Context: an optimization exercise on an open-source flow, tuned for small area. The choices shown serve that exercise and are no tape-out recipe. In this exercise RTL edits were held to simulation tests only and were not proved equivalent to the original. The series may have gaps, and a smaller design here may also do less where the tests do not look. Power figures rest on the tool's default switching activity, not on a simulated workload.

[flow/config.mk]
export PLATFORM = sky130hd
export DESIGN_NAME = slink_ll
export DESIGN_NICKNAME = slink_ll
export VERILOG_FILES = /design/flow/design.v
export SDC_FILE = /design/flow/constraint.sdc
export NUM_CORES = 4
export LEC_CHECK = 0
export CAP_MARGIN = 20
export CORE_MARGIN = 2
export CORE_UTILIZATION = 50
export SLEW_MARGIN = 20
[flow/constraint.sdc]
create_clock -name core_clock -period 12.0 [get_ports {clk}]
set_input_delay 2.4000 -clock core_clock [delete_from_list [all_inputs] [get_ports {clk}]]
set_output_delay 2.4000 -clock core_clock [all_outputs]
set_load 0.01 [all_outputs]
[flow/design.v]
localparam    TS1_BYTE0 = 8'h1e,
              TS1_BYTEX = 8'h55,  
              TS2_BYTE0 = 8'h2d,  
              TS2_BYTEX = 8'haa,  
              SDS_BYTE0 = 8'he1,  
              SDS_BYTEX = 8'hab;  
localparam    SNYC_B0   = 8'h00;
localparam    SNYC_B1   = 8'hff;
localparam    SH_DATA   = 2'b10;
localparam    SH_CTRL   = 2'b01;
localparam    P1_REQ_B0   = 8'hd1, 
              P2_REQ_B0   = 8'hd2,
              P3_REQ_B0   = 8'hd3,
              P_START_B0  = 8'hd8,
              PX_FILLER   = 8'h76;
localparam    ATTR_RD_B0  = 8'ha0,
              ATTR_WR_B0  = 8'ha1,
              ATTR_RSP_B0 = 8'ha3,
              ATTR_FILLER = 8'h17;
localparam    NOP_DATAID = 8'h01,
              NOP_WC0    = 8'hfe,
              NOP_WC1    = 8'hfd;
localparam    IDL_SYM    = 8'h00;
localparam    ONE_LANE       = 'd0,
              TWO_LANE       = 'd1,
              FOUR_LANE      = 'd2,
              EIGHT_LANE     = 'd3,
              SIXTEEN_LANE   = 'd4;
localparam    ATTR_ADDR       = 8'h02,
              ATTR_DATA       = 8'h03,
              ATTR_REQ        = 8'h04,
              ATTR_RSP        = 8'h05;
localparam    PX_REQ          = 8'h06,     
              PX_START        = 8'h08;     
localparam    ATTR_MAX_TXS    = 16'h0,
              ATTR_MAX_RXS    = 16'h1,
              ATTR_ACTIVE_TXS = 16'h2,
              ATTR_ACTIVE_RXS = 16'h3,
              ATTR_HARD_RESET_US  = 16'h8,
              ATTR_P1_TS1_TX  = 16'h20,
              ATTR_P1_TS1_RX  = 16'h21,
              ATTR_P1_TS2_TX  = 16'h22,
              ATTR_P1_TS2_RX  = 16'h23,
              ATTR_P2_TS1_TX  = 16'h24,
              ATTR_P2_TS1_RX  = 16'h25,
              ATTR_P2_TS2_TX  = 16'h26,
              ATTR_P2_TS2_RX  = 16'h27,
              ATTR_P3R_TS1_TX  = 16'h28,
              ATTR_P3R_TS1_RX  = 16'h29,
              ATTR_P3R_TS2_TX  = 16'h2a,
              ATTR_P3R_TS2_RX  = 16'h2b;
localparam    BIST_PAYLOAD_1010       = 4'h0,
              BIST_PAYLOAD_1100       = 4'h1,
              BIST_PAYLOAD_1111_0000  = 4'h2,
              BIST_PAYLOAD_COUNT      = 4'h8,
              BIST_PAYLOAD_PRBS9      = 4'h9,
              BIST_PAYLOAD_PRBS11     = 4'ha,
              BIST_PAYLOAD_PRBS18     = 4'hb;
function [15:0] slink_add16;
  input [15:0] a;
  input [15:0] b;
  integer i;
  reg c;
  begin
    c = 1'b0;
    for(i = 0; i < 16; i = i + 1) begin
      slink_add16[i] = a[i] ^ b[i] ^ c;
      c = (a[i] & b[i]) | (c & (a[i] ^ b[i]));
    end
  end
endfunction
function [15:0] slink_sub16;
  input [15:0] a;
  input [15:0] b;
  integer i;
  reg br;
  begin
    br = 1'b0;
    for(i = 0; i < 16; i = i + 1) begin
      slink_sub16[i] = a[i] ^ b[i] ^ br;
      br = (~a[i] & b[i]) | (br & ~(a[i] ^ b[i]));
    end
  end
endfunction
function slink_ge16;
  input [15:0] a;
  input [15:0] b;
  integer i;
  reg br;
  begin
    br = 1'b0;
    for(i = 0; i < 16; i = i + 1) begin
      br = (~a[i] & b[i]) | (br & ~(a[i] ^ b[i]));
    end
    slink_ge16 = ~br;
  end
endfunction
function slink_le8;
  input [7:0] a;
  input [7:0] b;
  integer i;
  reg br;
  begin
    br = 1'b0;
    for(i = 0; i < 8; i = i + 1) begin
      br = (~b[i] & a[i]) | (br & ~(a[i] ^ b[i]));
    end
    slink_le8 = ~br;
  end
endfunction
module slink_crc_8_16bit_compute(
  input  wire [7:0]     data_in,
  input  wire [15:0]    crc_prev,
  output wire [15:0]    crc_next
);
wire [7:0] x = data_in ^ crc_prev[7:0];
assign crc_next[15] = x[7] ^ x[3];
assign crc_next[14] = x[6] ^ x[2];
assign crc_next[13] = x[5] ^ x[1];
assign crc_next[12] = x[4] ^ x[0];
assign crc_next[11] = x[3];
assign crc_next[10] = x[7] ^ x[3] ^ x[2];
assign crc_next[ 9] = x[6] ^ x[2] ^ x[1];
assign crc_next[ 8] = x[5] ^ x[1] ^ x[0];
assign crc_next[ 7] = x[4] ^ x[0] ^ crc_prev[15];
assign crc_next[ 6] = x[3] ^ crc_prev[14];
assign crc_next[ 5] = x[2] ^ crc_prev[13];
assign crc_next[ 4] = x[1] ^ crc_prev[12];
assign crc_next[ 3] = x[7] ^ x[3] ^ x[0] ^ crc_prev[11];
assign crc_next[ 2] = x[6] ^ x[2] ^ crc_prev[10];
assign crc_next[ 1] = x[5] ^ x[1] ^ crc_prev[9];
assign crc_next[ 0] = x[4] ^ x[0] ^ crc_prev[8];
endmodule
module slink_ecc_calc(
  input  wire [23:0]      ph_in,
  output wire [5:0]       ecc
);
assign ecc[0] = ph_in[0] ^ ph_in[1] ^ ph_in[2] ^ ph_in[4] ^ ph_in[5] ^ ph_in[7] ^ ph_in[10] ^
                ph_in[11] ^ ph_in[13] ^ ph_in[16] ^ ph_in[20] ^ ph_in[21] ^ ph_in[22] ^ ph_in[23];
assign ecc[1] = ph_in[0] ^ ph_in[1] ^ ph_in[3] ^ ph_in[4] ^ ph_in[6] ^ ph_in[8] ^ ph_in[10] ^
                ph_in[12] ^ ph_in[14] ^ ph_in[17] ^ ph_in[20] ^ ph_in[21] ^ ph_in[22] ^ ph_in[23];
assign ecc[2] = ph_in[0] ^ ph_in[2] ^ ph_in[3] ^ ph_in[5] ^ ph_in[6] ^ ph_in[9] ^ ph_in[11] ^
                ph_in[12] ^ ph_in[15] ^ ph_in[18] ^ ph_in[20] ^ ph_in[21] ^ ph_in[22];
assign ecc[3] = ph_in[1] ^ ph_in[2] ^ ph_in[3] ^ ph_in[7] ^ ph_in[8] ^ ph_in[9] ^ ph_in[13] ^
                ph_in[14] ^ ph_in[15] ^ ph_in[19] ^ ph_in[20] ^ ph_in[21] ^ ph_in[23];
assign ecc[4] = ph_in[4] ^ ph_in[5] ^ ph_in[6] ^ ph_in[7] ^ ph_in[8] ^ ph_in[9] ^ ph_in[16] ^
                ph_in[17] ^ ph_in[18] ^ ph_in[19] ^ ph_in[20] ^ ph_in[22] ^ ph_in[23];
assign ecc[5] = ph_in[10] ^ ph_in[11] ^ ph_in[12] ^ ph_in[13] ^ ph_in[14] ^ ph_in[15] ^ ph_in[16] ^
                ph_in[17] ^ ph_in[18] ^ ph_in[19] ^ ph_in[21] ^ ph_in[22] ^ ph_in[23];
endmodule
module slink_ecc_syndrome(
  input  wire [23:0]      ph_in,             
  input  wire [5:0]       rx_ecc,            
  output reg  [23:0]      corrected_ph,      
  output reg              corrected,         
  output wire             corrupt            
);
wire [5:0] ecc;
wire [5:0] syndrome;
slink_ecc_calc u_calc (.ph_in(ph_in), .ecc(ecc));
assign syndrome = ecc ^ rx_ecc;
reg [23:0] flip;
always @(*) begin
  flip = 24'd0;
  case(syndrome)
    6'h07 : flip[0]  = 1'b1;
    6'h0B : flip[1]  = 1'b1;
    6'h0D : flip[2]  = 1'b1;
    6'h0E : flip[3]  = 1'b1;
    6'h13 : flip[4]  = 1'b1;
    6'h15 : flip[5]  = 1'b1;
    6'h16 : flip[6]  = 1'b1;
    6'h19 : flip[7]  = 1'b1;
    6'h1A : flip[8]  = 1'b1;
    6'h1C : flip[9]  = 1'b1;
    6'h23 : flip[10] = 1'b1;
    6'h25 : flip[11] = 1'b1;
    6'h26 : flip[12] = 1'b1;
    6'h29 : flip[13] = 1'b1;
    6'h2A : flip[14] = 1'b1;
    6'h2C : flip[15] = 1'b1;
    6'h31 : flip[16] = 1'b1;
    6'h32 : flip[17] = 1'b1;
    6'h34 : flip[18] = 1'b1;
    6'h38 : flip[19] = 1'b1;
    6'h1F : flip[20] = 1'b1;
    6'h2F : flip[21] = 1'b1;
    6'h37 : flip[22] = 1'b1;
    6'h3B : flip[23] = 1'b1;
    default : ;
  endcase
  corrected_ph = ph_in ^ flip;
  corrected    = (|flip) || (syndrome == 6'h01) || (syndrome == 6'h02) || (syndrome == 6'h04) ||
                 (syndrome == 6'h08) || (syndrome == 6'h10) || (syndrome == 6'h20);
end
assign corrupt = (|syndrome) && ~corrected;
endmodule
module slink_ll_rx_pkt_filt (
  input  wire             sop,
  input  wire [7:0]       data_id,
  input  wire             valid,
  output wire             sop_app,
  output wire             valid_app
);
wire  pkt_is_internal = (data_id[7:1] == 7'd0);   
assign sop_app          = ~pkt_is_internal && sop;
assign valid_app        = ~pkt_is_internal && valid;
endmodule
module slink_ll_tx (
  input  wire         clk,
  input  wire         reset,
  input  wire         enable,
  input  wire [7:0]   swi_short_packet_max,
  input  wire         sop,
  input  wire [7:0]   data_id,
  input  wire [15:0]  word_count,
  input  wire [31:0]  app_data,
  output reg          advance,
  input  wire [1:0]   delimeter,
  input  wire [2:0]   active_lanes,
  input  wire         sds_sent,
  input  wire         ll_tx_valid,
  output wire [31:0]  link_data,
  output reg          link_idle
);
localparam    TS1_BYTE0 = 8'h1e,
              TS1_BYTEX = 8'h55,  
              TS2_BYTE0 = 8'h2d,  
              TS2_BYTEX = 8'haa,  
              SDS_BYTE0 = 8'he1,  
              SDS_BYTEX = 8'hab;  
localparam    SNYC_B0   = 8'h00;
localparam    SNYC_B1   = 8'hff;
localparam    SH_DATA   = 2'b10;
localparam    SH_CTRL   = 2'b01;
localparam    P1_REQ_B0   = 8'hd1, 
              P2_REQ_B0   = 8'hd2,
              P3_REQ_B0   = 8'hd3,
              P_START_B0  = 8'hd8,
              PX_FILLER   = 8'h76;
localparam    ATTR_RD_B0  = 8'ha0,
              ATTR_WR_B0  = 8'ha1,
              ATTR_RSP_B0 = 8'ha3,
              ATTR_FILLER = 8'h17;
localparam    NOP_DATAID = 8'h01,
              NOP_WC0    = 8'hfe,
              NOP_WC1    = 8'hfd;
localparam    IDL_SYM    = 8'h00;
localparam    ONE_LANE       = 'd0,
              TWO_LANE       = 'd1,
              FOUR_LANE      = 'd2,
              EIGHT_LANE     = 'd3,
              SIXTEEN_LANE   = 'd4;
localparam    ATTR_ADDR       = 8'h02,
              ATTR_DATA       = 8'h03,
              ATTR_REQ        = 8'h04,
              ATTR_RSP        = 8'h05;
localparam    PX_REQ          = 8'h06,     
              PX_START        = 8'h08;     
localparam    ATTR_MAX_TXS    = 16'h0,
              ATTR_MAX_RXS    = 16'h1,
              ATTR_ACTIVE_TXS = 16'h2,
              ATTR_ACTIVE_RXS = 16'h3,
              ATTR_HARD_RESET_US  = 16'h8,
              ATTR_P1_TS1_TX  = 16'h20,
              ATTR_P1_TS1_RX  = 16'h21,
              ATTR_P1_TS2_TX  = 16'h22,
              ATTR_P1_TS2_RX  = 16'h23,
              ATTR_P2_TS1_TX  = 16'h24,
              ATTR_P2_TS1_RX  = 16'h25,
              ATTR_P2_TS2_TX  = 16'h26,
              ATTR_P2_TS2_RX  = 16'h27,
              ATTR_P3R_TS1_TX  = 16'h28,
              ATTR_P3R_TS1_RX  = 16'h29,
              ATTR_P3R_TS2_TX  = 16'h2a,
              ATTR_P3R_TS2_RX  = 16'h2b;
localparam    BIST_PAYLOAD_1010       = 4'h0,
              BIST_PAYLOAD_1100       = 4'h1,
              BIST_PAYLOAD_1111_0000  = 4'h2,
              BIST_PAYLOAD_COUNT      = 4'h8,
              BIST_PAYLOAD_PRBS9      = 4'h9,
              BIST_PAYLOAD_PRBS11     = 4'ha,
              BIST_PAYLOAD_PRBS18     = 4'hb;
function [15:0] slink_add16;
  input [15:0] a;
  input [15:0] b;
  integer i;
  reg c;
  begin
    c = 1'b0;
    for(i = 0; i < 16; i = i + 1) begin
      slink_add16[i] = a[i] ^ b[i] ^ c;
      c = (a[i] & b[i]) | (c & (a[i] ^ b[i]));
    end
  end
endfunction
function [15:0] slink_sub16;
  input [15:0] a;
  input [15:0] b;
  integer i;
  reg br;
  begin
    br = 1'b0;
    for(i = 0; i < 16; i = i + 1) begin
      slink_sub16[i] = a[i] ^ b[i] ^ br;
      br = (~a[i] & b[i]) | (br & ~(a[i] ^ b[i]));
    end
  end
endfunction
function slink_ge16;
  input [15:0] a;
  input [15:0] b;
  integer i;
  reg br;
  begin
    br = 1'b0;
    for(i = 0; i < 16; i = i + 1) begin
      br = (~a[i] & b[i]) | (br & ~(a[i] ^ b[i]));
    end
    slink_ge16 = ~br;
  end
endfunction
function slink_le8;
  input [7:0] a;
  input [7:0] b;
  integer i;
  reg br;
  begin
    br = 1'b0;
    for(i = 0; i < 8; i = i + 1) begin
      br = (~b[i] & a[i]) | (br & ~(a[i] ^ b[i]));
    end
    slink_le8 = ~br;
  end
endfunction
localparam      WAIT_SDS      = 4'd0,
                IDLE          = 4'd1,
                HEADER_WC0    = 4'd3,
                HEADER_WC1    = 4'd4,
                HEADER_ECC    = 4'd5,
                LONG_DATA     = 4'd6,
                CRC0          = 4'd7,
                CRC1          = 4'd8,
                IDL_SYM_ST    = 4'd9;
localparam [23:0] NOP_PH = {NOP_WC1, NOP_WC0, NOP_DATAID};
reg   [3:0]   state, nstate;
reg   [31:0]  link_data_reg, link_data_reg_in;
reg   [1:0]   byte_count, byte_count_in;
reg   [15:0]  remaining, remaining_in;
reg           never;
reg   [5:0]   ecc_reg;
reg           is_short_pkt_reg;
reg   [1:0]   delim_count;
wire  [1:0]   delim_count_in;
reg   [15:0]  crc, crc_in;
reg           hdr_load;
wire lane1 = ~active_lanes[1] & ~active_lanes[0];
wire lane2 = active_lanes[0];
wire lane4 = active_lanes[1];
wire [5:0]  nop_ecc;
wire [5:0]  hdr_ecc;
slink_ecc_calc u_nop_ecc (.ph_in(NOP_PH),                  .ecc(nop_ecc));
slink_ecc_calc u_hdr_ecc (.ph_in({word_count, data_id}),   .ecc(hdr_ecc));
wire        is_short_pkt  = slink_le8(data_id, swi_short_packet_max);
wire        delim_adv     = delim_count == delimeter;
wire        delim_start   = delim_count == 2'd0;
wire [3:0]  nstate_idle_check = delim_adv ? IDLE : IDL_SYM_ST;
assign delim_count_in = enable ? ll_tx_valid ? ((nstate == WAIT_SDS) || delim_adv ? 2'd0 : {delim_count[1] ^ delim_count[0], ~delim_count[0]}) : delim_count : 2'd0;
wire [31:0] nop_first = lane4 ? {2'b00, nop_ecc, NOP_WC1, NOP_WC0, NOP_DATAID} :
                        lane2 ? {16'd0, NOP_WC0, NOP_DATAID} : {24'd0, NOP_DATAID};
wire [7:0]  byte1 = byte_count[1] ? (byte_count[0] ? app_data[31:24] : app_data[23:16]) :
                                   (byte_count[0] ? app_data[15: 8] : app_data[ 7: 0]);
wire [15:0] half2 = byte_count[1] ? app_data[31:16] : app_data[15:0];
wire [31:0] crc_data = lane4 ? app_data : lane2 ? {16'd0, half2} : {24'd0, byte1};
wire [15:0] crc_n0, crc_n1, crc_n2, crc_n3;
slink_crc_8_16bit_compute u_crc0 (.data_in(crc_data[ 7: 0]), .crc_prev(crc),    .crc_next(crc_n0));
slink_crc_8_16bit_compute u_crc1 (.data_in(crc_data[15: 8]), .crc_prev(crc_n0), .crc_next(crc_n1));
slink_crc_8_16bit_compute u_crc2 (.data_in(crc_data[23:16]), .crc_prev(crc_n1), .crc_next(crc_n2));
slink_crc_8_16bit_compute u_crc3 (.data_in(crc_data[31:24]), .crc_prev(crc_n2), .crc_next(crc_n3));
wire [15:0] step      = {13'd0, lane4, lane2, lane1};
wire        rem_hi0   = ~(|remaining[15:3]);
wire        last_data = ~never && rem_hi0 &&
                        (lane4 ? ~(remaining[2] & (remaining[1] | remaining[0])) :
                         lane2 ? ~remaining[2] & ~(remaining[1] & remaining[0]) :
                                 ~remaining[2] & ~remaining[1]);
wire        never_in  = (&word_count[15:2]) && (lane4 ? (word_count[1] | word_count[0]) : lane2 && (word_count[1] & word_count[0]));
always @(posedge clk or posedge reset) begin
  if(reset) begin
    state               <= WAIT_SDS;
    link_data_reg       <= 32'd0;
    delim_count         <= 2'd0;
  end else begin
    state               <= nstate;
    link_data_reg       <= link_data_reg_in;
    delim_count         <= delim_count_in;
  end
end
always @(posedge clk) begin
  byte_count          <= byte_count_in;
  remaining           <= remaining_in;
  crc                 <= crc_in;
  if(hdr_load) begin
    never             <= never_in;
    ecc_reg           <= hdr_ecc;
    is_short_pkt_reg  <= is_short_pkt;
  end
end
always @(*) begin
  nstate            = state;
  link_data_reg_in  = link_data_reg;
  byte_count_in     = byte_count;
  remaining_in      = remaining;
  advance           = 1'b0;
  link_idle         = 1'b0;
  hdr_load          = 1'b0;
  crc_in            = crc;
  case(state)
    WAIT_SDS : begin
      link_data_reg_in  = 32'd0;
      if(sds_sent) begin
        nstate            = IDLE;
        link_data_reg_in  = nop_first;
        byte_count_in     = lane4 ? 2'd0 : 2'd1;
      end
    end
    IDLE : begin
      crc_in = 16'hffff;
      if(ll_tx_valid) begin
        if(|byte_count[1:0]) begin
          if(lane2) begin
            link_data_reg_in  = {16'd0, 2'b00, nop_ecc, NOP_WC1};
            byte_count_in     = 2'd0;
          end else if(lane1) begin
            link_data_reg_in  = {24'd0, (byte_count[1:0] == 2'd1) ? NOP_WC0 :
                                        (byte_count[1:0] == 2'd2) ? NOP_WC1 : {2'b00, nop_ecc}};
            byte_count_in     = {byte_count[1] ^ byte_count[0], ~byte_count[0]};
          end
        end else if(sop && delim_start) begin
          hdr_load = 1'b1;
          remaining_in = word_count;
          if(lane4) begin
            link_data_reg_in  = {2'b00, hdr_ecc, word_count, data_id};
            advance           = is_short_pkt;
            nstate            = is_short_pkt ? IDLE : LONG_DATA;
          end else if(lane2) begin
            link_data_reg_in  = {16'd0, word_count[7:0], data_id};
            byte_count_in     = 2'd1;
            nstate            = HEADER_WC1;
          end else begin
            link_data_reg_in  = {24'd0, data_id};
            nstate            = HEADER_WC0;
          end
        end else begin
          link_idle         = 1'b1;
          link_data_reg_in  = nop_first;
          byte_count_in     = lane4 ? 2'd0 : 2'd1;
        end
      end
    end
    HEADER_WC0 : begin
      if(ll_tx_valid) begin
        link_data_reg_in  = {24'd0, word_count[7:0]};
        nstate            = HEADER_WC1;
      end
    end
    HEADER_WC1 : begin
      if(ll_tx_valid) begin
        advance           = is_short_pkt_reg;
        if(lane2) begin
          link_data_reg_in  = {16'd0, 2'b00, ecc_reg, word_count[15:8]};
          nstate            = is_short_pkt_reg ? IDLE : LONG_DATA;
          byte_count_in     = 2'd0;
        end else begin
          link_data_reg_in  = {24'd0, word_count[15:8]};
          nstate            = HEADER_ECC;
        end
      end
    end
    HEADER_ECC : begin
      if(ll_tx_valid) begin
        link_data_reg_in  = {24'd0, 2'b00, ecc_reg};
        nstate            = is_short_pkt_reg ? IDLE : (~(|remaining) ? CRC0 : LONG_DATA);
        byte_count_in     = 2'd0;
      end
    end
    LONG_DATA : begin
      if(ll_tx_valid) begin
        byte_count_in     = lane4 ? byte_count : lane2 ? {~byte_count[1], byte_count[0]} :
                                                         {byte_count[1] ^ byte_count[0], ~byte_count[0]};
        remaining_in      = slink_sub16(remaining, step);
        if(lane4) begin
          link_data_reg_in  = app_data;
          advance           = 1'b1;
          crc_in            = crc_n3;
          if(last_data) begin
            case(remaining[1:0])
              2'b00 : begin
                byte_count_in     = 2'd0;
                nstate            = CRC0;
              end
              2'b01 : begin
                link_data_reg_in  = {IDL_SYM, crc_n0, app_data[7:0]};
                byte_count_in     = 2'd0;
                nstate            = nstate_idle_check;
              end
              2'b10 : begin
                link_data_reg_in  = {crc_n1, app_data[15:0]};
                byte_count_in     = 2'd0;
                nstate            = nstate_idle_check;
              end
              2'b11 : begin
                link_data_reg_in  = {crc_n2[7:0], app_data[23:0]};
                crc_in            = crc_n2;
                nstate            = CRC1;
              end
            endcase
          end
        end else if(lane2) begin
          link_data_reg_in  = {16'd0, half2};
          advance           = byte_count[1];
          crc_in            = crc_n1;
          if(last_data) begin
            advance           = 1'b1;
            nstate            = CRC0;
            if(remaining[0]) begin
              link_data_reg_in  = {16'd0, crc_n0[7:0], half2[7:0]};
              crc_in            = crc_n0;
              nstate            = CRC1;
            end
          end
        end else begin
          link_data_reg_in  = {24'd0, byte1};
          advance           = &byte_count[1:0];
          crc_in            = crc_n0;
          if(last_data) begin
            advance           = 1'b1;
            nstate            = CRC0;
          end
        end
      end
    end
    CRC0 : begin
      byte_count_in     = 2'd0;
      if(ll_tx_valid) begin
        if(lane1) begin
          link_data_reg_in  = {24'd0, crc[7:0]};
          nstate            = CRC1;
        end else begin
          link_data_reg_in  = {16'd0, crc};
          nstate            = nstate_idle_check;
        end
      end
    end
    CRC1 : begin
      if(ll_tx_valid) begin
        link_data_reg_in  = {24'd0, crc[15:8]};
        nstate            = nstate_idle_check;
        byte_count_in     = 2'd0;
      end
    end
    IDL_SYM_ST : begin
      if(ll_tx_valid) begin
        nstate            = nstate_idle_check;
        link_data_reg_in  = 32'd0;
      end
    end
    default : begin
      nstate            = WAIT_SDS;
    end
  endcase
  if(~enable) begin
    nstate            = WAIT_SDS;
  end
end
assign link_data = link_data_reg;
endmodule
module slink_ll_rx (
  input  wire         clk,
  input  wire         reset,
  input  wire         enable,
  input  wire [7:0]   swi_short_packet_max,
  output reg          sop,
  output wire [7:0]   data_id,
  output wire [15:0]  word_count,
  output wire [31:0]  app_data,
  output reg          valid,
  input  wire [2:0]   active_lanes,
  input  wire [1:0]   delimeter,
  input  wire         swi_allow_ecc_corrected,
  input  wire         swi_ecc_corrected_causes_reset,
  input  wire         swi_ecc_corrupted_causes_reset,
  input  wire         swi_crc_corrupted_causes_reset,
  input  wire         sds_received,
  output wire         ecc_corrected,
  output wire         ecc_corrupted,
  output reg          crc_corrupted,
  input  wire         external_link_reset_condition,
  output reg          link_reset_condition,
  input  wire [31:0]  link_data,
  input  wire         ll_rx_valid
);
localparam    TS1_BYTE0 = 8'h1e,
              TS1_BYTEX = 8'h55,  
              TS2_BYTE0 = 8'h2d,  
              TS2_BYTEX = 8'haa,  
              SDS_BYTE0 = 8'he1,  
              SDS_BYTEX = 8'hab;  
localparam    SNYC_B0   = 8'h00;
localparam    SNYC_B1   = 8'hff;
localparam    SH_DATA   = 2'b10;
localparam    SH_CTRL   = 2'b01;
localparam    P1_REQ_B0   = 8'hd1, 
              P2_REQ_B0   = 8'hd2,
              P3_REQ_B0   = 8'hd3,
              P_START_B0  = 8'hd8,
              PX_FILLER   = 8'h76;
localparam    ATTR_RD_B0  = 8'ha0,
              ATTR_WR_B0  = 8'ha1,
              ATTR_RSP_B0 = 8'ha3,
              ATTR_FILLER = 8'h17;
localparam    NOP_DATAID = 8'h01,
              NOP_WC0    = 8'hfe,
              NOP_WC1    = 8'hfd;
localparam    IDL_SYM    = 8'h00;
localparam    ONE_LANE       = 'd0,
              TWO_LANE       = 'd1,
              FOUR_LANE      = 'd2,
              EIGHT_LANE     = 'd3,
              SIXTEEN_LANE   = 'd4;
localparam    ATTR_ADDR       = 8'h02,
              ATTR_DATA       = 8'h03,
              ATTR_REQ        = 8'h04,
              ATTR_RSP        = 8'h05;
localparam    PX_REQ          = 8'h06,     
              PX_START        = 8'h08;     
localparam    ATTR_MAX_TXS    = 16'h0,
              ATTR_MAX_RXS    = 16'h1,
              ATTR_ACTIVE_TXS = 16'h2,
              ATTR_ACTIVE_RXS = 16'h3,
              ATTR_HARD_RESET_US  = 16'h8,
              ATTR_P1_TS1_TX  = 16'h20,
              ATTR_P1_TS1_RX  = 16'h21,
              ATTR_P1_TS2_TX  = 16'h22,
              ATTR_P1_TS2_RX  = 16'h23,
              ATTR_P2_TS1_TX  = 16'h24,
              ATTR_P2_TS1_RX  = 16'h25,
              ATTR_P2_TS2_TX  = 16'h26,
              ATTR_P2_TS2_RX  = 16'h27,
              ATTR_P3R_TS1_TX  = 16'h28,
              ATTR_P3R_TS1_RX  = 16'h29,
              ATTR_P3R_TS2_TX  = 16'h2a,
              ATTR_P3R_TS2_RX  = 16'h2b;
localparam    BIST_PAYLOAD_1010       = 4'h0,
              BIST_PAYLOAD_1100       = 4'h1,
              BIST_PAYLOAD_1111_0000  = 4'h2,
              BIST_PAYLOAD_COUNT      = 4'h8,
              BIST_PAYLOAD_PRBS9      = 4'h9,
              BIST_PAYLOAD_PRBS11     = 4'ha,
              BIST_PAYLOAD_PRBS18     = 4'hb;
function [15:0] slink_add16;
  input [15:0] a;
  input [15:0] b;
  integer i;
  reg c;
  begin
    c = 1'b0;
    for(i = 0; i < 16; i = i + 1) begin
      slink_add16[i] = a[i] ^ b[i] ^ c;
      c = (a[i] & b[i]) | (c & (a[i] ^ b[i]));
    end
  end
endfunction
function [15:0] slink_sub16;
  input [15:0] a;
  input [15:0] b;
  integer i;
  reg br;
  begin
    br = 1'b0;
    for(i = 0; i < 16; i = i + 1) begin
      slink_sub16[i] = a[i] ^ b[i] ^ br;
      br = (~a[i] & b[i]) | (br & ~(a[i] ^ b[i]));
    end
  end
endfunction
function slink_ge16;
  input [15:0] a;
  input [15:0] b;
  integer i;
  reg br;
  begin
    br = 1'b0;
    for(i = 0; i < 16; i = i + 1) begin
      br = (~a[i] & b[i]) | (br & ~(a[i] ^ b[i]));
    end
    slink_ge16 = ~br;
  end
endfunction
function slink_le8;
  input [7:0] a;
  input [7:0] b;
  integer i;
  reg br;
  begin
    br = 1'b0;
    for(i = 0; i < 8; i = i + 1) begin
      br = (~b[i] & a[i]) | (br & ~(a[i] ^ b[i]));
    end
    slink_le8 = ~br;
  end
endfunction
localparam    WAIT_SDS      = 4'd0,
              IDLE          = 4'd1,
              HEADER_WC0    = 4'd3,
              HEADER_WC1    = 4'd4,
              HEADER_ECC    = 4'd5,
              LONG_DATA     = 4'd6,
              CRC0          = 4'd7,
              CRC1          = 4'd8;
reg   [3:0]   state, nstate;
reg   [31:0]  app_data_reg, app_data_reg_in;
reg   [15:0]  byte_count, byte_count_in;
reg   [7:0]   data_id_reg, data_id_reg_in;
reg   [15:0]  word_count_reg, word_count_reg_in;
reg           sop_in, valid_in;
reg           sop_sent, sop_sent_in;
reg           crc_corr_prev, crc_corr_prev_in;
reg           crc_corrupted_in;
reg   [15:0]  crc, crc_in;
reg   [1:0]   delim_count;
wire  [1:0]   delim_count_in;
wire lane1 = ~active_lanes[1] & ~active_lanes[0];
wire lane2 = active_lanes[0];
wire lane4 = active_lanes[1];
wire reset_cond = link_reset_condition || external_link_reset_condition || ~enable;
assign delim_count_in = enable ? ll_rx_valid ? ((state == WAIT_SDS) || (delim_count == delimeter) ? 2'd0 : {delim_count[1] ^ delim_count[0], ~delim_count[0]}) : delim_count : 2'd0;
wire   delim_adv      = delim_count == 2'd0;
wire [23:0] ph_check = lane4 ? link_data[23:0] :
                       lane2 ? {link_data[7:0], word_count_reg[7:0], data_id_reg} :
                               {word_count_reg, data_id_reg};
wire [5:0]  rx_ecc   = lane4 ? link_data[29:24] : lane2 ? link_data[13:8] : link_data[5:0];
wire [23:0] corrected_ph;
wire        corrected;
wire        corrupt;
slink_ecc_syndrome u_slink_ecc_syndrome (
  .ph_in           ( ph_check         ),
  .rx_ecc          ( rx_ecc           ),
  .corrected_ph    ( corrected_ph     ),
  .corrected       ( corrected        ),
  .corrupt         ( corrupt          ));
wire ecc_check = ll_rx_valid && (lane4 ? (state == IDLE) && delim_adv :
                                 lane2 ? (state == HEADER_WC1) && ~reset_cond :
                                         (state == HEADER_ECC) && ~reset_cond);
assign ecc_corrected = corrected && ecc_check;
assign ecc_corrupted = corrupt   && ecc_check;
wire block_app_for_ecc_error    = ecc_corrupted || (ecc_corrected && ~swi_allow_ecc_corrected);
wire short_pkt_check_corrected  = slink_le8(corrected_ph[7:0], swi_short_packet_max);
wire short_pkt_corrected_cond   = short_pkt_check_corrected && ~block_app_for_ecc_error;
wire link_reset_condition_in    = (swi_ecc_corrected_causes_reset && ecc_corrected) ||
                                  (swi_ecc_corrupted_causes_reset && ecc_corrupted) ||
                                  (swi_crc_corrupted_causes_reset && crc_corrupted);
wire [15:0] crc_n0, crc_n1, crc_n2, crc_n3;
slink_crc_8_16bit_compute u_crc0 (.data_in(link_data[ 7: 0]), .crc_prev(crc),    .crc_next(crc_n0));
slink_crc_8_16bit_compute u_crc1 (.data_in(link_data[15: 8]), .crc_prev(crc_n0), .crc_next(crc_n1));
slink_crc_8_16bit_compute u_crc2 (.data_in(link_data[23:16]), .crc_prev(crc_n1), .crc_next(crc_n2));
slink_crc_8_16bit_compute u_crc3 (.data_in(link_data[31:24]), .crc_prev(crc_n2), .crc_next(crc_n3));
wire [15:0] byte_count_step = slink_add16(byte_count, {13'd0, lane4, lane2, lane1});
wire        last_data       = slink_ge16(byte_count_step, word_count_reg);
wire sop_app;
wire valid_app;
always @(posedge clk or posedge reset) begin
  if(reset) begin
    state               <= WAIT_SDS;
    sop                 <= 1'b0;
    valid               <= 1'b0;
    crc_corrupted       <= 1'b0;
    link_reset_condition<= 1'b0;
    delim_count         <= 2'd0;
  end else begin
    state               <= nstate;
    sop                 <= sop_app;
    valid               <= valid_app;
    crc_corrupted       <= crc_corrupted_in;
    link_reset_condition<= link_reset_condition_in;
    delim_count         <= delim_count_in;
  end
end
always @(posedge clk) begin
  app_data_reg        <= app_data_reg_in;
  data_id_reg         <= data_id_reg_in;
  word_count_reg      <= word_count_reg_in;
  byte_count          <= byte_count_in;
  sop_sent            <= sop_sent_in;
  crc_corr_prev       <= crc_corr_prev_in;
  crc                 <= crc_in;
end
always @(*) begin
  nstate                = state;
  app_data_reg_in       = app_data_reg;
  data_id_reg_in        = data_id_reg;
  word_count_reg_in     = word_count_reg;
  sop_in                = 1'b0;
  valid_in              = 1'b0;
  byte_count_in         = byte_count;
  sop_sent_in           = sop_sent;
  crc_in                = crc;
  crc_corrupted_in      = 1'b0;
  crc_corr_prev_in      = crc_corr_prev;
  case(state)
    WAIT_SDS : begin
      if(sds_received) begin
        nstate          = IDLE;
      end
    end
    IDLE : begin
      crc_corr_prev_in  = 1'b0;
      sop_sent_in       = 1'b0;
      byte_count_in     = 16'd0;
      app_data_reg_in   = 32'd0;
      crc_in            = 16'hffff;
      if(delim_adv && ll_rx_valid) begin
        if(lane4) begin
          data_id_reg_in    = corrected_ph[ 7:0];
          word_count_reg_in = corrected_ph[23:8];
          sop_in            = short_pkt_corrected_cond;
          valid_in          = short_pkt_corrected_cond;
          nstate            = short_pkt_check_corrected ? IDLE : LONG_DATA;
        end else if(lane2) begin
          data_id_reg_in    = link_data[7:0];
          word_count_reg_in[7:0] = link_data[15:8];    
          nstate            = HEADER_WC1;
        end else begin
          data_id_reg_in    = link_data[7:0];
          nstate            = HEADER_WC0;
        end
      end
    end
    HEADER_WC0 : begin
      if(ll_rx_valid) begin
        word_count_reg_in[7:0] = link_data[7:0];       
        nstate            = HEADER_WC1;
      end
    end
    HEADER_WC1 : begin
      if(ll_rx_valid) begin
        if(lane2) begin
          data_id_reg_in    = corrected_ph[7:0];
          word_count_reg_in = corrected_ph[23:8];
          nstate            = short_pkt_check_corrected ? IDLE : LONG_DATA;
          sop_in            = short_pkt_corrected_cond;
          valid_in          = short_pkt_corrected_cond;
          byte_count_in     = 16'd0;
        end else begin
          word_count_reg_in = {link_data[7:0], word_count_reg[7:0]};
          nstate            = HEADER_ECC;
        end
      end
    end
    HEADER_ECC : begin
      if(ll_rx_valid) begin
        data_id_reg_in    = corrected_ph[7:0];
        word_count_reg_in = corrected_ph[23:8];
        nstate            = short_pkt_check_corrected ? IDLE : LONG_DATA;
        sop_in            = short_pkt_corrected_cond;
        valid_in          = short_pkt_corrected_cond;
        byte_count_in     = 16'd0;
      end
    end
    LONG_DATA : begin
      if(ll_rx_valid) begin
        byte_count_in       = byte_count_step;
        if(lane4) begin
          app_data_reg_in   = link_data;
          valid_in          = 1'b1;
          crc_in            = crc_n3;
          if(last_data) begin
            byte_count_in   = 16'd0;
            case(word_count_reg[1:0])
              2'b00 : begin
                nstate            = CRC0;
                valid_in          = 1'b0;
              end
              2'b01 : begin
                crc_corrupted_in  = |crc_n2;
                nstate            = IDLE;
                app_data_reg_in   = {24'd0, link_data[7:0]};
              end
              2'b10 : begin
                crc_corrupted_in  = |crc_n3;
                nstate            = IDLE;
                app_data_reg_in   = {16'd0, link_data[15:0]};
              end
              2'b11 : begin
                crc_corr_prev_in  = |crc_n3[15:8];
                valid_in          = 1'b0;
                nstate            = CRC1;
                crc_in            = crc_n2;
                app_data_reg_in   = {8'd0, link_data[23:0]};
              end
            endcase
          end
        end else if(lane2) begin
          if(byte_count[1]) app_data_reg_in[31:16] = link_data[15:0];
          else              app_data_reg_in[15: 0] = link_data[15:0];
          valid_in          = byte_count[1];
          crc_in            = crc_n1;
          if(last_data) begin
            valid_in        = 1'b0;
            byte_count_in   = 16'd0;
            if(word_count_reg[0]) begin
              nstate            = CRC1;
              crc_in            = crc_n0;
              crc_corrupted_in  = |crc_n1[15:8];
            end else begin
              nstate            = CRC0;
            end
          end
        end else begin
          case(byte_count[1:0])
            2'd0 : app_data_reg_in[ 7: 0] = link_data[7:0];
            2'd1 : app_data_reg_in[15: 8] = link_data[7:0];
            2'd2 : app_data_reg_in[23:16] = link_data[7:0];
            2'd3 : app_data_reg_in[31:24] = link_data[7:0];
          endcase
          valid_in          = &byte_count[1:0];
          crc_in            = crc_n0;
          if(last_data) begin
            nstate          = CRC0;
            valid_in        = 1'b0;
          end
        end
        sop_in          = valid_in && ~sop_sent;
        sop_sent_in     = valid_in || sop_sent;
      end
    end
    CRC0 : begin
      if(ll_rx_valid) begin
        if(lane1) begin
          nstate            = CRC1;
          crc_corr_prev_in  = |crc_n0[15:8];
        end else begin
          nstate            = IDLE;
          crc_corrupted_in  = |crc_n1;
          valid_in          = 1'b1;
        end
        sop_in          = valid_in && ~sop_sent;
        sop_sent_in     = valid_in || sop_sent;
      end
    end
    CRC1 : begin
      if(ll_rx_valid) begin
        nstate            = IDLE;
        crc_corrupted_in  = (crc[15:8] != link_data[7:0]) || crc_corr_prev;
        valid_in          = 1'b1;
        sop_in            = ~sop_sent;
        sop_sent_in       = 1'b1;
      end
    end
    default : begin
      nstate    = WAIT_SDS;
    end
  endcase
  if(reset_cond) begin
    nstate      = WAIT_SDS;
  end
end
slink_ll_rx_pkt_filt u_slink_ll_rx_pkt_filt (
  .sop                  ( sop_in          ),
  .data_id              ( data_id_reg_in  ),
  .valid                ( valid_in        ),
  .sop_app              ( sop_app         ),
  .valid_app            ( valid_app       ));
assign data_id        = data_id_reg;
assign word_count     = word_count_reg;
assign app_data       = app_data_reg;
endmodule
module slink_ll (
  input  wire         clk,
  input  wire         reset,
  input  wire         enable,
  input  wire [7:0]   swi_short_packet_max,
  input  wire [1:0]   delimeter,
  input  wire [2:0]   tx_active_lanes,
  input  wire [2:0]   rx_active_lanes,
  input  wire         swi_allow_ecc_corrected,
  input  wire         swi_ecc_corrected_causes_reset,
  input  wire         swi_ecc_corrupted_causes_reset,
  input  wire         swi_crc_corrupted_causes_reset,
  input  wire         tx_sop,
  input  wire [7:0]   tx_data_id,
  input  wire [15:0]  tx_word_count,
  input  wire [31:0]  tx_app_data,
  output wire         tx_advance,
  input  wire         tx_sds_sent,
  input  wire         tx_ll_valid,
  output wire [31:0]  tx_link_data,
  output wire         tx_link_idle,
  input  wire         rx_sds_received,
  input  wire         rx_ll_valid,
  input  wire [31:0]  rx_link_data,
  input  wire         external_link_reset_condition,
  output wire         rx_sop,
  output wire [7:0]   rx_data_id,
  output wire [15:0]  rx_word_count,
  output wire [31:0]  rx_app_data,
  output wire         rx_valid,
  output wire         rx_ecc_corrected,
  output wire         rx_ecc_corrupted,
  output wire         rx_crc_corrupted,
  output wire         link_reset_condition
);
slink_ll_tx u_slink_ll_tx (
  .clk                      ( clk                   ),
  .reset                    ( reset                 ),
  .enable                   ( enable                ),
  .swi_short_packet_max     ( swi_short_packet_max  ),
  .sop                      ( tx_sop                ),
  .data_id                  ( tx_data_id            ),
  .word_count               ( tx_word_count         ),
  .app_data                 ( tx_app_data           ),
  .advance                  ( tx_advance            ),
  .delimeter                ( delimeter             ),
  .active_lanes             ( tx_active_lanes       ),
  .sds_sent                 ( tx_sds_sent           ),
  .link_data                ( tx_link_data          ),
  .ll_tx_valid              ( tx_ll_valid           ),
  .link_idle                ( tx_link_idle          ));
slink_ll_rx u_slink_ll_rx (
  .clk                                ( clk                             ),
  .reset                              ( reset                           ),
  .enable                             ( enable                          ),
  .swi_short_packet_max               ( swi_short_packet_max            ),
  .sop                                ( rx_sop                          ),
  .data_id                            ( rx_data_id                      ),
  .word_count                         ( rx_word_count                   ),
  .app_data                           ( rx_app_data                     ),
  .valid                              ( rx_valid                        ),
  .active_lanes                       ( rx_active_lanes                 ),
  .delimeter                          ( delimeter                       ),
  .swi_allow_ecc_corrected            ( swi_allow_ecc_corrected         ),
  .swi_ecc_corrected_causes_reset     ( swi_ecc_corrected_causes_reset  ),
  .swi_ecc_corrupted_causes_reset     ( swi_ecc_corrupted_causes_reset  ),
  .swi_crc_corrupted_causes_reset     ( swi_crc_corrupted_causes_reset  ),
  .sds_received                       ( rx_sds_received                 ),
  .ecc_corrected                      ( rx_ecc_corrected                ),
  .ecc_corrupted                      ( rx_ecc_corrupted                ),
  .crc_corrupted                      ( rx_crc_corrupted                ),
  .external_link_reset_condition      ( external_link_reset_condition   ),
  .link_reset_condition               ( link_reset_condition            ),
  .link_data                          ( rx_link_data                    ),
  .ll_rx_valid                        ( rx_ll_valid                     ));
endmodule
[flow/flow/run.sh]
#!/bin/bash
# Standard layout, except: the combinational logic of the standard synthesis
# is re-mapped for area (registers untouched), the port buffers are buf_1,
# and the clock tree uses clkbuf_8 without dummy loads.
set -euo pipefail
W=$(pwd)
R=$W/orfs/results/$FLOW_PLATFORM/slink_ll/base
YOSYS=$FLOW_HOME/../tools/install/yosys/bin/yosys
bash standard.sh synth > log_1_standard_synth.txt 2>&1
cp $R/1_2_yosys.v $W/std_1_2_yosys.v
RS_LIB=$FLOW_HOME/platforms/$FLOW_PLATFORM/lib/sky130_fd_sc_hd__tt_025C_1v80.lib \
RS_IN=$W/std_1_2_yosys.v RS_OUT=$W/resynth.v RS_ABC=$W/flow/area.abc \
RS_STAT_IN=$W/stat_std.txt RS_STAT_OUT=$W/stat_resynth.txt \
  $YOSYS -c $W/flow/resynth.tcl > log_2_resynth.txt 2>&1
cp $W/resynth.v $R/1_2_yosys.v
bash standard.sh "BUFFER_PORTS_ARGS=-buffer_cell sky130_fd_sc_hd__buf_1" \
  "CTS_ARGS=-sink_clustering_enable -repair_clock_nets -buf_list sky130_fd_sc_hd__clkbuf_8 -sink_clustering_size 16 -dont_use_dummy_load" \
  finish > log_3_standard_finish.txt 2>&1
[flow/flow/area.abc]
strash
 &get -n
 &deepsyn -T 60
 &put
 &get -n
 &dch -f
 &nf -p -R 1000 -F 8 -A 4 -C 32
 &put
[flow/flow/resynth.tcl]
# Re-map the combinational logic of the standard synthesis netlist for area.
# Every flip-flop instance is kept as it is (same name, same cell type); only
# the gates between them are re-optimized and re-mapped.
yosys -import
set lib     $::env(RS_LIB)
set in_v    $::env(RS_IN)
set out_v   $::env(RS_OUT)
set script  $::env(RS_ABC)

read_verilog $in_v
read_liberty -ignore_miss_func $lib
hierarchy -top slink_ll
# registers (and anything sequential) stay as black-box instances
blackbox sky130_fd_sc_hd__df* sky130_fd_sc_hd__edf* sky130_fd_sc_hd__sdf* sky130_fd_sc_hd__dl*
flatten
# the gates are inlined now: every library cell becomes a black box again
blackbox sky130_fd_sc_hd__*
opt_clean -purge
tee -o $::env(RS_STAT_IN) stat -liberty $lib
abc -liberty $lib -dont_use sky130_fd_sc_hd__lpflow_* -dont_use sky130_fd_sc_hd__probe* -script $script
setundef -zero
splitnets
opt_clean -purge
hilomap -singleton -hicell sky130_fd_sc_hd__conb_1 HI -locell sky130_fd_sc_hd__conb_1 LO
insbuf -buf sky130_fd_sc_hd__buf_4 A X
opt_clean -purge
tee -o $::env(RS_STAT_OUT) stat -liberty $lib
write_verilog -noattr -nohex -nodec $out_v
# the written netlist must read back cleanly against the library
design -reset
read_liberty -lib $lib
read_verilog $out_v
hierarchy -check -top slink_ll
check -assert -mapped
[flow/standard.sh]
#!/bin/bash
# synth_recipe.tcl (not shown) runs the flow's synth.tcl, then flattens the netlist and writes it again
# the make line also repeats each setting of config.mk as NAME=value (left out here)
make -C /OpenROAD-flow-scripts/flow DESIGN_CONFIG=/design/flow/config.mk WORK_HOME=/design/flow/orfs CLKGATE_MAP_FILE= SYNTH_SCRIPT=/design/flow/synth_recipe.tcl "${@:-finish}"
Figure 1. Met1 routing (run 1).
Drawn at 4 px/um. Supply wires on this layer in grey.
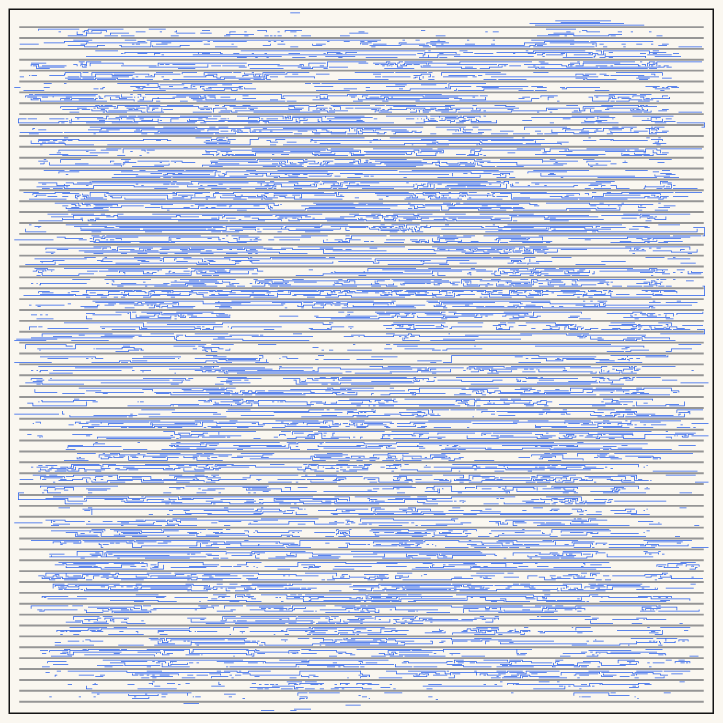
nets with wire on the layer: 1822
share of all routed wire: 44%
longest straight run: 64.9 um
main direction: horizontal
wire length on this layer: 25.0 mm
GR Util met1: 54.61%
post-detailed-routing wire length: 57.23 mm
Via Count: 14590

Figure 2. The metal 2 layer (run 1).
Drawn at 3 px/um.
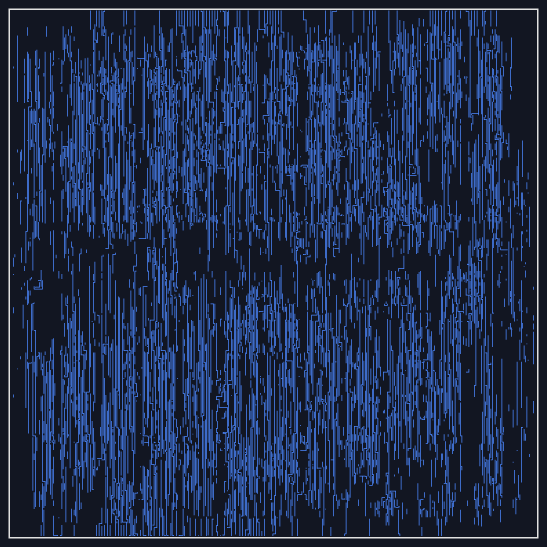
longest straight run: 49.8 um
main direction: vertical
nets with wire on the layer: 1702
share of all routed wire: 42%
met2 Use GR: 52.69%

Figure 3. The metal 3 layer (run 1).
Drawn at 3 px/um. Cells faint in the background.
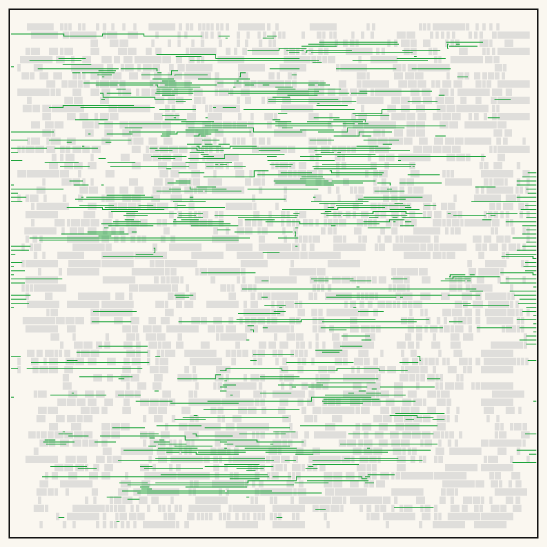
main direction: horizontal
wire length on this layer: 6610 um
longest straight run: 102 um
GR Util met3: 8.874%

==> run 1: through the flow <==
stage	instances	total power (W)	instance area, sq um	setup slack (ns)	util (%)
2_1_floorplan	1672	0.002398	14730	4.612	-
3_3_place_gp	2242	0.002871	15820	3.115	54.82
3_5_place_dp	2242	0.002877	15820	3.063	54.83
4_1_cts	2259	0.003223	16060	3.039	55.65
5_1_grt	2259	0.003459	16060	2.519	55.65
6_report	2261	0.003274	16060	2.901	55.67
==> run 1: per-layer routing <==
layer	track usage, %	up-vias	wire (um)
met3	8.874	108	6607
met2	52.69	974	24150
met4	10.64	0	1469
li1	-	6504	-
met1	54.61	7004	25000
met5	0	-	0
==> run 1: power groups by stage <==
stage	sequential, W	clock (W)	combinational [W]
2_1_floorplan	0.000797	0	0.00160
3_3_place_gp	0.000818	0	0.00205
3_5_place_dp	0.000819	0	0.00206
4_1_cts	0.000806	0.000344	0.00207
5_1_grt	0.000816	0.000368	0.00227
6_report	0.000809	0.000342	0.00212
==> run 1: final timing paths <==
path	end	slack, ns
max in group asynchronous	u_slink_ll_tx.link_data_reg[13]	9.42
min in group asynchronous	u_slink_ll_tx.link_data_reg[30]	2.06
min	u_slink_ll_rx.sop	0.46
min reg2reg	u_slink_ll_rx.sop	0.46
max reg2reg	u_slink_ll_tx.crc[1]	5.47
max	rx_ecc_corrected	2.90
==> run 1: cell type report <==
class                           instances  share of cell area, %
Inverter                               38                 0.8879
Antenna cell                            2                0.03115
Multi-Input combinational cell       1398                  56.51
Tap cell                              384                  2.991
Timing Repair Buffer                  242                  6.410
Sequential cell                       180                  31.72
Clock buffer                           17                  1.456
==> run 1: worst max-delay path: stages <==
cell     delay [ns]
buf_1          0.64
nor2b_1        0.92
a22oi_1        0.21
nand2_1        0.25
xor2_1         0.21
xnor2_1        0.14
xnor2_1        0.31
xnor2_1        0.14
o31ai_1        0.70
nor2_1         0.11
a21oi_1        0.23
and2_0         0.25
buf_1          0.18
==> qor.txt, run 1 <==
status: timing/DRC/antenna clean
Synth warnings: 3
Slew headroom: 22.79%
die extent in y: 175.6 um
Clock Tree Buf Depth: 2
Avg Inst Size Synth: 8.810 sq um
Starting Density: 51.04%
Final HPWL DP: 43.75 mm
CP Class: input port to output port
DRC: 0
Antenna Violating Nets Remaining: 0
hold_ws: 0.4631 ns
Ports: 213
post-CTS setup buffer count: 0
Flop pwr share: 24.7%
vias per cell: 6.453
area grow syn2layout: 9.055%
Rows: 62
Clk Latency, worst-skew pair: 0.49 ns
fin nets: 1994
Port Buffer Count: 210
WL/cell: 25.31 um
Mapped Cells: 1672
Sw Ratio: 49.68%
core area: 28860 sq um
area of the multi-input gates: 9077 sq um
register area: 5095 sq um
highest clock rate: 109.9 MHz
P per Cell Area: 203.8 nW/um^2
CTS Buf Count: 17
layout cells sized above 1: 2.773%
Total GRT Usage: 36.71%
Max Cap Violations: 0
antenna violations before repair: 0
CTS Hold Bufs: 0
Pre-antenna DRT Iters: 8
final RePlAce weighted congestion: 0.9764
CTS H-tree depth: 4
Critical Path AT: 6.70 ns
commonest non-fill, non-tap cell in the layout: xnor2_1
worst min-delay path class: flop to flop
Figure 4. Met4 routing (run 1).
Drawn at 4 px/um. Supply wires on this layer in grey. Cells faint in the background.
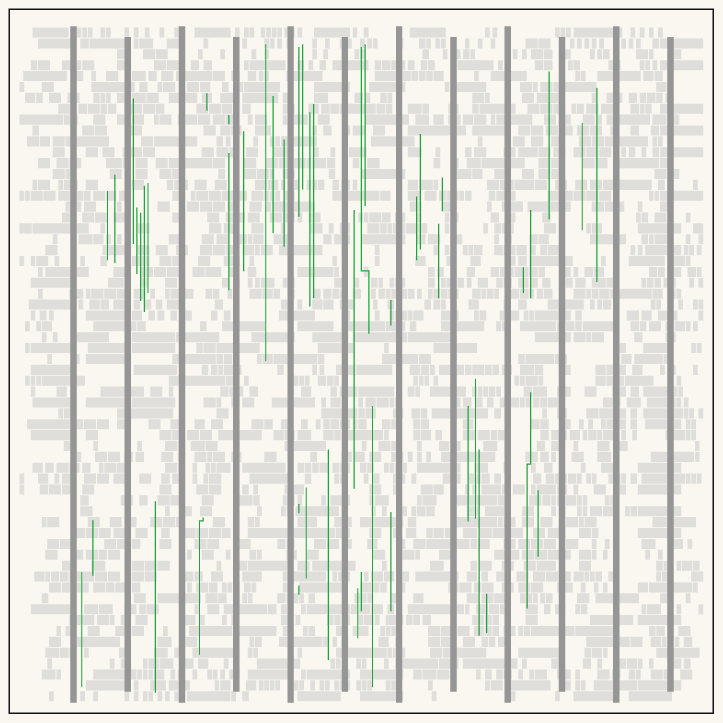

--- run 2 (diff from run 1) ---
--- a/flow/design.v
+++ b/flow/design.v
@@ -389,19 +389,23 @@
     state               <= WAIT_SDS;
     link_data_reg       <= 32'd0;
+    byte_count          <= 2'd0;
+    remaining           <= 16'd0;
+    never               <= 1'b0;
+    ecc_reg             <= 6'd0;
     delim_count         <= 2'd0;
+    is_short_pkt_reg    <= 1'b0;
+    crc                 <= 16'hffff;
   end else begin
     state               <= nstate;
     link_data_reg       <= link_data_reg_in;
+    byte_count          <= byte_count_in;
+    remaining           <= remaining_in;
     delim_count         <= delim_count_in;
-  end
-end
-always @(posedge clk) begin
-  byte_count          <= byte_count_in;
-  remaining           <= remaining_in;
-  crc                 <= crc_in;
-  if(hdr_load) begin
-    never             <= never_in;
-    ecc_reg           <= hdr_ecc;
-    is_short_pkt_reg  <= is_short_pkt;
+    crc                 <= crc_in;
+    if(hdr_load) begin
+      never             <= never_in;
+      ecc_reg           <= hdr_ecc;
+      is_short_pkt_reg  <= is_short_pkt;
+    end
   end
 end
@@ -772,27 +776,32 @@
   if(reset) begin
     state               <= WAIT_SDS;
+    app_data_reg        <= 32'd0;
+    data_id_reg         <= 8'd0;
+    word_count_reg      <= 16'd0;
     sop                 <= 1'b0;
     valid               <= 1'b0;
+    byte_count          <= 16'd0;
+    sop_sent            <= 1'b0;
+    crc_corr_prev       <= 1'b0;
     crc_corrupted       <= 1'b0;
     link_reset_condition<= 1'b0;
     delim_count         <= 2'd0;
+    crc                 <= 16'hffff;
   end else begin
     state               <= nstate;
+    app_data_reg        <= app_data_reg_in;
+    data_id_reg         <= data_id_reg_in;
+    word_count_reg      <= word_count_reg_in;
     sop                 <= sop_app;
     valid               <= valid_app;
+    byte_count          <= byte_count_in;
+    sop_sent            <= sop_sent_in;
+    crc_corr_prev       <= crc_corr_prev_in;
     crc_corrupted       <= crc_corrupted_in;
     link_reset_condition<= link_reset_condition_in;
     delim_count         <= delim_count_in;
+    crc                 <= crc_in;
   end
 end
-always @(posedge clk) begin
-  app_data_reg        <= app_data_reg_in;
-  data_id_reg         <= data_id_reg_in;
-  word_count_reg      <= word_count_reg_in;
-  byte_count          <= byte_count_in;
-  sop_sent            <= sop_sent_in;
-  crc_corr_prev       <= crc_corr_prev_in;
-  crc                 <= crc_in;
-end
 always @(*) begin
   nstate                = state;
Figure 5. Met4 routing (run 2).
Drawn at 4 px/um. Supply wires on this layer in grey. Cells faint in the background.
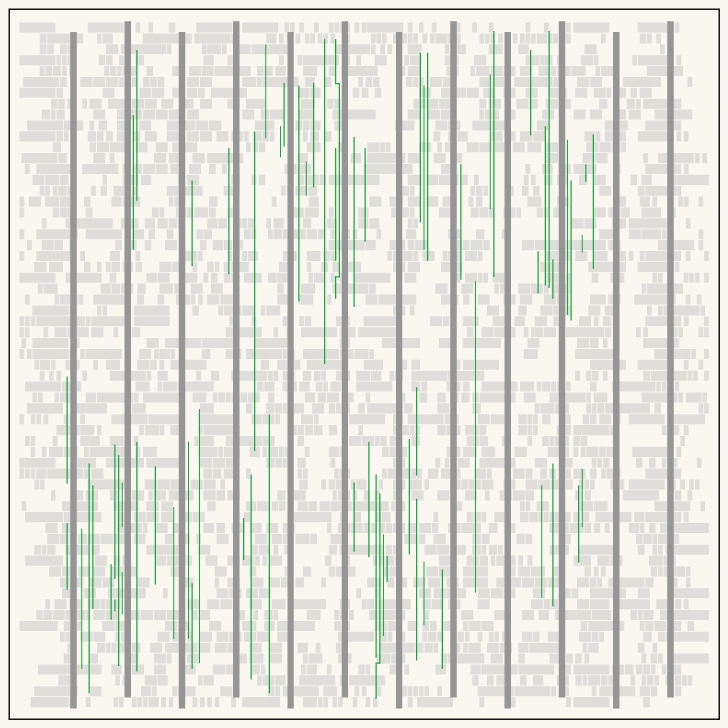
nets with wire on the layer: 53
longest straight run: 80.9 um
post-detailed-routing wire length: 61.08 mm
Via Count: 15372

Figure 6. The metal 2 layer (run 2).
Drawn at 3 px/um.
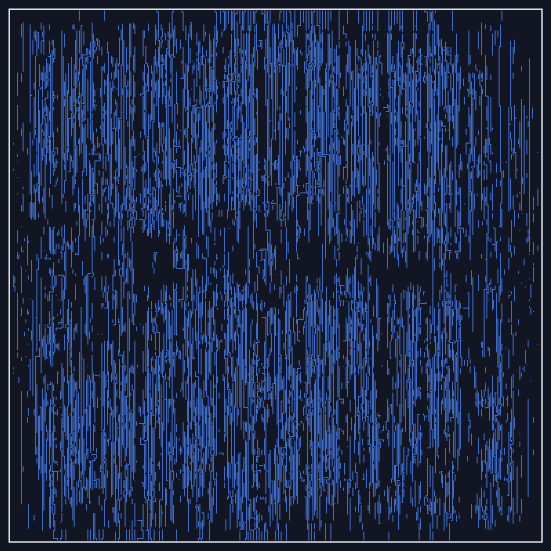
longest straight run: 64.6 um
nets with wire on the layer: 1737
main direction: vertical
share of all routed wire: 41%
met2 Use GR: 54.57%

==> run 2 against run 1 <==
Against the previous run: still clean; final area rose by 0.40%; global-route usage rose by 2.5 points; wire length grew 6.7%; sequential share of layout area fell by 3.5 points; clock power barely moved; synthesized cell count is 7.4% higher; hold slack better by 0.014 ns; worst setup slack got worse by 0.43 ns; utilization fell by 1.1 points; first-iteration DRC count shrank 5.1%; clock-buffer cell count unchanged; critical path type is now input port to flop; largest power group unchanged.
==> qor.txt, run 2 <==
status: timing/DRC/antenna clean (unchanged)
Slew headroom: 20.32% (was 22.79%)
highest clock rate: 105.0 MHz (was 109.9 MHz)
commonest non-fill, non-tap cell in the layout: xnor2_1 (unchanged)
Hold Crit Depth: 2 (was 1)
pre-CTS worst setup slack: 2.413 ns (was 3.063 ns)
max-slew violation count: 0 (unchanged)
largest net degree at the start of global routing: 116 (was 64)
Avg Inst Size Synth: 8.342 sq um (was 8.810 sq um)
Max Cap Violations: 0 (unchanged)
most frequent cells in the layout: 252 x xnor2_1, 209 x buf_1, 183 x nor2_1 (was 231 x xnor2_1, 209 x buf_1, 197 x nor2_1)
Clk Latency, worst-skew pair: 0.52 ns (was 0.49 ns)
CP endpoint: u_slink_ll_tx.crc[3] (was rx_ecc_corrected)
area grow syn2layout: 7.649% (was 9.055%)
P per Cell Area: 316.0 nW/um^2 (was 203.8 nW/um^2)
WL/cell: 25.86 um (was 25.31 um)
Cell Count, Final, Fillers Out: 2362 (was 2261)
r2r startpoint: u_slink_ll_tx.byte_count[1] (unchanged)
cell area after synthesis: 14980 sq um (was 14730 sq um)
Antenna Cells: 0 (was 2)
RR Endpoint: u_slink_ll_tx.crc[3] (was u_slink_ll_tx.crc[1])
Critical Path AT: 9.95 ns (was 6.70 ns)
Worst Slack Setup Final: 2.476 ns (was 2.901 ns)
vias per cell: 6.508 (was 6.453)
crit path max fanout: 23 (was 18)
period utilisation layout: 79.37% (was 75.83%)
R2R setup slack: 4.75 ns (was 5.47 ns)
Worst setup EP type: flop (was output port)
first-pass GRT wire length: 91.46 mm (was 85.04 mm)
Clock Tree Buf Depth: 2 (unchanged)
Clock Skew: 0.03824 ns (was 0.02472 ns)
Die Width: 177.1 um (was 175.6 um)
core area: 29560 sq um (was 28860 sq um)
CTS Hold Bufs: 0 (unchanged)
CTS Buf Count: 17 (unchanged)
layout cells sized above 1: 4.615% (was 2.773%)
Sink Count: 180 (unchanged)
Mapped Cells: 1796 (was 1672)
placed cell area: 15890 sq um (was 15820 sq um)
Lkg Pwr: 5.927 nW (was 5.356 nW)
Max VDD drop: 0.0003096 V (was 0.0002713 V)
syn_nets: 1913 (was 1789)
Final HPWL DP: 46.19 mm (was 43.75 mm)
Starting Density: 50.69% (was 51.04%)
CP Class: input port to flop (was input port to output port)
crit path launch: tx_active_lanes[1] (was rx_active_lanes[0])
Antenna Violating Nets Remaining: 0 (unchanged)
Rows: 63 (was 62)
CTS-repair resized insts: 0 (unchanged)
setup_tns: 0 ns (unchanged)
placed insts: 2345 (was 2242)
Total GRT Usage: 39.19% (was 36.71%)
worst min-delay path class: flop to flop (unchanged)
Synth warnings: 3 (unchanged)
die extent in y: 177.1 um (was 175.6 um)
post-CTS setup buffer count: 0 (unchanged)
fin util: 54.57% (was 55.67%)
clock root buffer: clkbuf_8 (unchanged)
Ports: 213 (unchanged)
Worst setup SP type: input port (unchanged)
vias in the first global route: 14440 (was 13646)
final RePlAce weighted congestion: 1.022 (was 0.9764)
Slew @ Worst Pin: 1.186 ns (was 1.129 ns)
grt ovf: 0 (unchanged)
Port Buffer Count: 210 (unchanged)
Fin. Hold Viols: 0 (unchanged)
Tmin final: 9.524 ns (was 9.099 ns)
Die Area: 31370 sq um (was 30850 sq um)
DRC: 0 (unchanged)
antenna violations before repair: 1 (was 0)
worst r2r path cells: 17 (unchanged)
Crit path required time: 12.43 ns (was 9.60 ns)
CTS tree: yes (unchanged)
final instance area: 16130 sq um (was 16060 sq um)
setup violators final: 0 (unchanged)
RSZ-0062 raised after global routing: no (unchanged)
CTS H-tree depth: 4 (unchanged)
clk slew on worst S/H paths: 0.09 ns (was 0.08 ns)
initial drt markers: 1983 (was 2089)
Pre-antenna DRT Iters: 9 (was 8)
fin nets: 2091 (was 1994)
Figure 7. Met1 routing (run 2).
Drawn at 4 px/um. Supply wires on this layer in grey.
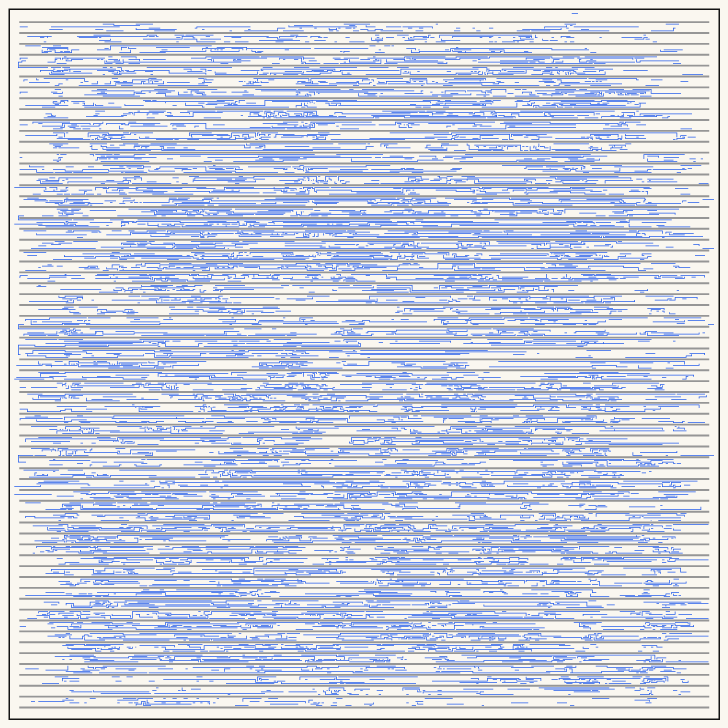
share of all routed wire: 43%
wire length on this layer: 26.0 mm
main direction: horizontal
nets with wire on the layer: 1909
longest straight run: 63.0 um
GR Util met1: 56.74%

Figure 8. The metal 3 layer (run 2).
Drawn at 3 px/um. Cells faint in the background.
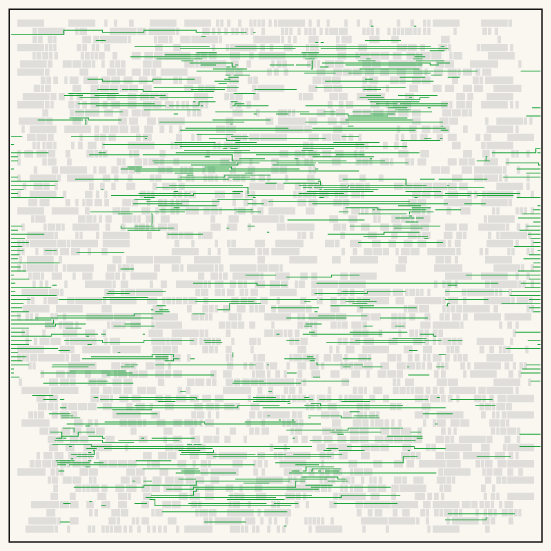
nets with wire on the layer: 365
main direction: horizontal
GR Util met3: 11.49%

==> run 2: changes by cell type in the layout (fill, tap and decap cells not counted), moves of 21 or more <==
cell,before,now
xor2_1,142,111
clkinv_1,37,61
xnor2_1,231,252
o21ai_0,110,131
dfstp_2,0,32
a21oi_1,81,109
a222oi_1,16,38
dfrtp_1,48,148
edfxtp_1,125,0
==> run 2: power breakdown <==
part           switching, W  internal (W)  leakage (nW)
sequential         0.000211      0.000753          2.24
combinational       0.00239       0.00140          3.56
clock              0.000216      0.000125         0.122
==> run 2: final cells by class <==
| cell class | count | area, sq um |
|---|---|---|
| Timing Repair Buffer | 247 | 1067 |
| Clock buffer | 17 | 234.0 |
| Tap cell | 390 | 488.0 |
| Multi-Input combinational cell | 1466 | 9555 |
| Fill cell | 2924 | 13430 |
| Sequential cell | 180 | 4544 |
| Inverter | 62 | 240.2 |
==> run 2: worst min path at each step <==
stage	start	endpoint	slack (ns)
3_5_place_dp	u_slink_ll_rx.app_data_reg[24]	u_slink_ll_rx.app_data_reg[24]	0.46
3_3_place_gp	u_slink_ll_rx.app_data_reg[24]	u_slink_ll_rx.app_data_reg[24]	0.45
5_1_grt	u_slink_ll_rx.app_data_reg[9]	u_slink_ll_rx.app_data_reg[9]	0.52
4_1_cts	u_slink_ll_rx.app_data_reg[24]	u_slink_ll_rx.app_data_reg[24]	0.48
6_report	u_slink_ll_rx.app_data_reg[24]	u_slink_ll_rx.app_data_reg[24]	0.48
2_1_floorplan	u_slink_ll_rx.app_data_reg[24]	u_slink_ll_rx.app_data_reg[24]	0.44
==> run 2: metrics by stage <==
stage,hold WS [ns],power (W)
after global placement,0.4544,0.004621
after global routing,0.5249,0.005416
after CTS,0.4806,0.004995
final,0.4775,0.005097
after floorplan,0.4400,0.003794
after detailed placement,0.4601,0.004635
==> run 2: critical path, stage by stage <==
cell	delay (ns)
buf_1	0.06
buf_4	0.33
clkinv_1	0.42
nand2_1	0.60
mux2i_1	0.32
a211oi_1	0.45
xnor2_1	0.25
xnor2_1	0.68
xor2_1	0.43
xor2_1	0.32
xnor2_1	0.78
xor2_1	0.30
xor2_1	0.53
xnor2_1	0.33
xnor2_1	0.49
xor2_1	0.44
xnor2_1	0.20
nand2b_1	0.18
nor2_1	0.07
o32a_1	0.33
==> run 2: metal layers <==
layer	global-route usage [%]	vias to the layer above	part of all wire, %
li1	-	6804	-
met1	56.74	7443	43
met2	54.57	962	41
met3	11.49	161	13
met4	14.67	2	3.7
met5	0	-	0.021
Figure 9. Placement view (run 2).
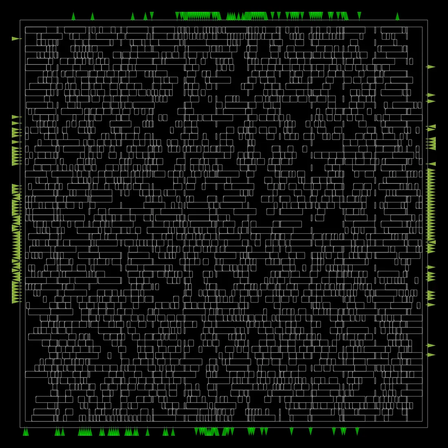

--- run 3 (diff from run 2) ---
==> flow/flow/run.sh (replaced) <==
#!/bin/bash
# Standard layout, except: the combinational logic of the standard synthesis
# is re-mapped for area (registers untouched; the smallest of four ABC runs
# with different seeds is kept), the port buffers are buf_1, and the clock
# tree uses clkbuf_8 without dummy loads.
set -euo pipefail
W=$(pwd)
R=$W/orfs/results/$FLOW_PLATFORM/slink_ll/base
YOSYS=$FLOW_HOME/../tools/install/yosys/bin/yosys
LIB=$FLOW_HOME/platforms/$FLOW_PLATFORM/lib/sky130_fd_sc_hd__tt_025C_1v80.lib
bash standard.sh synth > log_1_standard_synth.txt 2>&1
cp $R/1_2_yosys.v $W/std_1_2_yosys.v
for S in 0 1 2 3; do
  sed "s/-S 0/-S $S/" $W/flow/area.abc > $W/area_S$S.abc
  ( RS_LIB=$LIB RS_IN=$W/std_1_2_yosys.v RS_OUT=$W/resynth_S$S.v RS_ABC=$W/area_S$S.abc \
    RS_STAT_IN=$W/stat_std_S$S.txt RS_STAT_OUT=$W/stat_resynth_S$S.txt \
    $YOSYS -c $W/flow/resynth.tcl > log_2_resynth_S$S.txt 2>&1 || rm -f $W/resynth_S$S.v ) &
done
wait
best=""; best_area=""
for S in 0 1 2 3; do
  [[ -s $W/resynth_S$S.v && -s $W/stat_resynth_S$S.txt ]] || continue
  a=$(awk '/Chip area/ {print $NF}' $W/stat_resynth_S$S.txt)
  if [[ -z "$best" ]] || awk -v a="$a" -v b="$best_area" 'BEGIN {exit !(a < b)}'; then
    best=$S; best_area=$a
  fi
done
echo "resynth seeds: kept S=$best (area $best_area)" > log_2_resynth_choice.txt
cp $W/resynth_S$best.v $R/1_2_yosys.v
bash standard.sh "BUFFER_PORTS_ARGS=-buffer_cell sky130_fd_sc_hd__buf_1" \
  "CTS_ARGS=-sink_clustering_enable -repair_clock_nets -buf_list sky130_fd_sc_hd__clkbuf_8 -sink_clustering_size 16 -dont_use_dummy_load" \
  finish > log_3_standard_finish.txt 2>&1
==> flow/flow/area.abc (replaced) <==
strash
 &get -n
 &deepsyn -T 120 -S 0
 &put
 &get -n
 &dch -f
 &nf -p -R 1000 -F 8 -A 4 -C 32
 &put
--- a/flow/config.mk
+++ b/flow/config.mk
@@ -8,4 +8,4 @@
 export CAP_MARGIN = 20
 export CORE_MARGIN = 2
-export CORE_UTILIZATION = 50
+export CORE_UTILIZATION = 60
 export SLEW_MARGIN = 20
Figure 10. Placement view (run 3).
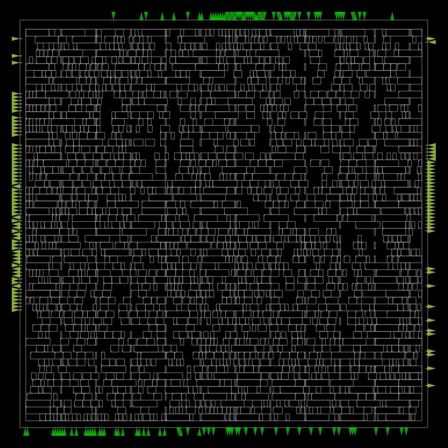
Cell Count, Final, Fillers Out: 2269
TAP cells: 324
fill cell count: 2187
fin util: 65.08%

Figure 11. Met1 routing (run 3).
Drawn at 4 px/um. Supply wires on this layer in grey.
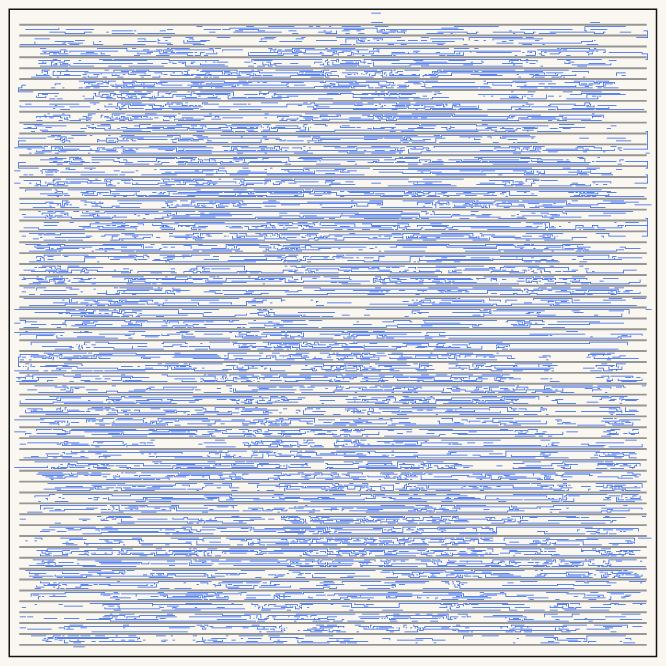
longest straight run: 72.2 um
share of all routed wire: 39%
main direction: horizontal
wire length on this layer: 23.0 mm
post-detailed-routing wire length: 59.34 mm
GR Util met1: 63.48%
Via Count: 15802

==> run 3 against run 2 <==
Against the previous run: non-clock buffer count down 15; register-to-register slack worse by 0.19 ns; critical endpoint is now rx_ecc_corrected; critical path type is now input port to output port; combinational power down 18%.
==> qor.txt, run 3 <==
CP Class: input port to output port (was input port to flop)
clk slew on worst S/H paths: 0.08 ns (was 0.09 ns)
Hold Crit Depth: 2 (unchanged)
Crit path required time: 9.60 ns (was 12.43 ns)
Crit-path slowest cell: or2_0 (was xnor2_1)
CTS Hold Bufs: 0 (unchanged)
setup violators final: 0 (unchanged)
Max Cap Violations: 0 (unchanged)
Final HPWL DP: 45.29 mm (was 46.19 mm)
worst r2r path cells: 18 (was 17)
Mapped Cells: 1782 (was 1796)
Flop pwr share: 21.4% (was 18.9%)
CTS H-tree depth: 4 (unchanged)
WL/cell: 26.15 um (was 25.86 um)
Internal Dissipation: 0.001992 W (was 0.002282 W)
status: timing/DRC/antenna clean (unchanged)
most frequent cells in the layout: 225 x xnor2_1, 209 x buf_1, 185 x nand2_1 (was 252 x xnor2_1, 209 x buf_1, 183 x nor2_1)
Crit. path cell count: 15 (was 20)
Rows: 57 (was 63)
Worst setup SP type: input port (unchanged)
Ports: 213 (unchanged)
first-pass GRT wire length: 88.27 mm (was 91.46 mm)
die extent in y: 161.4 um (was 177.1 um)
highest clock rate: 104.3 MHz (was 105.0 MHz)
CP bufs+invs: 3 (unchanged)
syn_nets: 1899 (was 1913)
Max VDD drop: 0.0003024 V (was 0.0003096 V)
core area: 24320 sq um (was 29560 sq um)
area of the multi-input gates: 9437 sq um (was 9555 sq um)
final RePlAce weighted congestion: 1.041 (was 1.022)
vias per cell: 6.964 (was 6.508)
commonest non-fill, non-tap cell in the layout: xnor2_1 (unchanged)
Starting Density: 61.15% (was 50.69%)
setup_tns: 0 ns (unchanged)
vias in the first global route: 14634 (was 14440)
period utilisation layout: 79.94% (was 79.37%)
Clock Tree Buf Depth: 2 (unchanged)
Synth warnings: 3 (unchanged)
Antenna Violating Nets Remaining: 0 (unchanged)
placed cell area: 15590 sq um (was 15890 sq um)
combinational fraction of design power: 70.8% (was 74.4%)
CTS tree: yes (unchanged)
CP cell instances: clkbuf_2, buf_4, or2_0, o22ai_1, a21oi_1, xnor2_1, xnor2_1, xor2_1, xnor2_1, or2_0, nand2_1, o21ai_0, o21ai_0, a211oi_1, buf_1 (was buf_1, buf_4, clkinv_1, nand2_1, mux2i_1, a211oi_1, xnor2_1, xnor2_1, xor2_1, xor2_1, xnor2_1, xor2_1, xor2_1, xnor2_1, xnor2_1, xor2_1, xnor2_1, nand2b_1, nor2_1, o32a_1)
Pre-antenna DRT Iters: 10 (was 9)
slowest stage delay, CP: 0.70 ns (was 0.78 ns)
Tmin final: 9.592 ns (was 9.524 ns)
final instance area: 15830 sq um (was 16130 sq um)
CTS Buf Count: 17 (unchanged)
Worst setup EP type: output port (was flop)
CTS-repair resized insts: 0 (unchanged)
initial drt markers: 2752 (was 1983)
crit-path leading delay family: compound AO/OA/AOI/OAI gates (was XOR/XNOR gates)
Sink Count: 180 (unchanged)
DRC: 0 (unchanged)
layout cells sized above 1: 3.911% (was 4.615%)
worst min-delay path class: flop to flop (unchanged)
switching power: 0.002418 W (was 0.002814 W)
Die Width: 161.4 um (was 177.1 um)
Slew headroom: 21.89% (was 20.32%)
Sw Ratio: 54.83% (was 55.22%)
register area: 4544 sq um (unchanged)
crit path max fanout: 40 (was 23)
most frequent cell on the critical path: xnor2_1 (unchanged)
Clk network pwr share: 7.8% (was 6.7%)
Clk Latency, worst-skew pair: 0.49 ns (was 0.52 ns)
Die Area: 26060 sq um (was 31370 sq um)
Fin. Hold Viols: 0 (unchanged)
Power, Total: 0.004410 W (was 0.005097 W)
Clock Skew: 0.04335 ns (was 0.03824 ns)
area grow syn2layout: 6.437% (was 7.649%)
P per Cell Area: 278.6 nW/um^2 (was 316.0 nW/um^2)
antenna violations before repair: 2 (was 1)
Slew @ Worst Pin: 1.164 ns (was 1.186 ns)
fin nets: 2062 (was 2091)
Critical Path AT: 7.19 ns (was 9.95 ns)
largest net degree at the start of global routing: 107 (was 116)
clock root buffer: clkbuf_8 (unchanged)
RSZ-0062 raised after global routing: no (unchanged)
Total GRT Usage: 44.81% (was 39.19%)
Port Buffer Count: 210 (unchanged)
Avg Inst Size Synth: 8.345 sq um (was 8.342 sq um)
max-slew violation count: 0 (unchanged)
cell area after synthesis: 14870 sq um (was 14980 sq um)
grt ovf: 0 (unchanged)
post-CTS setup buffer count: 0 (unchanged)
Lkg Pwr: 5.864 nW (was 5.927 nW)
Figure 12. Met4 routing (run 3).
Drawn at 4 px/um. Supply wires on this layer in grey. Cells faint in the background.
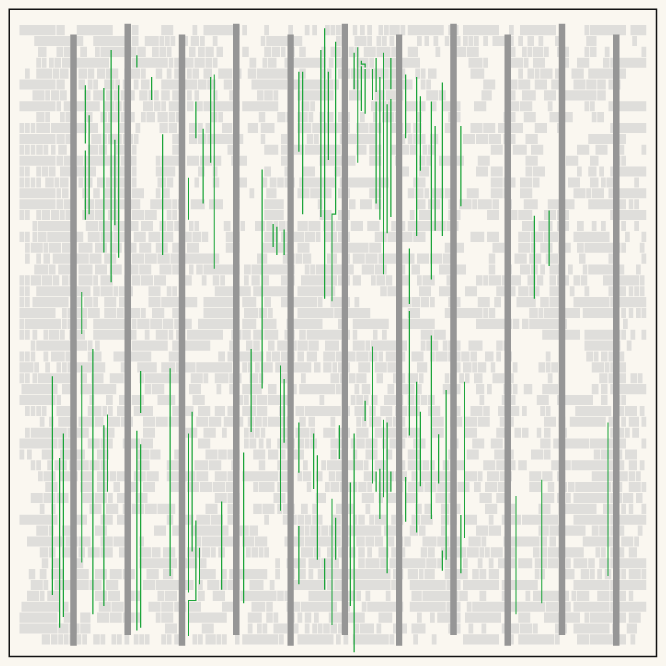
main direction: vertical
longest straight run: 67.3 um
share of all routed wire: 4.4%
nets with wire on the layer: 81
wire length on this layer: 2610 um

Figure 13. The metal 3 layer (run 3).
Drawn at 3 px/um. Cells faint in the background.
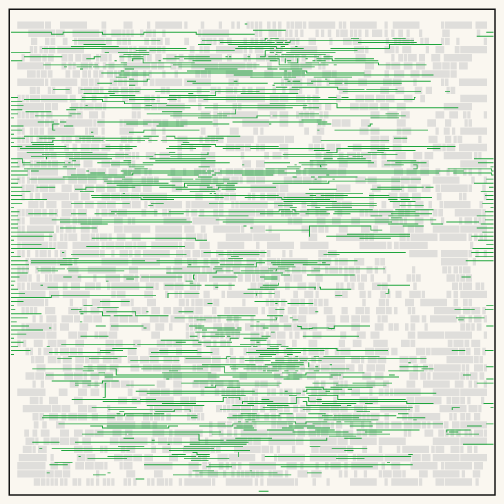
wire length on this layer: 9610 um
longest straight run: 79.1 um
main direction: horizontal
share of all routed wire: 16%
nets with wire on the layer: 488
GR Util met3: 15.13%

## run 3: cell count changes in the layout (fill, tap and decap cells not counted), sizes merged, moves of 7 or more
cell    previous run  this run
a22oi             34        27
a31oi             19         9
buf              246       231
nand2            173       185
nand3             24        40
nor2             185       159
o21ai            132       139
o221ai            14        29
xnor2            252       225
xor2             111       124
## run 3: metal layers
metal	track usage [%]	share of wire, %	up-vias
met5	0	0	-
met4	17.00	4.4	0
met3	15.13	16	215
met2	63.09	41	1369
met1	63.48	39	7464
li1	-	-	6754
## run 3: worst paths after layout
| check | start | end | slack (ns) |
|---|---|---|---|
| min in group asynchronous | reset | u_slink_ll_tx.link_data_reg[8] | 2.07 |
| max in group asynchronous | reset | u_slink_ll_rx.data_id_reg[5] | 8.48 |
| worst min register to register | u_slink_ll_tx.link_data_reg[8] | u_slink_ll_tx.link_data_reg[8] | 0.48 |
| worst max-delay path | rx_active_lanes[1] | rx_ecc_corrected | 2.41 |
| worst min-delay path | u_slink_ll_tx.link_data_reg[8] | u_slink_ll_tx.link_data_reg[8] | 0.48 |
| worst max register to register | u_slink_ll_tx.byte_count[1] | u_slink_ll_tx.crc[10] | 4.56 |
## run 3: power groups by stage
stage | logic, W | clock network (W) | registers, W
detailed placement | 0.00300 | 0 | 0.000943
global placement | 0.00300 | 0 | 0.000933
global route | 0.00333 | 0.000359 | 0.000954
floorplan | 0.00237 | 0 | 0.000864
CTS | 0.00302 | 0.000340 | 0.000931
finish | 0.00312 | 0.000343 | 0.000944
## run 3: layout make-up
class | count | share of cell area (%)
repair buffers | 232 | 6.032
inverters | 64 | 1.565
multi-input cells | 1450 | 59.62
well taps | 324 | 2.561
flip-flops and latches | 180 | 28.71
clock buffers | 17 | 1.478
diodes | 2 | 0.03162
## run 3: worst reg2reg max path, cell delays in order (launching register included)
cell      delay (ns)
dfrtp_1         0.64
nand2_1         0.46
mux2_1          0.53
a222oi_1        0.50
xnor2_1         0.35
xnor2_1         0.64
xnor2_1         0.31
xor2_1          0.29
xnor2_1         0.72
xor2_1          0.35
xor2_1          0.42
xnor2_1         0.14
xnor2_1         0.48
xor2_1          0.18
xnor2_1         0.39
xnor2_1         0.18
nand2b_1        0.22
o21ai_0         0.39
o21a_1          0.19
## run 3: through the flow
stage	util [%]	worst slack (ns)	std cells	hold slack (ns)
after floorplan	-	4.197	1782	0.4510
after global placement	64.09	2.433	2250	0.4640
after detailed placement	64.10	2.355	2250	0.4723
after CTS	65.06	2.677	2267	0.4888
after global routing	65.06	1.906	2267	0.5132
final	65.08	2.408	2269	0.4817
--- run 4 (diff from run 3) ---
--- a/flow/flow/run.sh
+++ b/flow/flow/run.sh
@@ -29,4 +29,4 @@
 cp $W/resynth_S$best.v $R/1_2_yosys.v
 bash standard.sh "BUFFER_PORTS_ARGS=-buffer_cell sky130_fd_sc_hd__buf_1" \
-  "CTS_ARGS=-sink_clustering_enable -repair_clock_nets -buf_list sky130_fd_sc_hd__clkbuf_8 -sink_clustering_size 16 -dont_use_dummy_load" \
+  "CTS_ARGS=-sink_clustering_enable -repair_clock_nets -buf_list sky130_fd_sc_hd__clkbuf_8 -sink_clustering_size 14 -dont_use_dummy_load" \
   finish > log_3_standard_finish.txt 2>&1
Figure 14. The metal 2 layer (run 4).
Drawn at 3 px/um.
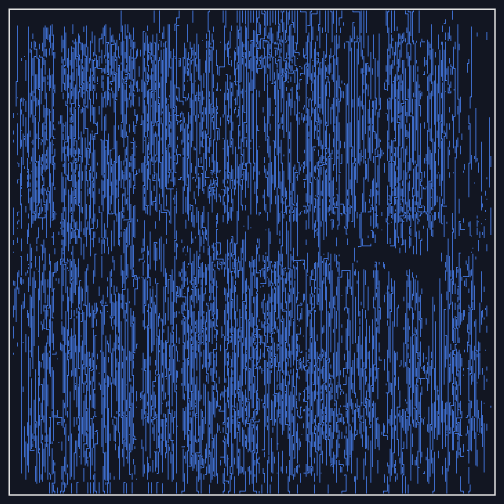
nets with wire on the layer: 1781
wire length on this layer: 24.1 mm
share of all routed wire: 41%
met2 Use GR: 63.09%

==> run 4 against run 3 <==
Against the previous run: wire length stayed put; clock-buffer cell count did not move; critical path depth did not move; worst setup slack unchanged; final area is the same; combinational power is essentially flat; hold slack is the same; utilization stayed put; register-to-register slack hardly changed; sequential cell count stayed put; maximum frequency unchanged; critical endpoint unchanged.
==> qor.txt, run 4 <==
CTS H-tree depth: 4 (unchanged)
WL/cell: 26.15 um (unchanged)
Hold Crit Depth: 2 (unchanged)
DRC: 0 (unchanged)
area grow syn2layout: 6.437% (unchanged)
Crit path required time: 9.60 ns (about the same)
Final HPWL DP: 45.29 mm (unchanged)
post-CTS setup buffer count: 0 (unchanged)
vias per cell: 6.964 (unchanged)
commonest non-fill, non-tap cell in the layout: xnor2_1 (unchanged)
Via Count: 15802 (unchanged)
worst r2r path cells: 18 (unchanged)
Mapped Cells: 1782 (unchanged)
Tmin final: 9.592 ns (unchanged)
Clk Latency, worst-skew pair: 0.49 ns (about the same)
CP Class: input port to output port (unchanged)
core area: 24320 sq um (unchanged)
Fin. Hold Viols: 0 (unchanged)
highest clock rate: 104.3 MHz (unchanged)
layout cells sized above 1: 3.911% (unchanged)
Port Buffer Count: 210 (unchanged)
CTS Hold Bufs: 0 (unchanged)
Rows: 57 (unchanged)
most frequent cells in the layout: 225 x xnor2_1, 209 x buf_1, 185 x nand2_1 (unchanged)
Worst setup EP type: output port (unchanged)
first-pass GRT wire length: 88.27 mm (unchanged)
antenna violations before repair: 2 (unchanged)
clock root buffer: clkbuf_8 (unchanged)
Synth warnings: 3 (unchanged)
pre-CTS worst setup slack: 2.355 ns (unchanged)
P per Cell Area: 278.6 nW/um^2 (unchanged)
setup violators final: 0 (unchanged)
Worst Slack Setup Final: 2.408 ns (unchanged)
Critical Path AT: 7.19 ns (about the same)
area of the multi-input gates: 9437 sq um (unchanged)
CTS Buf Count: 17 (unchanged)
Clock Tree Buf Depth: 2 (unchanged)
Max VDD drop: 0.0003024 V (unchanged)
cell area after synthesis: 14870 sq um (unchanged)
RSZ-0062 raised after global routing: no (unchanged)
Power, Total: 0.004410 W (unchanged)
fin nets: 2062 (unchanged)
Lkg Pwr: 5.864 nW (unchanged)
status: timing/DRC/antenna clean (unchanged)
CTS-repair resized insts: 0 (unchanged)
Max Cap Violations: 0 (unchanged)
Slew headroom: 21.89% (unchanged)
final RePlAce weighted congestion: 1.041 (unchanged)
Pre-antenna DRT Iters: 10 (unchanged)
syn_nets: 1899 (unchanged)
Total GRT Usage: 44.81% (unchanged)
Slew @ Worst Pin: 1.164 ns (unchanged)
Die Width: 161.4 um (unchanged)
Starting Density: 61.15% (unchanged)
post-detailed-routing wire length: 59.34 mm (unchanged)
register area: 4544 sq um (unchanged)
CTS tree: yes (unchanged)
max-slew violation count: 0 (unchanged)
Antenna Violating Nets Remaining: 0 (unchanged)
die extent in y: 161.4 um (unchanged)
Avg Inst Size Synth: 8.345 sq um (unchanged)
Worst setup SP type: input port (unchanged)
period utilisation layout: 79.94% (unchanged)
largest net degree at the start of global routing: 107 (unchanged)
vias in the first global route: 14634 (unchanged)
clk slew on worst S/H paths: 0.08 ns (about the same)
Ports: 213 (unchanged)
grt ovf: 0 (unchanged)
Sink Count: 180 (unchanged)
setup_tns: 0 ns (unchanged)
fill cell count: 2187 (unchanged)
initial drt markers: 2752 (unchanged)
Die Area: 26060 sq um (unchanged)
worst min-delay path class: flop to flop (unchanged)
-- run 4: power breakdown --
group	switching (W)	internal [W]	leakage, nW
logic	0.00200	0.00112	3.48
clock network	0.000217	0.000126	0.122
registers	0.000202	0.000743	2.26
total	0.00242	0.00199	5.86
-- run 4: through the flow --
stage	cells	hold WS, ns	utilization, %	instance area, sq um
after global placement	2250	0.4640	64.09	15590
after floorplan	1782	0.4510	-	14870
after global routing	2267	0.5132	65.06	15820
final	2269	0.4817	65.08	15830
after CTS	2267	0.4888	65.06	15820
after detailed placement	2250	0.4723	64.10	15590
-- run 4: cell type report --
| cell class | count | area share [%] |
|---|---|---|
| multi-input combinational | 1450 | 59.62 |
| timing repair buffer | 232 | 6.032 |
| sequential | 180 | 28.71 |
| inverter | 64 | 1.565 |
| clock buffer | 17 | 1.478 |
| tap | 324 | 2.561 |
| antenna | 2 | 0.03162 |
-- run 4: critical path, cell delays in order --
cell      delay [ns]
clkbuf_2        0.32
buf_4           0.47
or2_0           0.70
o22ai_1         0.13
a21oi_1         0.38
xnor2_1         0.20
xnor2_1         0.29
xor2_1          0.12
xnor2_1         0.36
or2_0           0.42
nand2_1         0.11
o21ai_0         0.16
o21ai_0         0.23
a211oi_1        0.66
buf_1           0.22
-- run 4: final timing paths --
check,startpoint,endpoint,slack [ns]
max,rx_active_lanes[1],rx_ecc_corrected,2.41
min,u_slink_ll_tx.link_data_reg[8],u_slink_ll_tx.link_data_reg[8],0.48
max reg2reg,u_slink_ll_tx.byte_count[1],u_slink_ll_tx.crc[10],4.56
min reg2reg,u_slink_ll_tx.link_data_reg[8],u_slink_ll_tx.link_data_reg[8],0.48
max in group asynchronous,reset,u_slink_ll_rx.data_id_reg[5],8.48
min in group asynchronous,reset,u_slink_ll_tx.link_data_reg[8],2.07
-- run 4: metal layers --
layer | wire [um] | vias up | share of wire, % | global-route usage, %
met3 | 9605 | 215 | 16 | 15.13
met1 | 23020 | 7464 | 39 | 63.48
met4 | 2608 | 0 | 4.4 | 17.00
met2 | 24100 | 1369 | 41 | 63.09
met5 | 0 | - | 0 | 0
li1 | - | 6754 | - | -
--- run 5 (diff from run 4) ---
--- a/flow/design.v
+++ b/flow/design.v
@@ -395,5 +395,5 @@
     delim_count         <= 2'd0;
     is_short_pkt_reg    <= 1'b0;
-    crc                 <= 16'hffff;
+    crc                 <= 16'h0000;    
   end else begin
     state               <= nstate;
@@ -787,5 +787,5 @@
     link_reset_condition<= 1'b0;
     delim_count         <= 2'd0;
-    crc                 <= 16'hffff;
+    crc                 <= 16'h0000;    
   end else begin
     state               <= nstate;
Figure 15. Placement view (run 5).
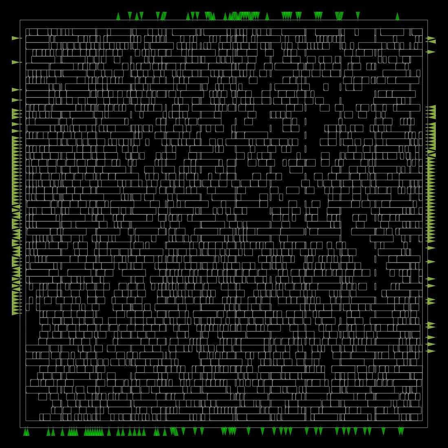
core area: 24320 sq um
Cell Count, Final, Fillers Out: 2270
Seq area share: 28.48%
fin util: 65.04%

Figure 16. Met1 routing (run 5).
Drawn at 4 px/um. Supply wires on this layer in grey.
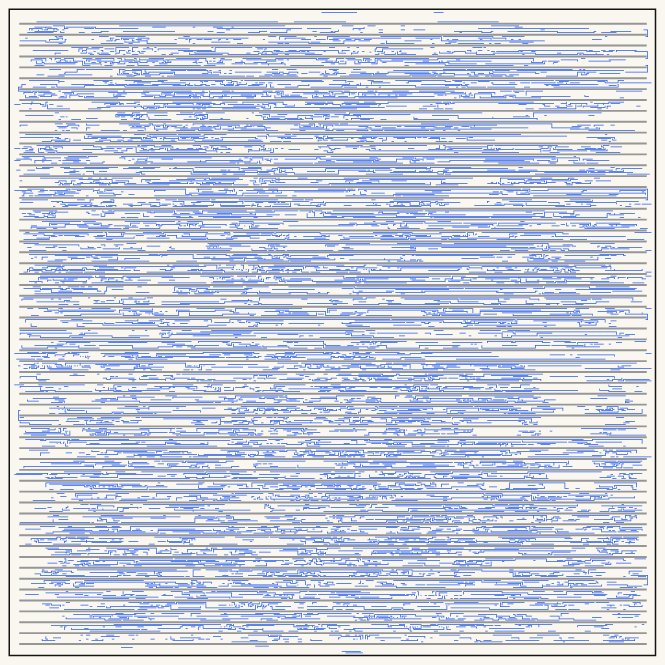
nets with wire on the layer: 1898
main direction: horizontal
share of all routed wire: 38%
Via Count: 15872
post-detailed-routing wire length: 61.21 mm
GR Util met1: 65.31%

==> run 5 against run 4 <==
Against the previous run: still clean; first-iteration DRC count is 0.58% higher; final cell count hardly changed; critical path depth is 7 higher; hold slack better by 0.0095 ns; wire length is 3.2% higher; synthesized area is 0.27% lower; maximum frequency is 0.84% higher; die area is 0.27% lower; synthesized cell count stayed put; clock power is 3% higher; sequential cell count stayed put; final area hardly changed; critical path type is now input port to flop; critical endpoint is now u_slink_ll_tx.crc[3]; largest power group unchanged; highest routed layer is now met5.
==> qor.txt, run 5 <==
status: timing/DRC/antenna clean (unchanged)
vias in the first global route: 14863 (was 14634)
most frequent cells in the layout: 225 x xnor2_1, 209 x buf_1, 185 x nand2_1 (unchanged)
Fin. Hold Viols: 0 (unchanged)
Crit path required time: 12.40 ns (was 9.60 ns)
clk slew on worst S/H paths: 0.08 ns (about the same)
Starting Density: 60.98% (was 61.15%)
Max VDD drop: 0.0002359 V (was 0.0003024 V)
crit-path leading delay family: XOR/XNOR gates (was compound AO/OA/AOI/OAI gates)
vias per cell: 6.992 (was 6.964)
Max Cap Violations: 0 (unchanged)
switching power: 0.002535 W (was 0.002418 W)
fin nets: 2065 (was 2062)
Synth warnings: 3 (unchanged)
CTS Buf Count: 17 (unchanged)
syn_nets: 1899 (unchanged)
Clock Skew: 0.03798 ns (was 0.04335 ns)
worst min-delay path class: flop to flop (unchanged)
Internal Dissipation: 0.001998 W (was 0.001992 W)
RSZ-0062 raised after global routing: no (unchanged)
crit path max fanout: 21 (was 40)
CTS H-tree depth: 4 (unchanged)
slowest stage delay, CP: 0.72 ns (was 0.70 ns)
Slew @ Worst Pin: 1.132 ns (was 1.164 ns)
Port Buffer Count: 210 (unchanged)
Power, Total: 0.004533 W (was 0.004410 W)
post-CTS setup buffer count: 0 (unchanged)
Die Area: 25990 sq um (was 26060 sq um)
Die Width: 161.2 um (was 161.4 um)
Clk Latency, worst-skew pair: 0.49 ns (about the same)
period utilisation layout: 79.27% (was 79.94%)
DRC: 0 (unchanged)
CTS Hold Bufs: 0 (unchanged)
CP bufs+invs: 3 (unchanged)
Crit. path cell count: 22 (was 15)
Sw Ratio: 55.92% (was 54.83%)
CP cell instances: buf_1, buf_4, clkinv_1, nand2_1, mux2i_1, nor2_1, a221oi_1, xor2_1, xnor2_1, xor2_1, xor2_1, xnor2_1, xor2_1, xor2_1, xnor2_1, xnor2_1, xor2_1, xnor2_1, xnor2_1, nand2b_1, o211ai_1, o22a_1 (was clkbuf_2, buf_4, or2_0, o22ai_1, a21oi_1, xnor2_1, xnor2_1, xor2_1, xnor2_1, or2_0, nand2_1, o21ai_0, o21ai_0, a211oi_1, buf_1)
CTS-repair resized insts: 0 (unchanged)
final instance area: 15820 sq um (was 15830 sq um)
Rows: 57 (unchanged)
Ports: 213 (unchanged)
Pre-antenna DRT Iters: 12 (was 10)
CP Class: input port to flop (was input port to output port)
Critical Path AT: 9.91 ns (was 7.19 ns)
highest clock rate: 105.1 MHz (was 104.3 MHz)
Final HPWL DP: 46.07 mm (was 45.29 mm)
die extent in y: 161.2 um (was 161.4 um)
Total GRT Usage: 46.29% (was 44.81%)
setup violators final: 0 (unchanged)
Mapped Cells: 1782 (unchanged)
cell area after synthesis: 14830 sq um (was 14870 sq um)
Sink Count: 180 (unchanged)
max-slew violation count: 0 (unchanged)
Clk network pwr share: 7.8% (about the same)
layout cells sized above 1: 2.415% (was 3.911%)
commonest non-fill, non-tap cell in the layout: xnor2_1 (unchanged)
combinational fraction of design power: 71.2% (was 70.8%)
Slew headroom: 24.28% (was 21.89%)
area grow syn2layout: 6.657% (was 6.437%)
Worst setup SP type: input port (unchanged)
CTS tree: yes (unchanged)
Clock Tree Buf Depth: 2 (unchanged)
Lkg Pwr: 5.825 nW (was 5.864 nW)
worst r2r path cells: 18 (unchanged)
layer with the highest usage: met1 (unchanged)
grt ovf: 0 (unchanged)
largest net degree at the start of global routing: 106 (was 107)
Hold Crit Depth: 1 (was 2)
Crit-path slowest cell: a221oi_1 (was or2_0)
first-pass GRT wire length: 90.58 mm (was 88.27 mm)
Worst setup EP type: flop (was output port)
antenna violations before repair: 1 (was 2)
final RePlAce weighted congestion: 1.061 (was 1.041)
P per Cell Area: 286.6 nW/um^2 (was 278.6 nW/um^2)
Tmin final: 9.513 ns (was 9.592 ns)
setup_tns: 0 ns (unchanged)
Antenna Cells: 0 (was 2)
WL/cell: 26.97 um (was 26.15 um)
placed cell area: 15570 sq um (was 15590 sq um)
Antenna Violating Nets Remaining: 0 (unchanged)
clock root buffer: clkbuf_8 (unchanged)
Avg Inst Size Synth: 8.322 sq um (was 8.345 sq um)
Flop pwr share: 21.0% (was 21.4%)
initial drt markers: 2768 (was 2752)
Figure 17. The metal 3 layer (run 5).
Drawn at 3 px/um. Cells faint in the background.
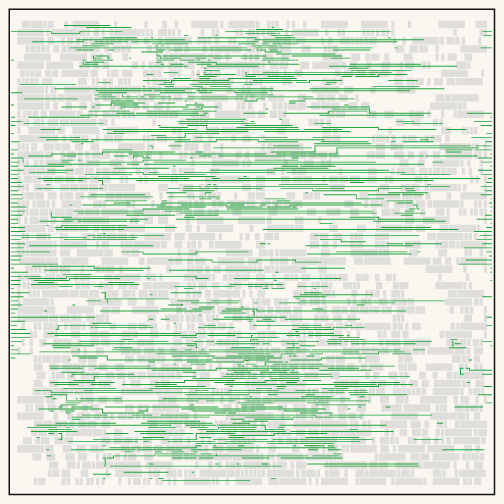
main direction: horizontal
longest straight run: 106 um
GR Util met3: 17.00%

Figure 18. The metal 2 layer (run 5).
Drawn at 3 px/um.
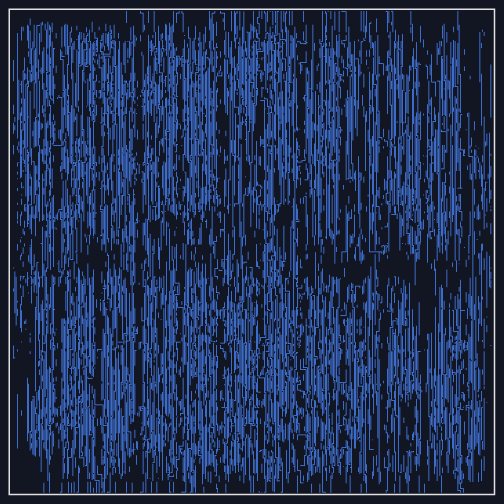
longest straight run: 109 um
share of all routed wire: 41%
nets with wire on the layer: 1787
wire length on this layer: 24.9 mm
main direction: vertical
met2 Use GR: 64.87%

==> run 5: cell count changes in the layout (fill, tap and decap cells not counted), sizes merged <==
cell / delta
dfrtp: +32
buf: +3
diode: -2
dfstp: -32
==> run 5: routing by layer <==
layer	wire (um)	share of wire, %
met1	23180	38
met2	24920	41
met3	10600	17
met4	2507	4.1
met5	9	0.015
==> run 5: worst register-to-register path, stage by stage, from the launching register on <==
cell and delay (ns):
dfrtp_1 0.64, nand2_1 0.51, mux2_1 0.55, a222oi_1 0.50, xnor2_1 0.33, xnor2_1 0.58
xnor2_1 0.31, xor2_1 0.34, xnor2_1 0.78, xor2_1 0.32, xor2_1 0.43, xnor2_1 0.14
xnor2_1 0.57, xor2_1 0.21, xnor2_1 0.38, xnor2_1 0.17, nand2b_1 0.23, o211ai_1 0.25
o22a_1 0.16
==> run 5: power by group through the flow <==
stage / clock, W / combinational [W] / sequential (W)
2_1_floorplan: 0 / 0.00237 / 0.000863
3_3_place_gp: 0 / 0.00308 / 0.000937
3_5_place_dp: 0 / 0.00308 / 0.000946
4_1_cts: 0.000348 / 0.00310 / 0.000934
5_1_grt: 0.000369 / 0.00342 / 0.000958
6_report: 0.000354 / 0.00323 / 0.000952
==> run 5: stage by stage <==
step	util [%]	std cells	setup WS [ns]	hold WS, ns
after floorplan	-	1782	4.197	0.4510
after global placement	63.99	2252	2.436	0.4636
after detailed placement	64.04	2253	2.388	0.4705
after CTS	65.00	2270	2.814	0.4879
after global routing	65.04	2270	2.125	0.5183
final	65.04	2270	2.487	0.4912
==> run 5: area by class of cell <==
| type | instances | area [sq um] |
|---|---|---|
| clock buffer | 17 | 234.0 |
| fill | 2150 | 8502 |
| inverter | 64 | 247.7 |
| multi-input combinational | 1450 | 9449 |
| sequential | 180 | 4504 |
| tap | 324 | 405.4 |
| timing repair buffer | 235 | 977.2 |
==> run 5: path summary, 6_finish.rpt <==
| path | from | end | slack (ns) |
|---|---|---|---|
| max reg2reg | u_slink_ll_tx.byte_count[1] | u_slink_ll_tx.crc[3] | 4.54 |
| min | u_slink_ll_rx.crc_corr_prev | u_slink_ll_rx.crc_corr_prev | 0.49 |
| max | tx_active_lanes[1] | u_slink_ll_tx.crc[3] | 2.49 |
| min in group asynchronous | reset | u_slink_ll_tx.link_data_reg[31] | 2.05 |
| min reg2reg | u_slink_ll_rx.crc_corr_prev | u_slink_ll_rx.crc_corr_prev | 0.49 |
| max in group asynchronous | reset | u_slink_ll_tx.link_data_reg[20] | 8.45 |
Figure 19. Met4 routing (run 5).
Drawn at 4 px/um. Supply wires on this layer in grey. Cells faint in the background.
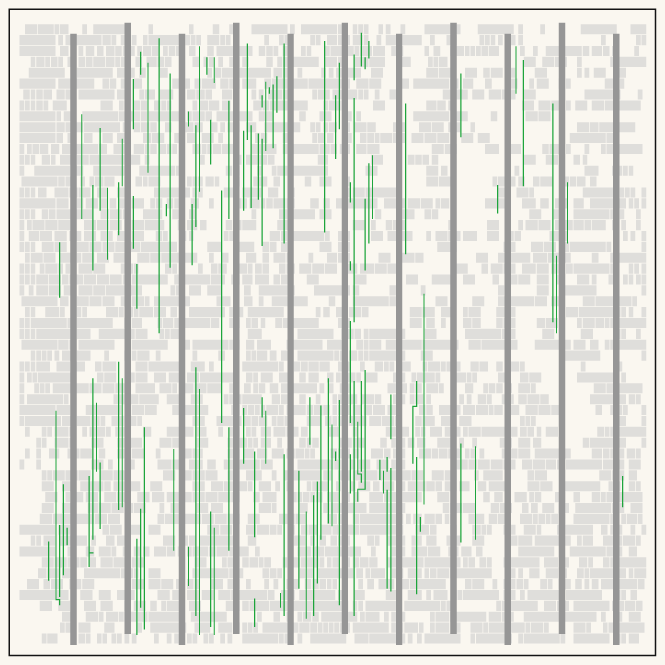

--- run 6 (diff from run 5) ---
--- a/flow/design.v
+++ b/flow/design.v
@@ -389,23 +389,19 @@
     state               <= WAIT_SDS;
     link_data_reg       <= 32'd0;
-    byte_count          <= 2'd0;
-    remaining           <= 16'd0;
-    never               <= 1'b0;
-    ecc_reg             <= 6'd0;
     delim_count         <= 2'd0;
-    is_short_pkt_reg    <= 1'b0;
-    crc                 <= 16'h0000;    
   end else begin
     state               <= nstate;
     link_data_reg       <= link_data_reg_in;
-    byte_count          <= byte_count_in;
-    remaining           <= remaining_in;
     delim_count         <= delim_count_in;
-    crc                 <= crc_in;
-    if(hdr_load) begin
-      never             <= never_in;
-      ecc_reg           <= hdr_ecc;
-      is_short_pkt_reg  <= is_short_pkt;
-    end
+  end
+end
+always @(posedge clk) begin
+  byte_count          <= byte_count_in;
+  remaining           <= remaining_in;
+  crc                 <= crc_in;
+  if(hdr_load) begin
+    never             <= never_in;
+    ecc_reg           <= hdr_ecc;
+    is_short_pkt_reg  <= is_short_pkt;
   end
 end
@@ -776,32 +772,27 @@
   if(reset) begin
     state               <= WAIT_SDS;
-    app_data_reg        <= 32'd0;
-    data_id_reg         <= 8'd0;
-    word_count_reg      <= 16'd0;
     sop                 <= 1'b0;
     valid               <= 1'b0;
-    byte_count          <= 16'd0;
-    sop_sent            <= 1'b0;
-    crc_corr_prev       <= 1'b0;
     crc_corrupted       <= 1'b0;
     link_reset_condition<= 1'b0;
     delim_count         <= 2'd0;
-    crc                 <= 16'h0000;    
   end else begin
     state               <= nstate;
-    app_data_reg        <= app_data_reg_in;
-    data_id_reg         <= data_id_reg_in;
-    word_count_reg      <= word_count_reg_in;
     sop                 <= sop_app;
     valid               <= valid_app;
-    byte_count          <= byte_count_in;
-    sop_sent            <= sop_sent_in;
-    crc_corr_prev       <= crc_corr_prev_in;
     crc_corrupted       <= crc_corrupted_in;
     link_reset_condition<= link_reset_condition_in;
     delim_count         <= delim_count_in;
-    crc                 <= crc_in;
   end
 end
+always @(posedge clk) begin
+  app_data_reg        <= app_data_reg_in;
+  data_id_reg         <= data_id_reg_in;
+  word_count_reg      <= word_count_reg_in;
+  byte_count          <= byte_count_in;
+  sop_sent            <= sop_sent_in;
+  crc_corr_prev       <= crc_corr_prev_in;
+  crc                 <= crc_in;
+end
 always @(*) begin
   nstate                = state;
Figure 20. Met4 routing (run 6).
Drawn at 4 px/um. Supply wires on this layer in grey. Cells faint in the background.
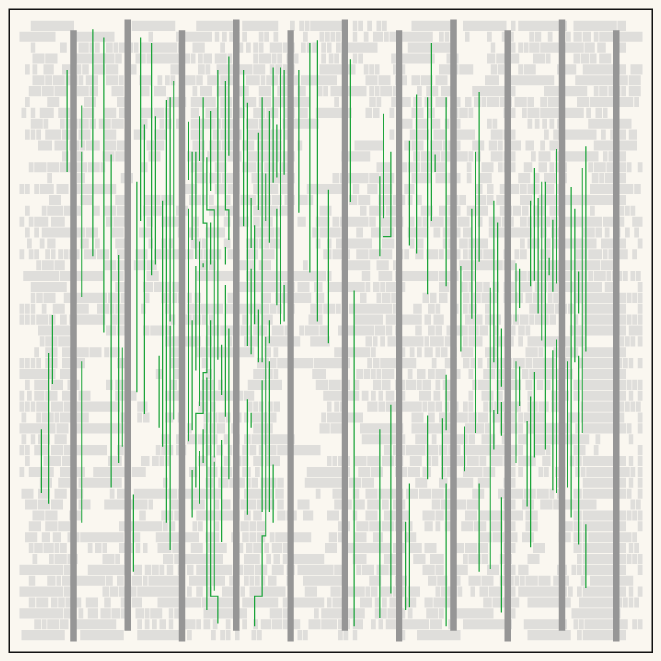
main direction: vertical
wire length on this layer: 4700 um
nets with wire on the layer: 105
longest straight run: 105 um
post-detailed-routing wire length: 55.68 mm
Via Count: 14786

Figure 21. The metal 2 layer (run 6).
Drawn at 3 px/um.
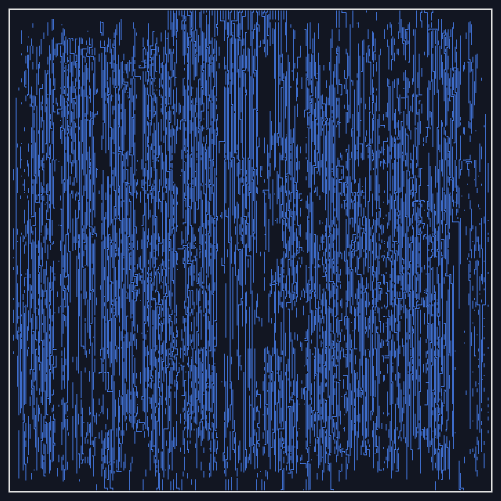
longest straight run: 80.2 um
share of all routed wire: 45%
main direction: vertical
met2 Use GR: 68.38%

Figure 22. Placement view (run 6).
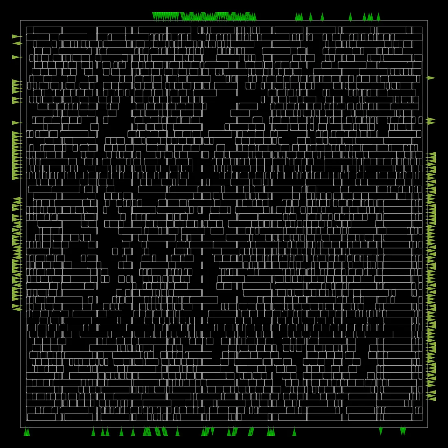
Rows: 57
Cell Count, Final, Fillers Out: 2172
Seq area share: 32.18%
fin util: 65.48%
sequential cell count: 180

Figure 23. The metal 3 layer (run 6).
Drawn at 3 px/um. Cells faint in the background.
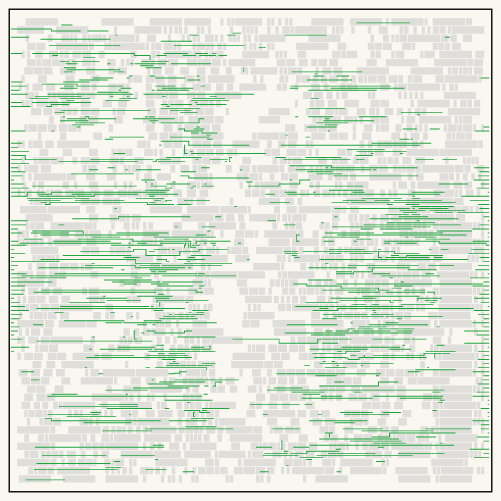
share of all routed wire: 12%
main direction: horizontal
wire length on this layer: 6620 um
longest straight run: 58.9 um
nets with wire on the layer: 446
GR Util met3: 8.316%

==> run 6 against run 5 <==
Against the previous run: combinational power shrank 41%; still clean; wire length fell by 9.0%; clock-buffer cell count did not move; non-clock buffer count fell by 6; final area barely moved; hold slack worse by 0.024 ns; sequential power down 15%; utilization up 0.44 points; largest cell class unchanged; synthesized area shrank 1.1%; register-to-register slack better by 1.2 ns; maximum frequency is 1.2% lower; power fell by 33%.
==> qor.txt, run 6 <==
setup violators final: 0 (unchanged)
setup_tns: 0 ns (unchanged)
Synth warnings: 3 (unchanged)
initial drt markers: 2256 (was 2768)
Crit path required time: 9.60 ns (was 12.40 ns)
cell area after synthesis: 14670 sq um (was 14830 sq um)
Die Area: 25720 sq um (was 25990 sq um)
DRC: 0 (unchanged)
Port Buffer Count: 210 (unchanged)
Lkg Pwr: 5.264 nW (was 5.825 nW)
core area: 24180 sq um (was 24320 sq um)
clock root buffer: clkbuf_8 (unchanged)
R2R setup slack: 5.72 ns (was 4.54 ns)
combinational fraction of design power: 62.2% (was 71.2%)
Internal Dissipation: 0.001557 W (was 0.001998 W)
Slew headroom: 18.82% (was 24.28%)
CTS Hold Bufs: 0 (unchanged)
clk slew on worst S/H paths: 0.07 ns (was 0.08 ns)
Die Width: 160.4 um (was 161.2 um)
Tmin final: 9.624 ns (was 9.513 ns)
Ports: 213 (unchanged)
Final HPWL DP: 42.48 mm (was 46.07 mm)
area grow syn2layout: 7.924% (was 6.657%)
largest net degree at the start of global routing: 49 (was 106)
Worst setup EP type: output port (was flop)
status: timing/DRC/antenna clean (unchanged)
Sw Ratio: 48.62% (was 55.92%)
vias in the first global route: 13952 (was 14863)
fin nets: 1967 (was 2065)
Flop pwr share: 26.6% (was 21.0%)
first-pass GRT wire length: 82.96 mm (was 90.58 mm)
WL/cell: 25.64 um (was 26.97 um)
syn_nets: 1775 (was 1899)
Clock Tree Buf Depth: 2 (unchanged)
Fin. Hold Viols: 0 (unchanged)
crit path max fanout: 35 (was 21)
period utilisation layout: 80.20% (was 79.27%)
Pre-antenna DRT Iters: 9 (was 12)
Max VDD drop: 0.0002860 V (was 0.0002359 V)
Clock Skew: 0.05273 ns (was 0.03798 ns)
r2r startpoint: u_slink_ll_rx.byte_count[0] (was u_slink_ll_tx.byte_count[1])
highest clock rate: 103.9 MHz (was 105.1 MHz)
Clk Latency, worst-skew pair: 0.50 ns (was 0.49 ns)
layout cells sized above 1: 2.219% (was 2.415%)
RSZ-0062 raised after global routing: no (unchanged)
commonest non-fill, non-tap cell in the layout: xnor2_1 (unchanged)
Hold Crit Endpoint: u_slink_ll_rx.sop (was u_slink_ll_rx.crc_corr_prev)
CTS tree: yes (unchanged)
Hold Crit Depth: 1 (unchanged)
post-CTS setup buffer count: 0 (unchanged)
Avg Inst Size Synth: 8.847 sq um (was 8.322 sq um)
Antenna Violating Nets Remaining: 0 (unchanged)
Worst setup SP type: input port (unchanged)
final RePlAce weighted congestion: 1.039 (was 1.061)
Slew @ Worst Pin: 1.215 ns (was 1.132 ns)
==> run 6: per-layer routing <==
metal | global-route usage (%) | share of wire [%] | up-vias
li1 | - | - | 6392
met1 | 52.06 | 35 | 6930
met2 | 68.38 | 45 | 1161
met3 | 8.316 | 12 | 303
met4 | 29.81 | 8.4 | 0
met5 | 0 | 0 | -
==> run 6: worst max-delay path, cell delays in order <==
cell and delay, ns:
clkbuf_2 0.41, buf_4 0.45, or2_0 0.90, o22ai_1 0.17
a21oi_1 0.39, xnor2_1 0.24, xor2_1 0.32, xnor2_1 0.15
xnor2_1 0.40, xor2_1 0.21, xnor2_1 0.10, o21ai_0 0.07
mux2i_1 0.16, nor3b_1 0.62, buf_1 0.21
==> run 6: per-stage QoR <==
stage	hold slack [ns]	setup slack (ns)	area, sq um	utilization, %
after global routing	0.4800	2.157	15830	65.48
final	0.4673	2.376	15830	65.48
after detailed placement	0.4714	2.646	15600	64.50
after CTS	0.4624	2.652	15830	65.47
after floorplan	0.4378	4.429	14670	-
after global placement	0.4489	2.788	15600	64.50
==> run 6: area by class of cell <==
cell class / instances / area [sq um]
multi-input combinational: 1394 / 9060
clock buffer: 17 / 234.0
inverter: 28 / 105.1
timing repair buffer: 229 / 932.1
fill: 2104 / 8346
tap: 324 / 405.4
sequential: 180 / 5095
==> run 6: worst max path at each step <==
stage / from / endpoint
after floorplan: rx_active_lanes[1] / rx_ecc_corrupted
after global placement: rx_active_lanes[1] / rx_ecc_corrupted
after detailed placement: rx_active_lanes[1] / rx_ecc_corrupted
after CTS: rx_active_lanes[1] / rx_ecc_corrupted
after global routing: rx_active_lanes[1] / rx_ecc_corrupted
final: rx_active_lanes[1] / rx_ecc_corrupted
==> run 6: power by group through the flow <==
stage	clock network [W]	registers, W	logic, W
after floorplan	0	0.000794	0.00142
after global routing	0.000357	0.000810	0.00203
after detailed placement	0	0.000815	0.00183
after global placement	0	0.000813	0.00181
final	0.000340	0.000805	0.00189
after CTS	0.000336	0.000801	0.00184
Figure 24. Met1 routing (run 6).
Drawn at 4 px/um. Supply wires on this layer in grey.
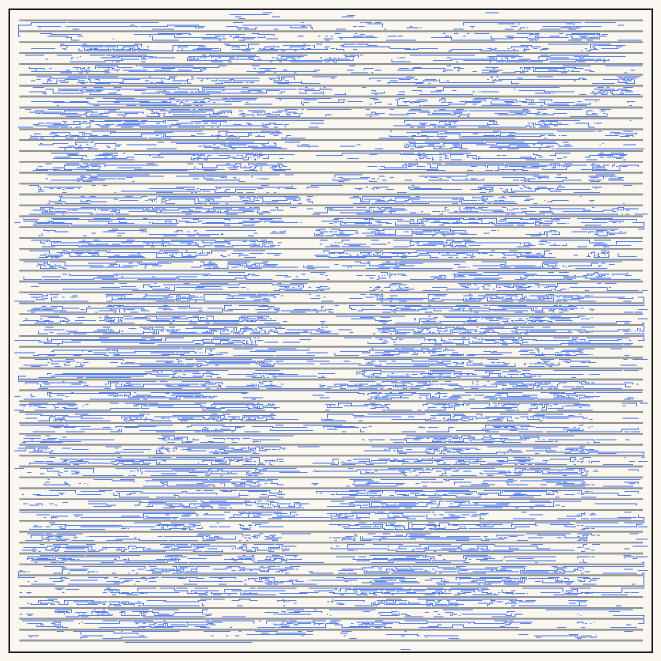

--- run 7 (diff from run 6) ---
--- a/flow/flow/run.sh
+++ b/flow/flow/run.sh
@@ -29,4 +29,4 @@
 cp $W/resynth_S$best.v $R/1_2_yosys.v
 bash standard.sh "BUFFER_PORTS_ARGS=-buffer_cell sky130_fd_sc_hd__buf_1" \
-  "CTS_ARGS=-sink_clustering_enable -repair_clock_nets -buf_list sky130_fd_sc_hd__clkbuf_8 -sink_clustering_size 14 -dont_use_dummy_load" \
+  "CTS_ARGS=-sink_clustering_enable -repair_clock_nets -buf_list sky130_fd_sc_hd__clkbuf_8 -sink_clustering_size 16 -dont_use_dummy_load" \
   finish > log_3_standard_finish.txt 2>&1
--- a/flow/config.mk
+++ b/flow/config.mk
@@ -8,4 +8,4 @@
 export CAP_MARGIN = 20
 export CORE_MARGIN = 2
-export CORE_UTILIZATION = 60
+export CORE_UTILIZATION = 50
 export SLEW_MARGIN = 20
Figure 25. Met1 routing (run 7).
Drawn at 4 px/um. Supply wires on this layer in grey.
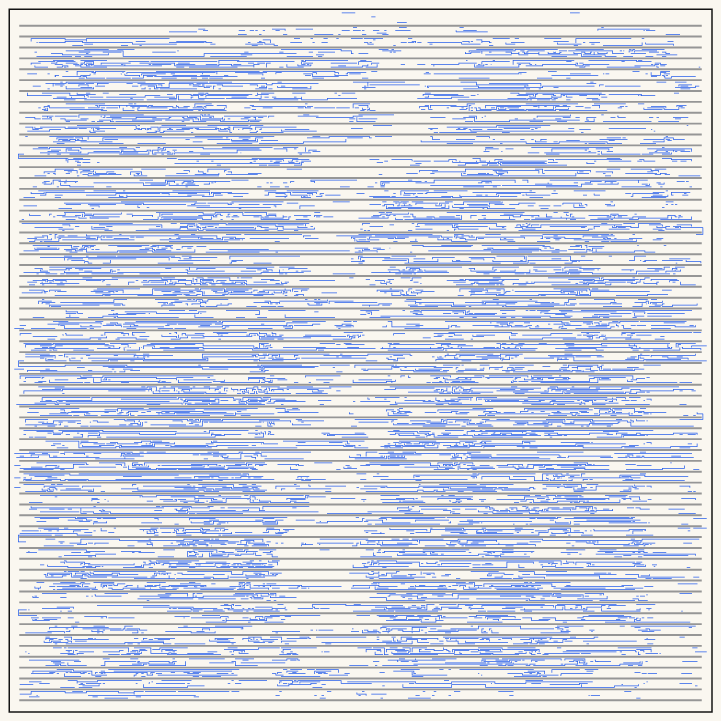
share of all routed wire: 38%
wire length on this layer: 21.7 mm
GR Util met1: 46.46%
post-detailed-routing wire length: 57.40 mm
Via Count: 14419

Figure 26. The metal 3 layer (run 7).
Drawn at 3 px/um. Cells faint in the background.
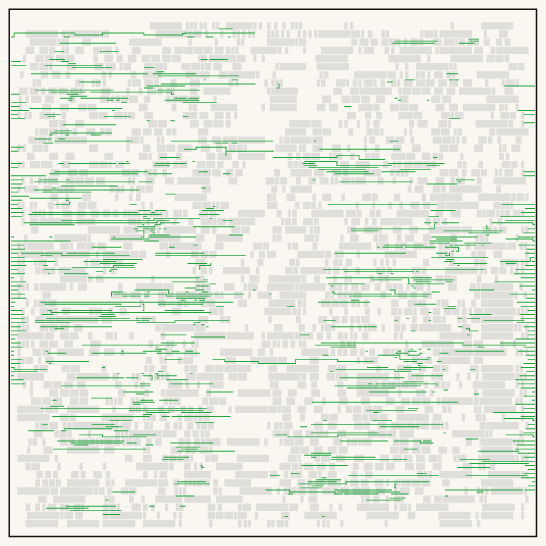
nets with wire on the layer: 413
longest straight run: 63.9 um
main direction: horizontal
share of all routed wire: 9.2%
GR Util met3: 4.762%

==> run 7 against run 6 <==
Against the previous run: first-iteration DRC count fell by 8.8%; sequential share of layout area fell by 0.27 points; largest power group unchanged; via count fell by 2.5%; die area rose by 19%; still clean on timing, DRC and antenna.
==> qor.txt, run 7 <==
final RePlAce weighted congestion: 1.013 (was 1.039)
Max VDD drop: 0.0001773 V (was 0.0002860 V)
combinational fraction of design power: 62.2% (about the same)
Ports: 213 (unchanged)
placed insts: 2223 (was 2155)
Antenna Cells: 0 (unchanged)
most frequent cells in the layout: 256 x xnor2_1, 209 x buf_1, 187 x nor2_1 (unchanged)
die extent in y: 175.3 um (was 160.4 um)
register area: 5095 sq um (unchanged)
Sw Ratio: 48.68% (was 48.62%)
Worst setup SP type: input port (unchanged)
vias in the first global route: 13494 (was 13952)
period utilisation layout: 75.09% (was 80.20%)
worst min-delay path class: flop to flop (unchanged)
Total GRT Usage: 36.78% (was 42.66%)
highest clock rate: 111.0 MHz (was 103.9 MHz)
CTS tree: yes (unchanged)
Port Buffer Count: 210 (unchanged)
WL/cell: 25.62 um (was 25.64 um)
Die Width: 175.3 um (was 160.4 um)
RSZ-0062 raised after global routing: no (unchanged)
largest net degree at the start of global routing: 56 (was 49)
clk slew on worst S/H paths: 0.08 ns (was 0.07 ns)
fin nets: 1975 (was 1967)
Antenna Violating Nets Remaining: 0 (unchanged)
CTS Hold Bufs: 0 (unchanged)
Fin. Hold Viols: 0 (unchanged)
cell area after synthesis: 14670 sq um (unchanged)
syn_nets: 1775 (unchanged)
Internal Dissipation: 0.001559 W (was 0.001557 W)
P per Cell Area: 190.3 nW/um^2 (was 191.4 nW/um^2)
Mapped Cells: 1658 (unchanged)
crit path max fanout: 55 (was 35)
CTS Buf Count: 17 (unchanged)
grt ovf: 0 (unchanged)
commonest non-fill, non-tap cell in the layout: xnor2_1 (unchanged)
pre-CTS worst setup slack: 3.074 ns (was 2.646 ns)
Max Cap Violations: 0 (unchanged)
area of the multi-input gates: 9060 sq um (unchanged)
core area: 28780 sq um (was 24180 sq um)
Clock Skew: 0.04396 ns (was 0.05273 ns)
layout cells sized above 1: 2.640% (was 2.219%)
Final HPWL DP: 44.52 mm (was 42.48 mm)
max-slew violation count: 0 (unchanged)
Clock Tree Buf Depth: 2 (unchanged)
antenna violations before repair: 0 (unchanged)
setup violators final: 0 (unchanged)
initial drt markers: 2057 (was 2256)
Slew headroom: 24.73% (was 18.82%)
clock root buffer: clkbuf_8 (unchanged)
post-CTS setup buffer count: 0 (unchanged)
first-pass GRT wire length: 84.31 mm (was 82.96 mm)
Worst Slack Setup Final: 2.989 ns (was 2.376 ns)
Clk Latency, worst-skew pair: 0.51 ns (was 0.50 ns)
hold_ws: 0.4619 ns (was 0.4673 ns)
Critical Path AT: 6.61 ns (was 7.22 ns)
vias per cell: 6.437 (was 6.808)
Tmin final: 9.011 ns (was 9.624 ns)
setup_tns: 0 ns (unchanged)
Flop pwr share: 26.5% (was 26.6%)
Slew @ Worst Pin: 1.120 ns (was 1.215 ns)
area grow syn2layout: 8.845% (was 7.924%)
Pre-antenna DRT Iters: 12 (was 9)
CP Class: input port to output port (unchanged)
Worst setup EP type: output port (unchanged)
DRC: 0 (unchanged)
status: timing/DRC/antenna clean (unchanged)
Cell Count, Final, Fillers Out: 2240 (was 2172)
Figure 27. The metal 2 layer (run 7).
Drawn at 3 px/um.
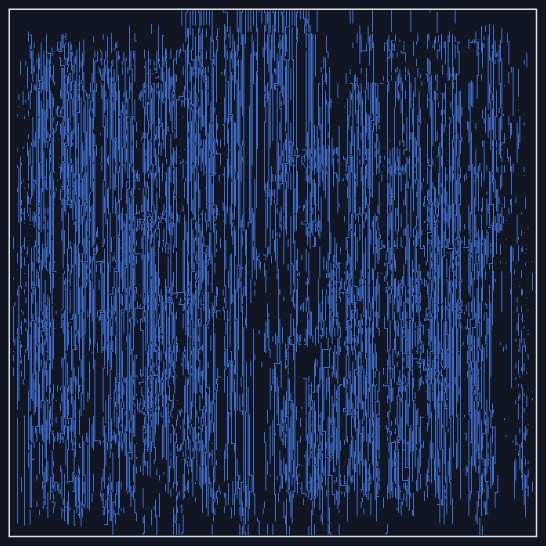
longest straight run: 80.9 um
share of all routed wire: 46%
main direction: vertical
met2 Use GR: 61.06%

Figure 28. Placement view (run 7).
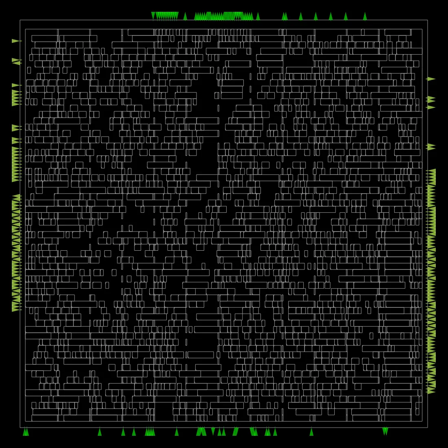
fill cell count: 2775
Seq area share: 31.91%
Rows: 62
fin util: 55.48%

==> run 7: path summary, 6_finish.rpt <==
check	to	from	slack, ns	depth (start not counted)
worst max-delay path	rx_ecc_corrupted	rx_active_lanes[1]	2.99	15
worst min-delay path	u_slink_ll_rx.sop	u_slink_ll_rx.sop_sent	0.46	1
worst max register to register	u_slink_ll_tx.crc[10]	u_slink_ll_tx.byte_count[1]	5.50	16
worst min register to register	u_slink_ll_rx.sop	u_slink_ll_rx.sop_sent	0.46	1
max in group asynchronous	u_slink_ll_tx.delim_count[0]	reset	9.43	3
min in group asynchronous	u_slink_ll_tx.state[1]	reset	2.08	3
==> run 7: power groups by stage <==
stage               clock (W)  sequential (W)  combinational [W]
floorplan                   0        0.000794            0.00142
global placement            0        0.000816            0.00184
detailed placement          0        0.000817            0.00184
CTS                  0.000345        0.000803            0.00186
global route         0.000365        0.000810            0.00202
finish               0.000343        0.000805            0.00189
==> run 7: through the flow <==
step	total power, W	utilization (%)	cell area (sq um)
after floorplan	0.002216	-	14670
after global placement	0.002661	54.66	15730
after detailed placement	0.002660	54.66	15730
after CTS	0.003003	55.48	15970
after global routing	0.003198	55.48	15970
final	0.003039	55.48	15970
==> run 7: area by class of cell <==
| class | instances | share of cell area, % |
|---|---|---|
| clock buffer | 17 | 1.465 |
| inverter | 28 | 0.6583 |
| multi-input combinational | 1394 | 56.74 |
| sequential | 180 | 31.91 |
| tap | 384 | 3.009 |
| timing repair buffer | 237 | 6.214 |
==> run 7: critical path: stages <==
cell      delay, ns
clkbuf_2       0.09
buf_4          0.53
nor2b_1        0.28
a22oi_1        0.24
a21boi_0       0.40
xnor2_1        0.18
xnor2_1        0.12
xnor2_1        0.36
xnor2_1        0.19
xnor2_1        0.17
o31ai_1        0.65
nand2_1        0.27
nor3b_1        0.38
nor3b_1        0.17
buf_1          0.16
==> run 7: metal layers <==
layer,share of wire (%),global-route usage (%),up-vias
met5,0,0,-
met4,6.5,20.52,0
met3,9.2,4.762,211
met2,46,61.06,978
met1,38,46.46,6827
li1,-,-,6403

-- re-timing with driven ports --
The results above use ideal ports. As a check the final layouts listed here were re-extracted and re-timed, cells and wires unchanged.
Step 1: set_driving_cell puts a clkbuf_16 on clk and a buf_2 on each other input, an assumption about the parent block.
Step 2 adds t to the input delays and takes it off the output delays; t is the mean of the earliest and latest rising clock arrival at the registers after step 1. Input paths then give back, and output paths get back, about the clock's delay inside the block.
Three values: no drivers, after step 1, after step 2; two values: the first two.
run	t, ns	setup WS [ns]	clock arrival spread, ns
run 1	0.528	2.901 / 2.867 / 2.867	0.025 / 0.025
run 2	0.548	2.476 / 2.499 / 1.951	0.039 / 0.038
run 3	0.514	2.408 / 2.386 / 1.969	0.047 / 0.047
run 4	0.514	2.408 / 2.386 / 1.969	0.047 / 0.047
run 5	0.519	2.487 / 2.509 / 1.990	0.039 / 0.038
run 6	0.524	2.376 / 2.347 / 2.347	0.053 / 0.053
run 7	0.532	2.989 / 2.956 / 2.834	0.045 / 0.045
After both steps setup and hold are still met in every run listed. For run 2, which loses most, drivers alone change the setup slack by +0.023 ns; drivers and shift together by -0.525 ns.
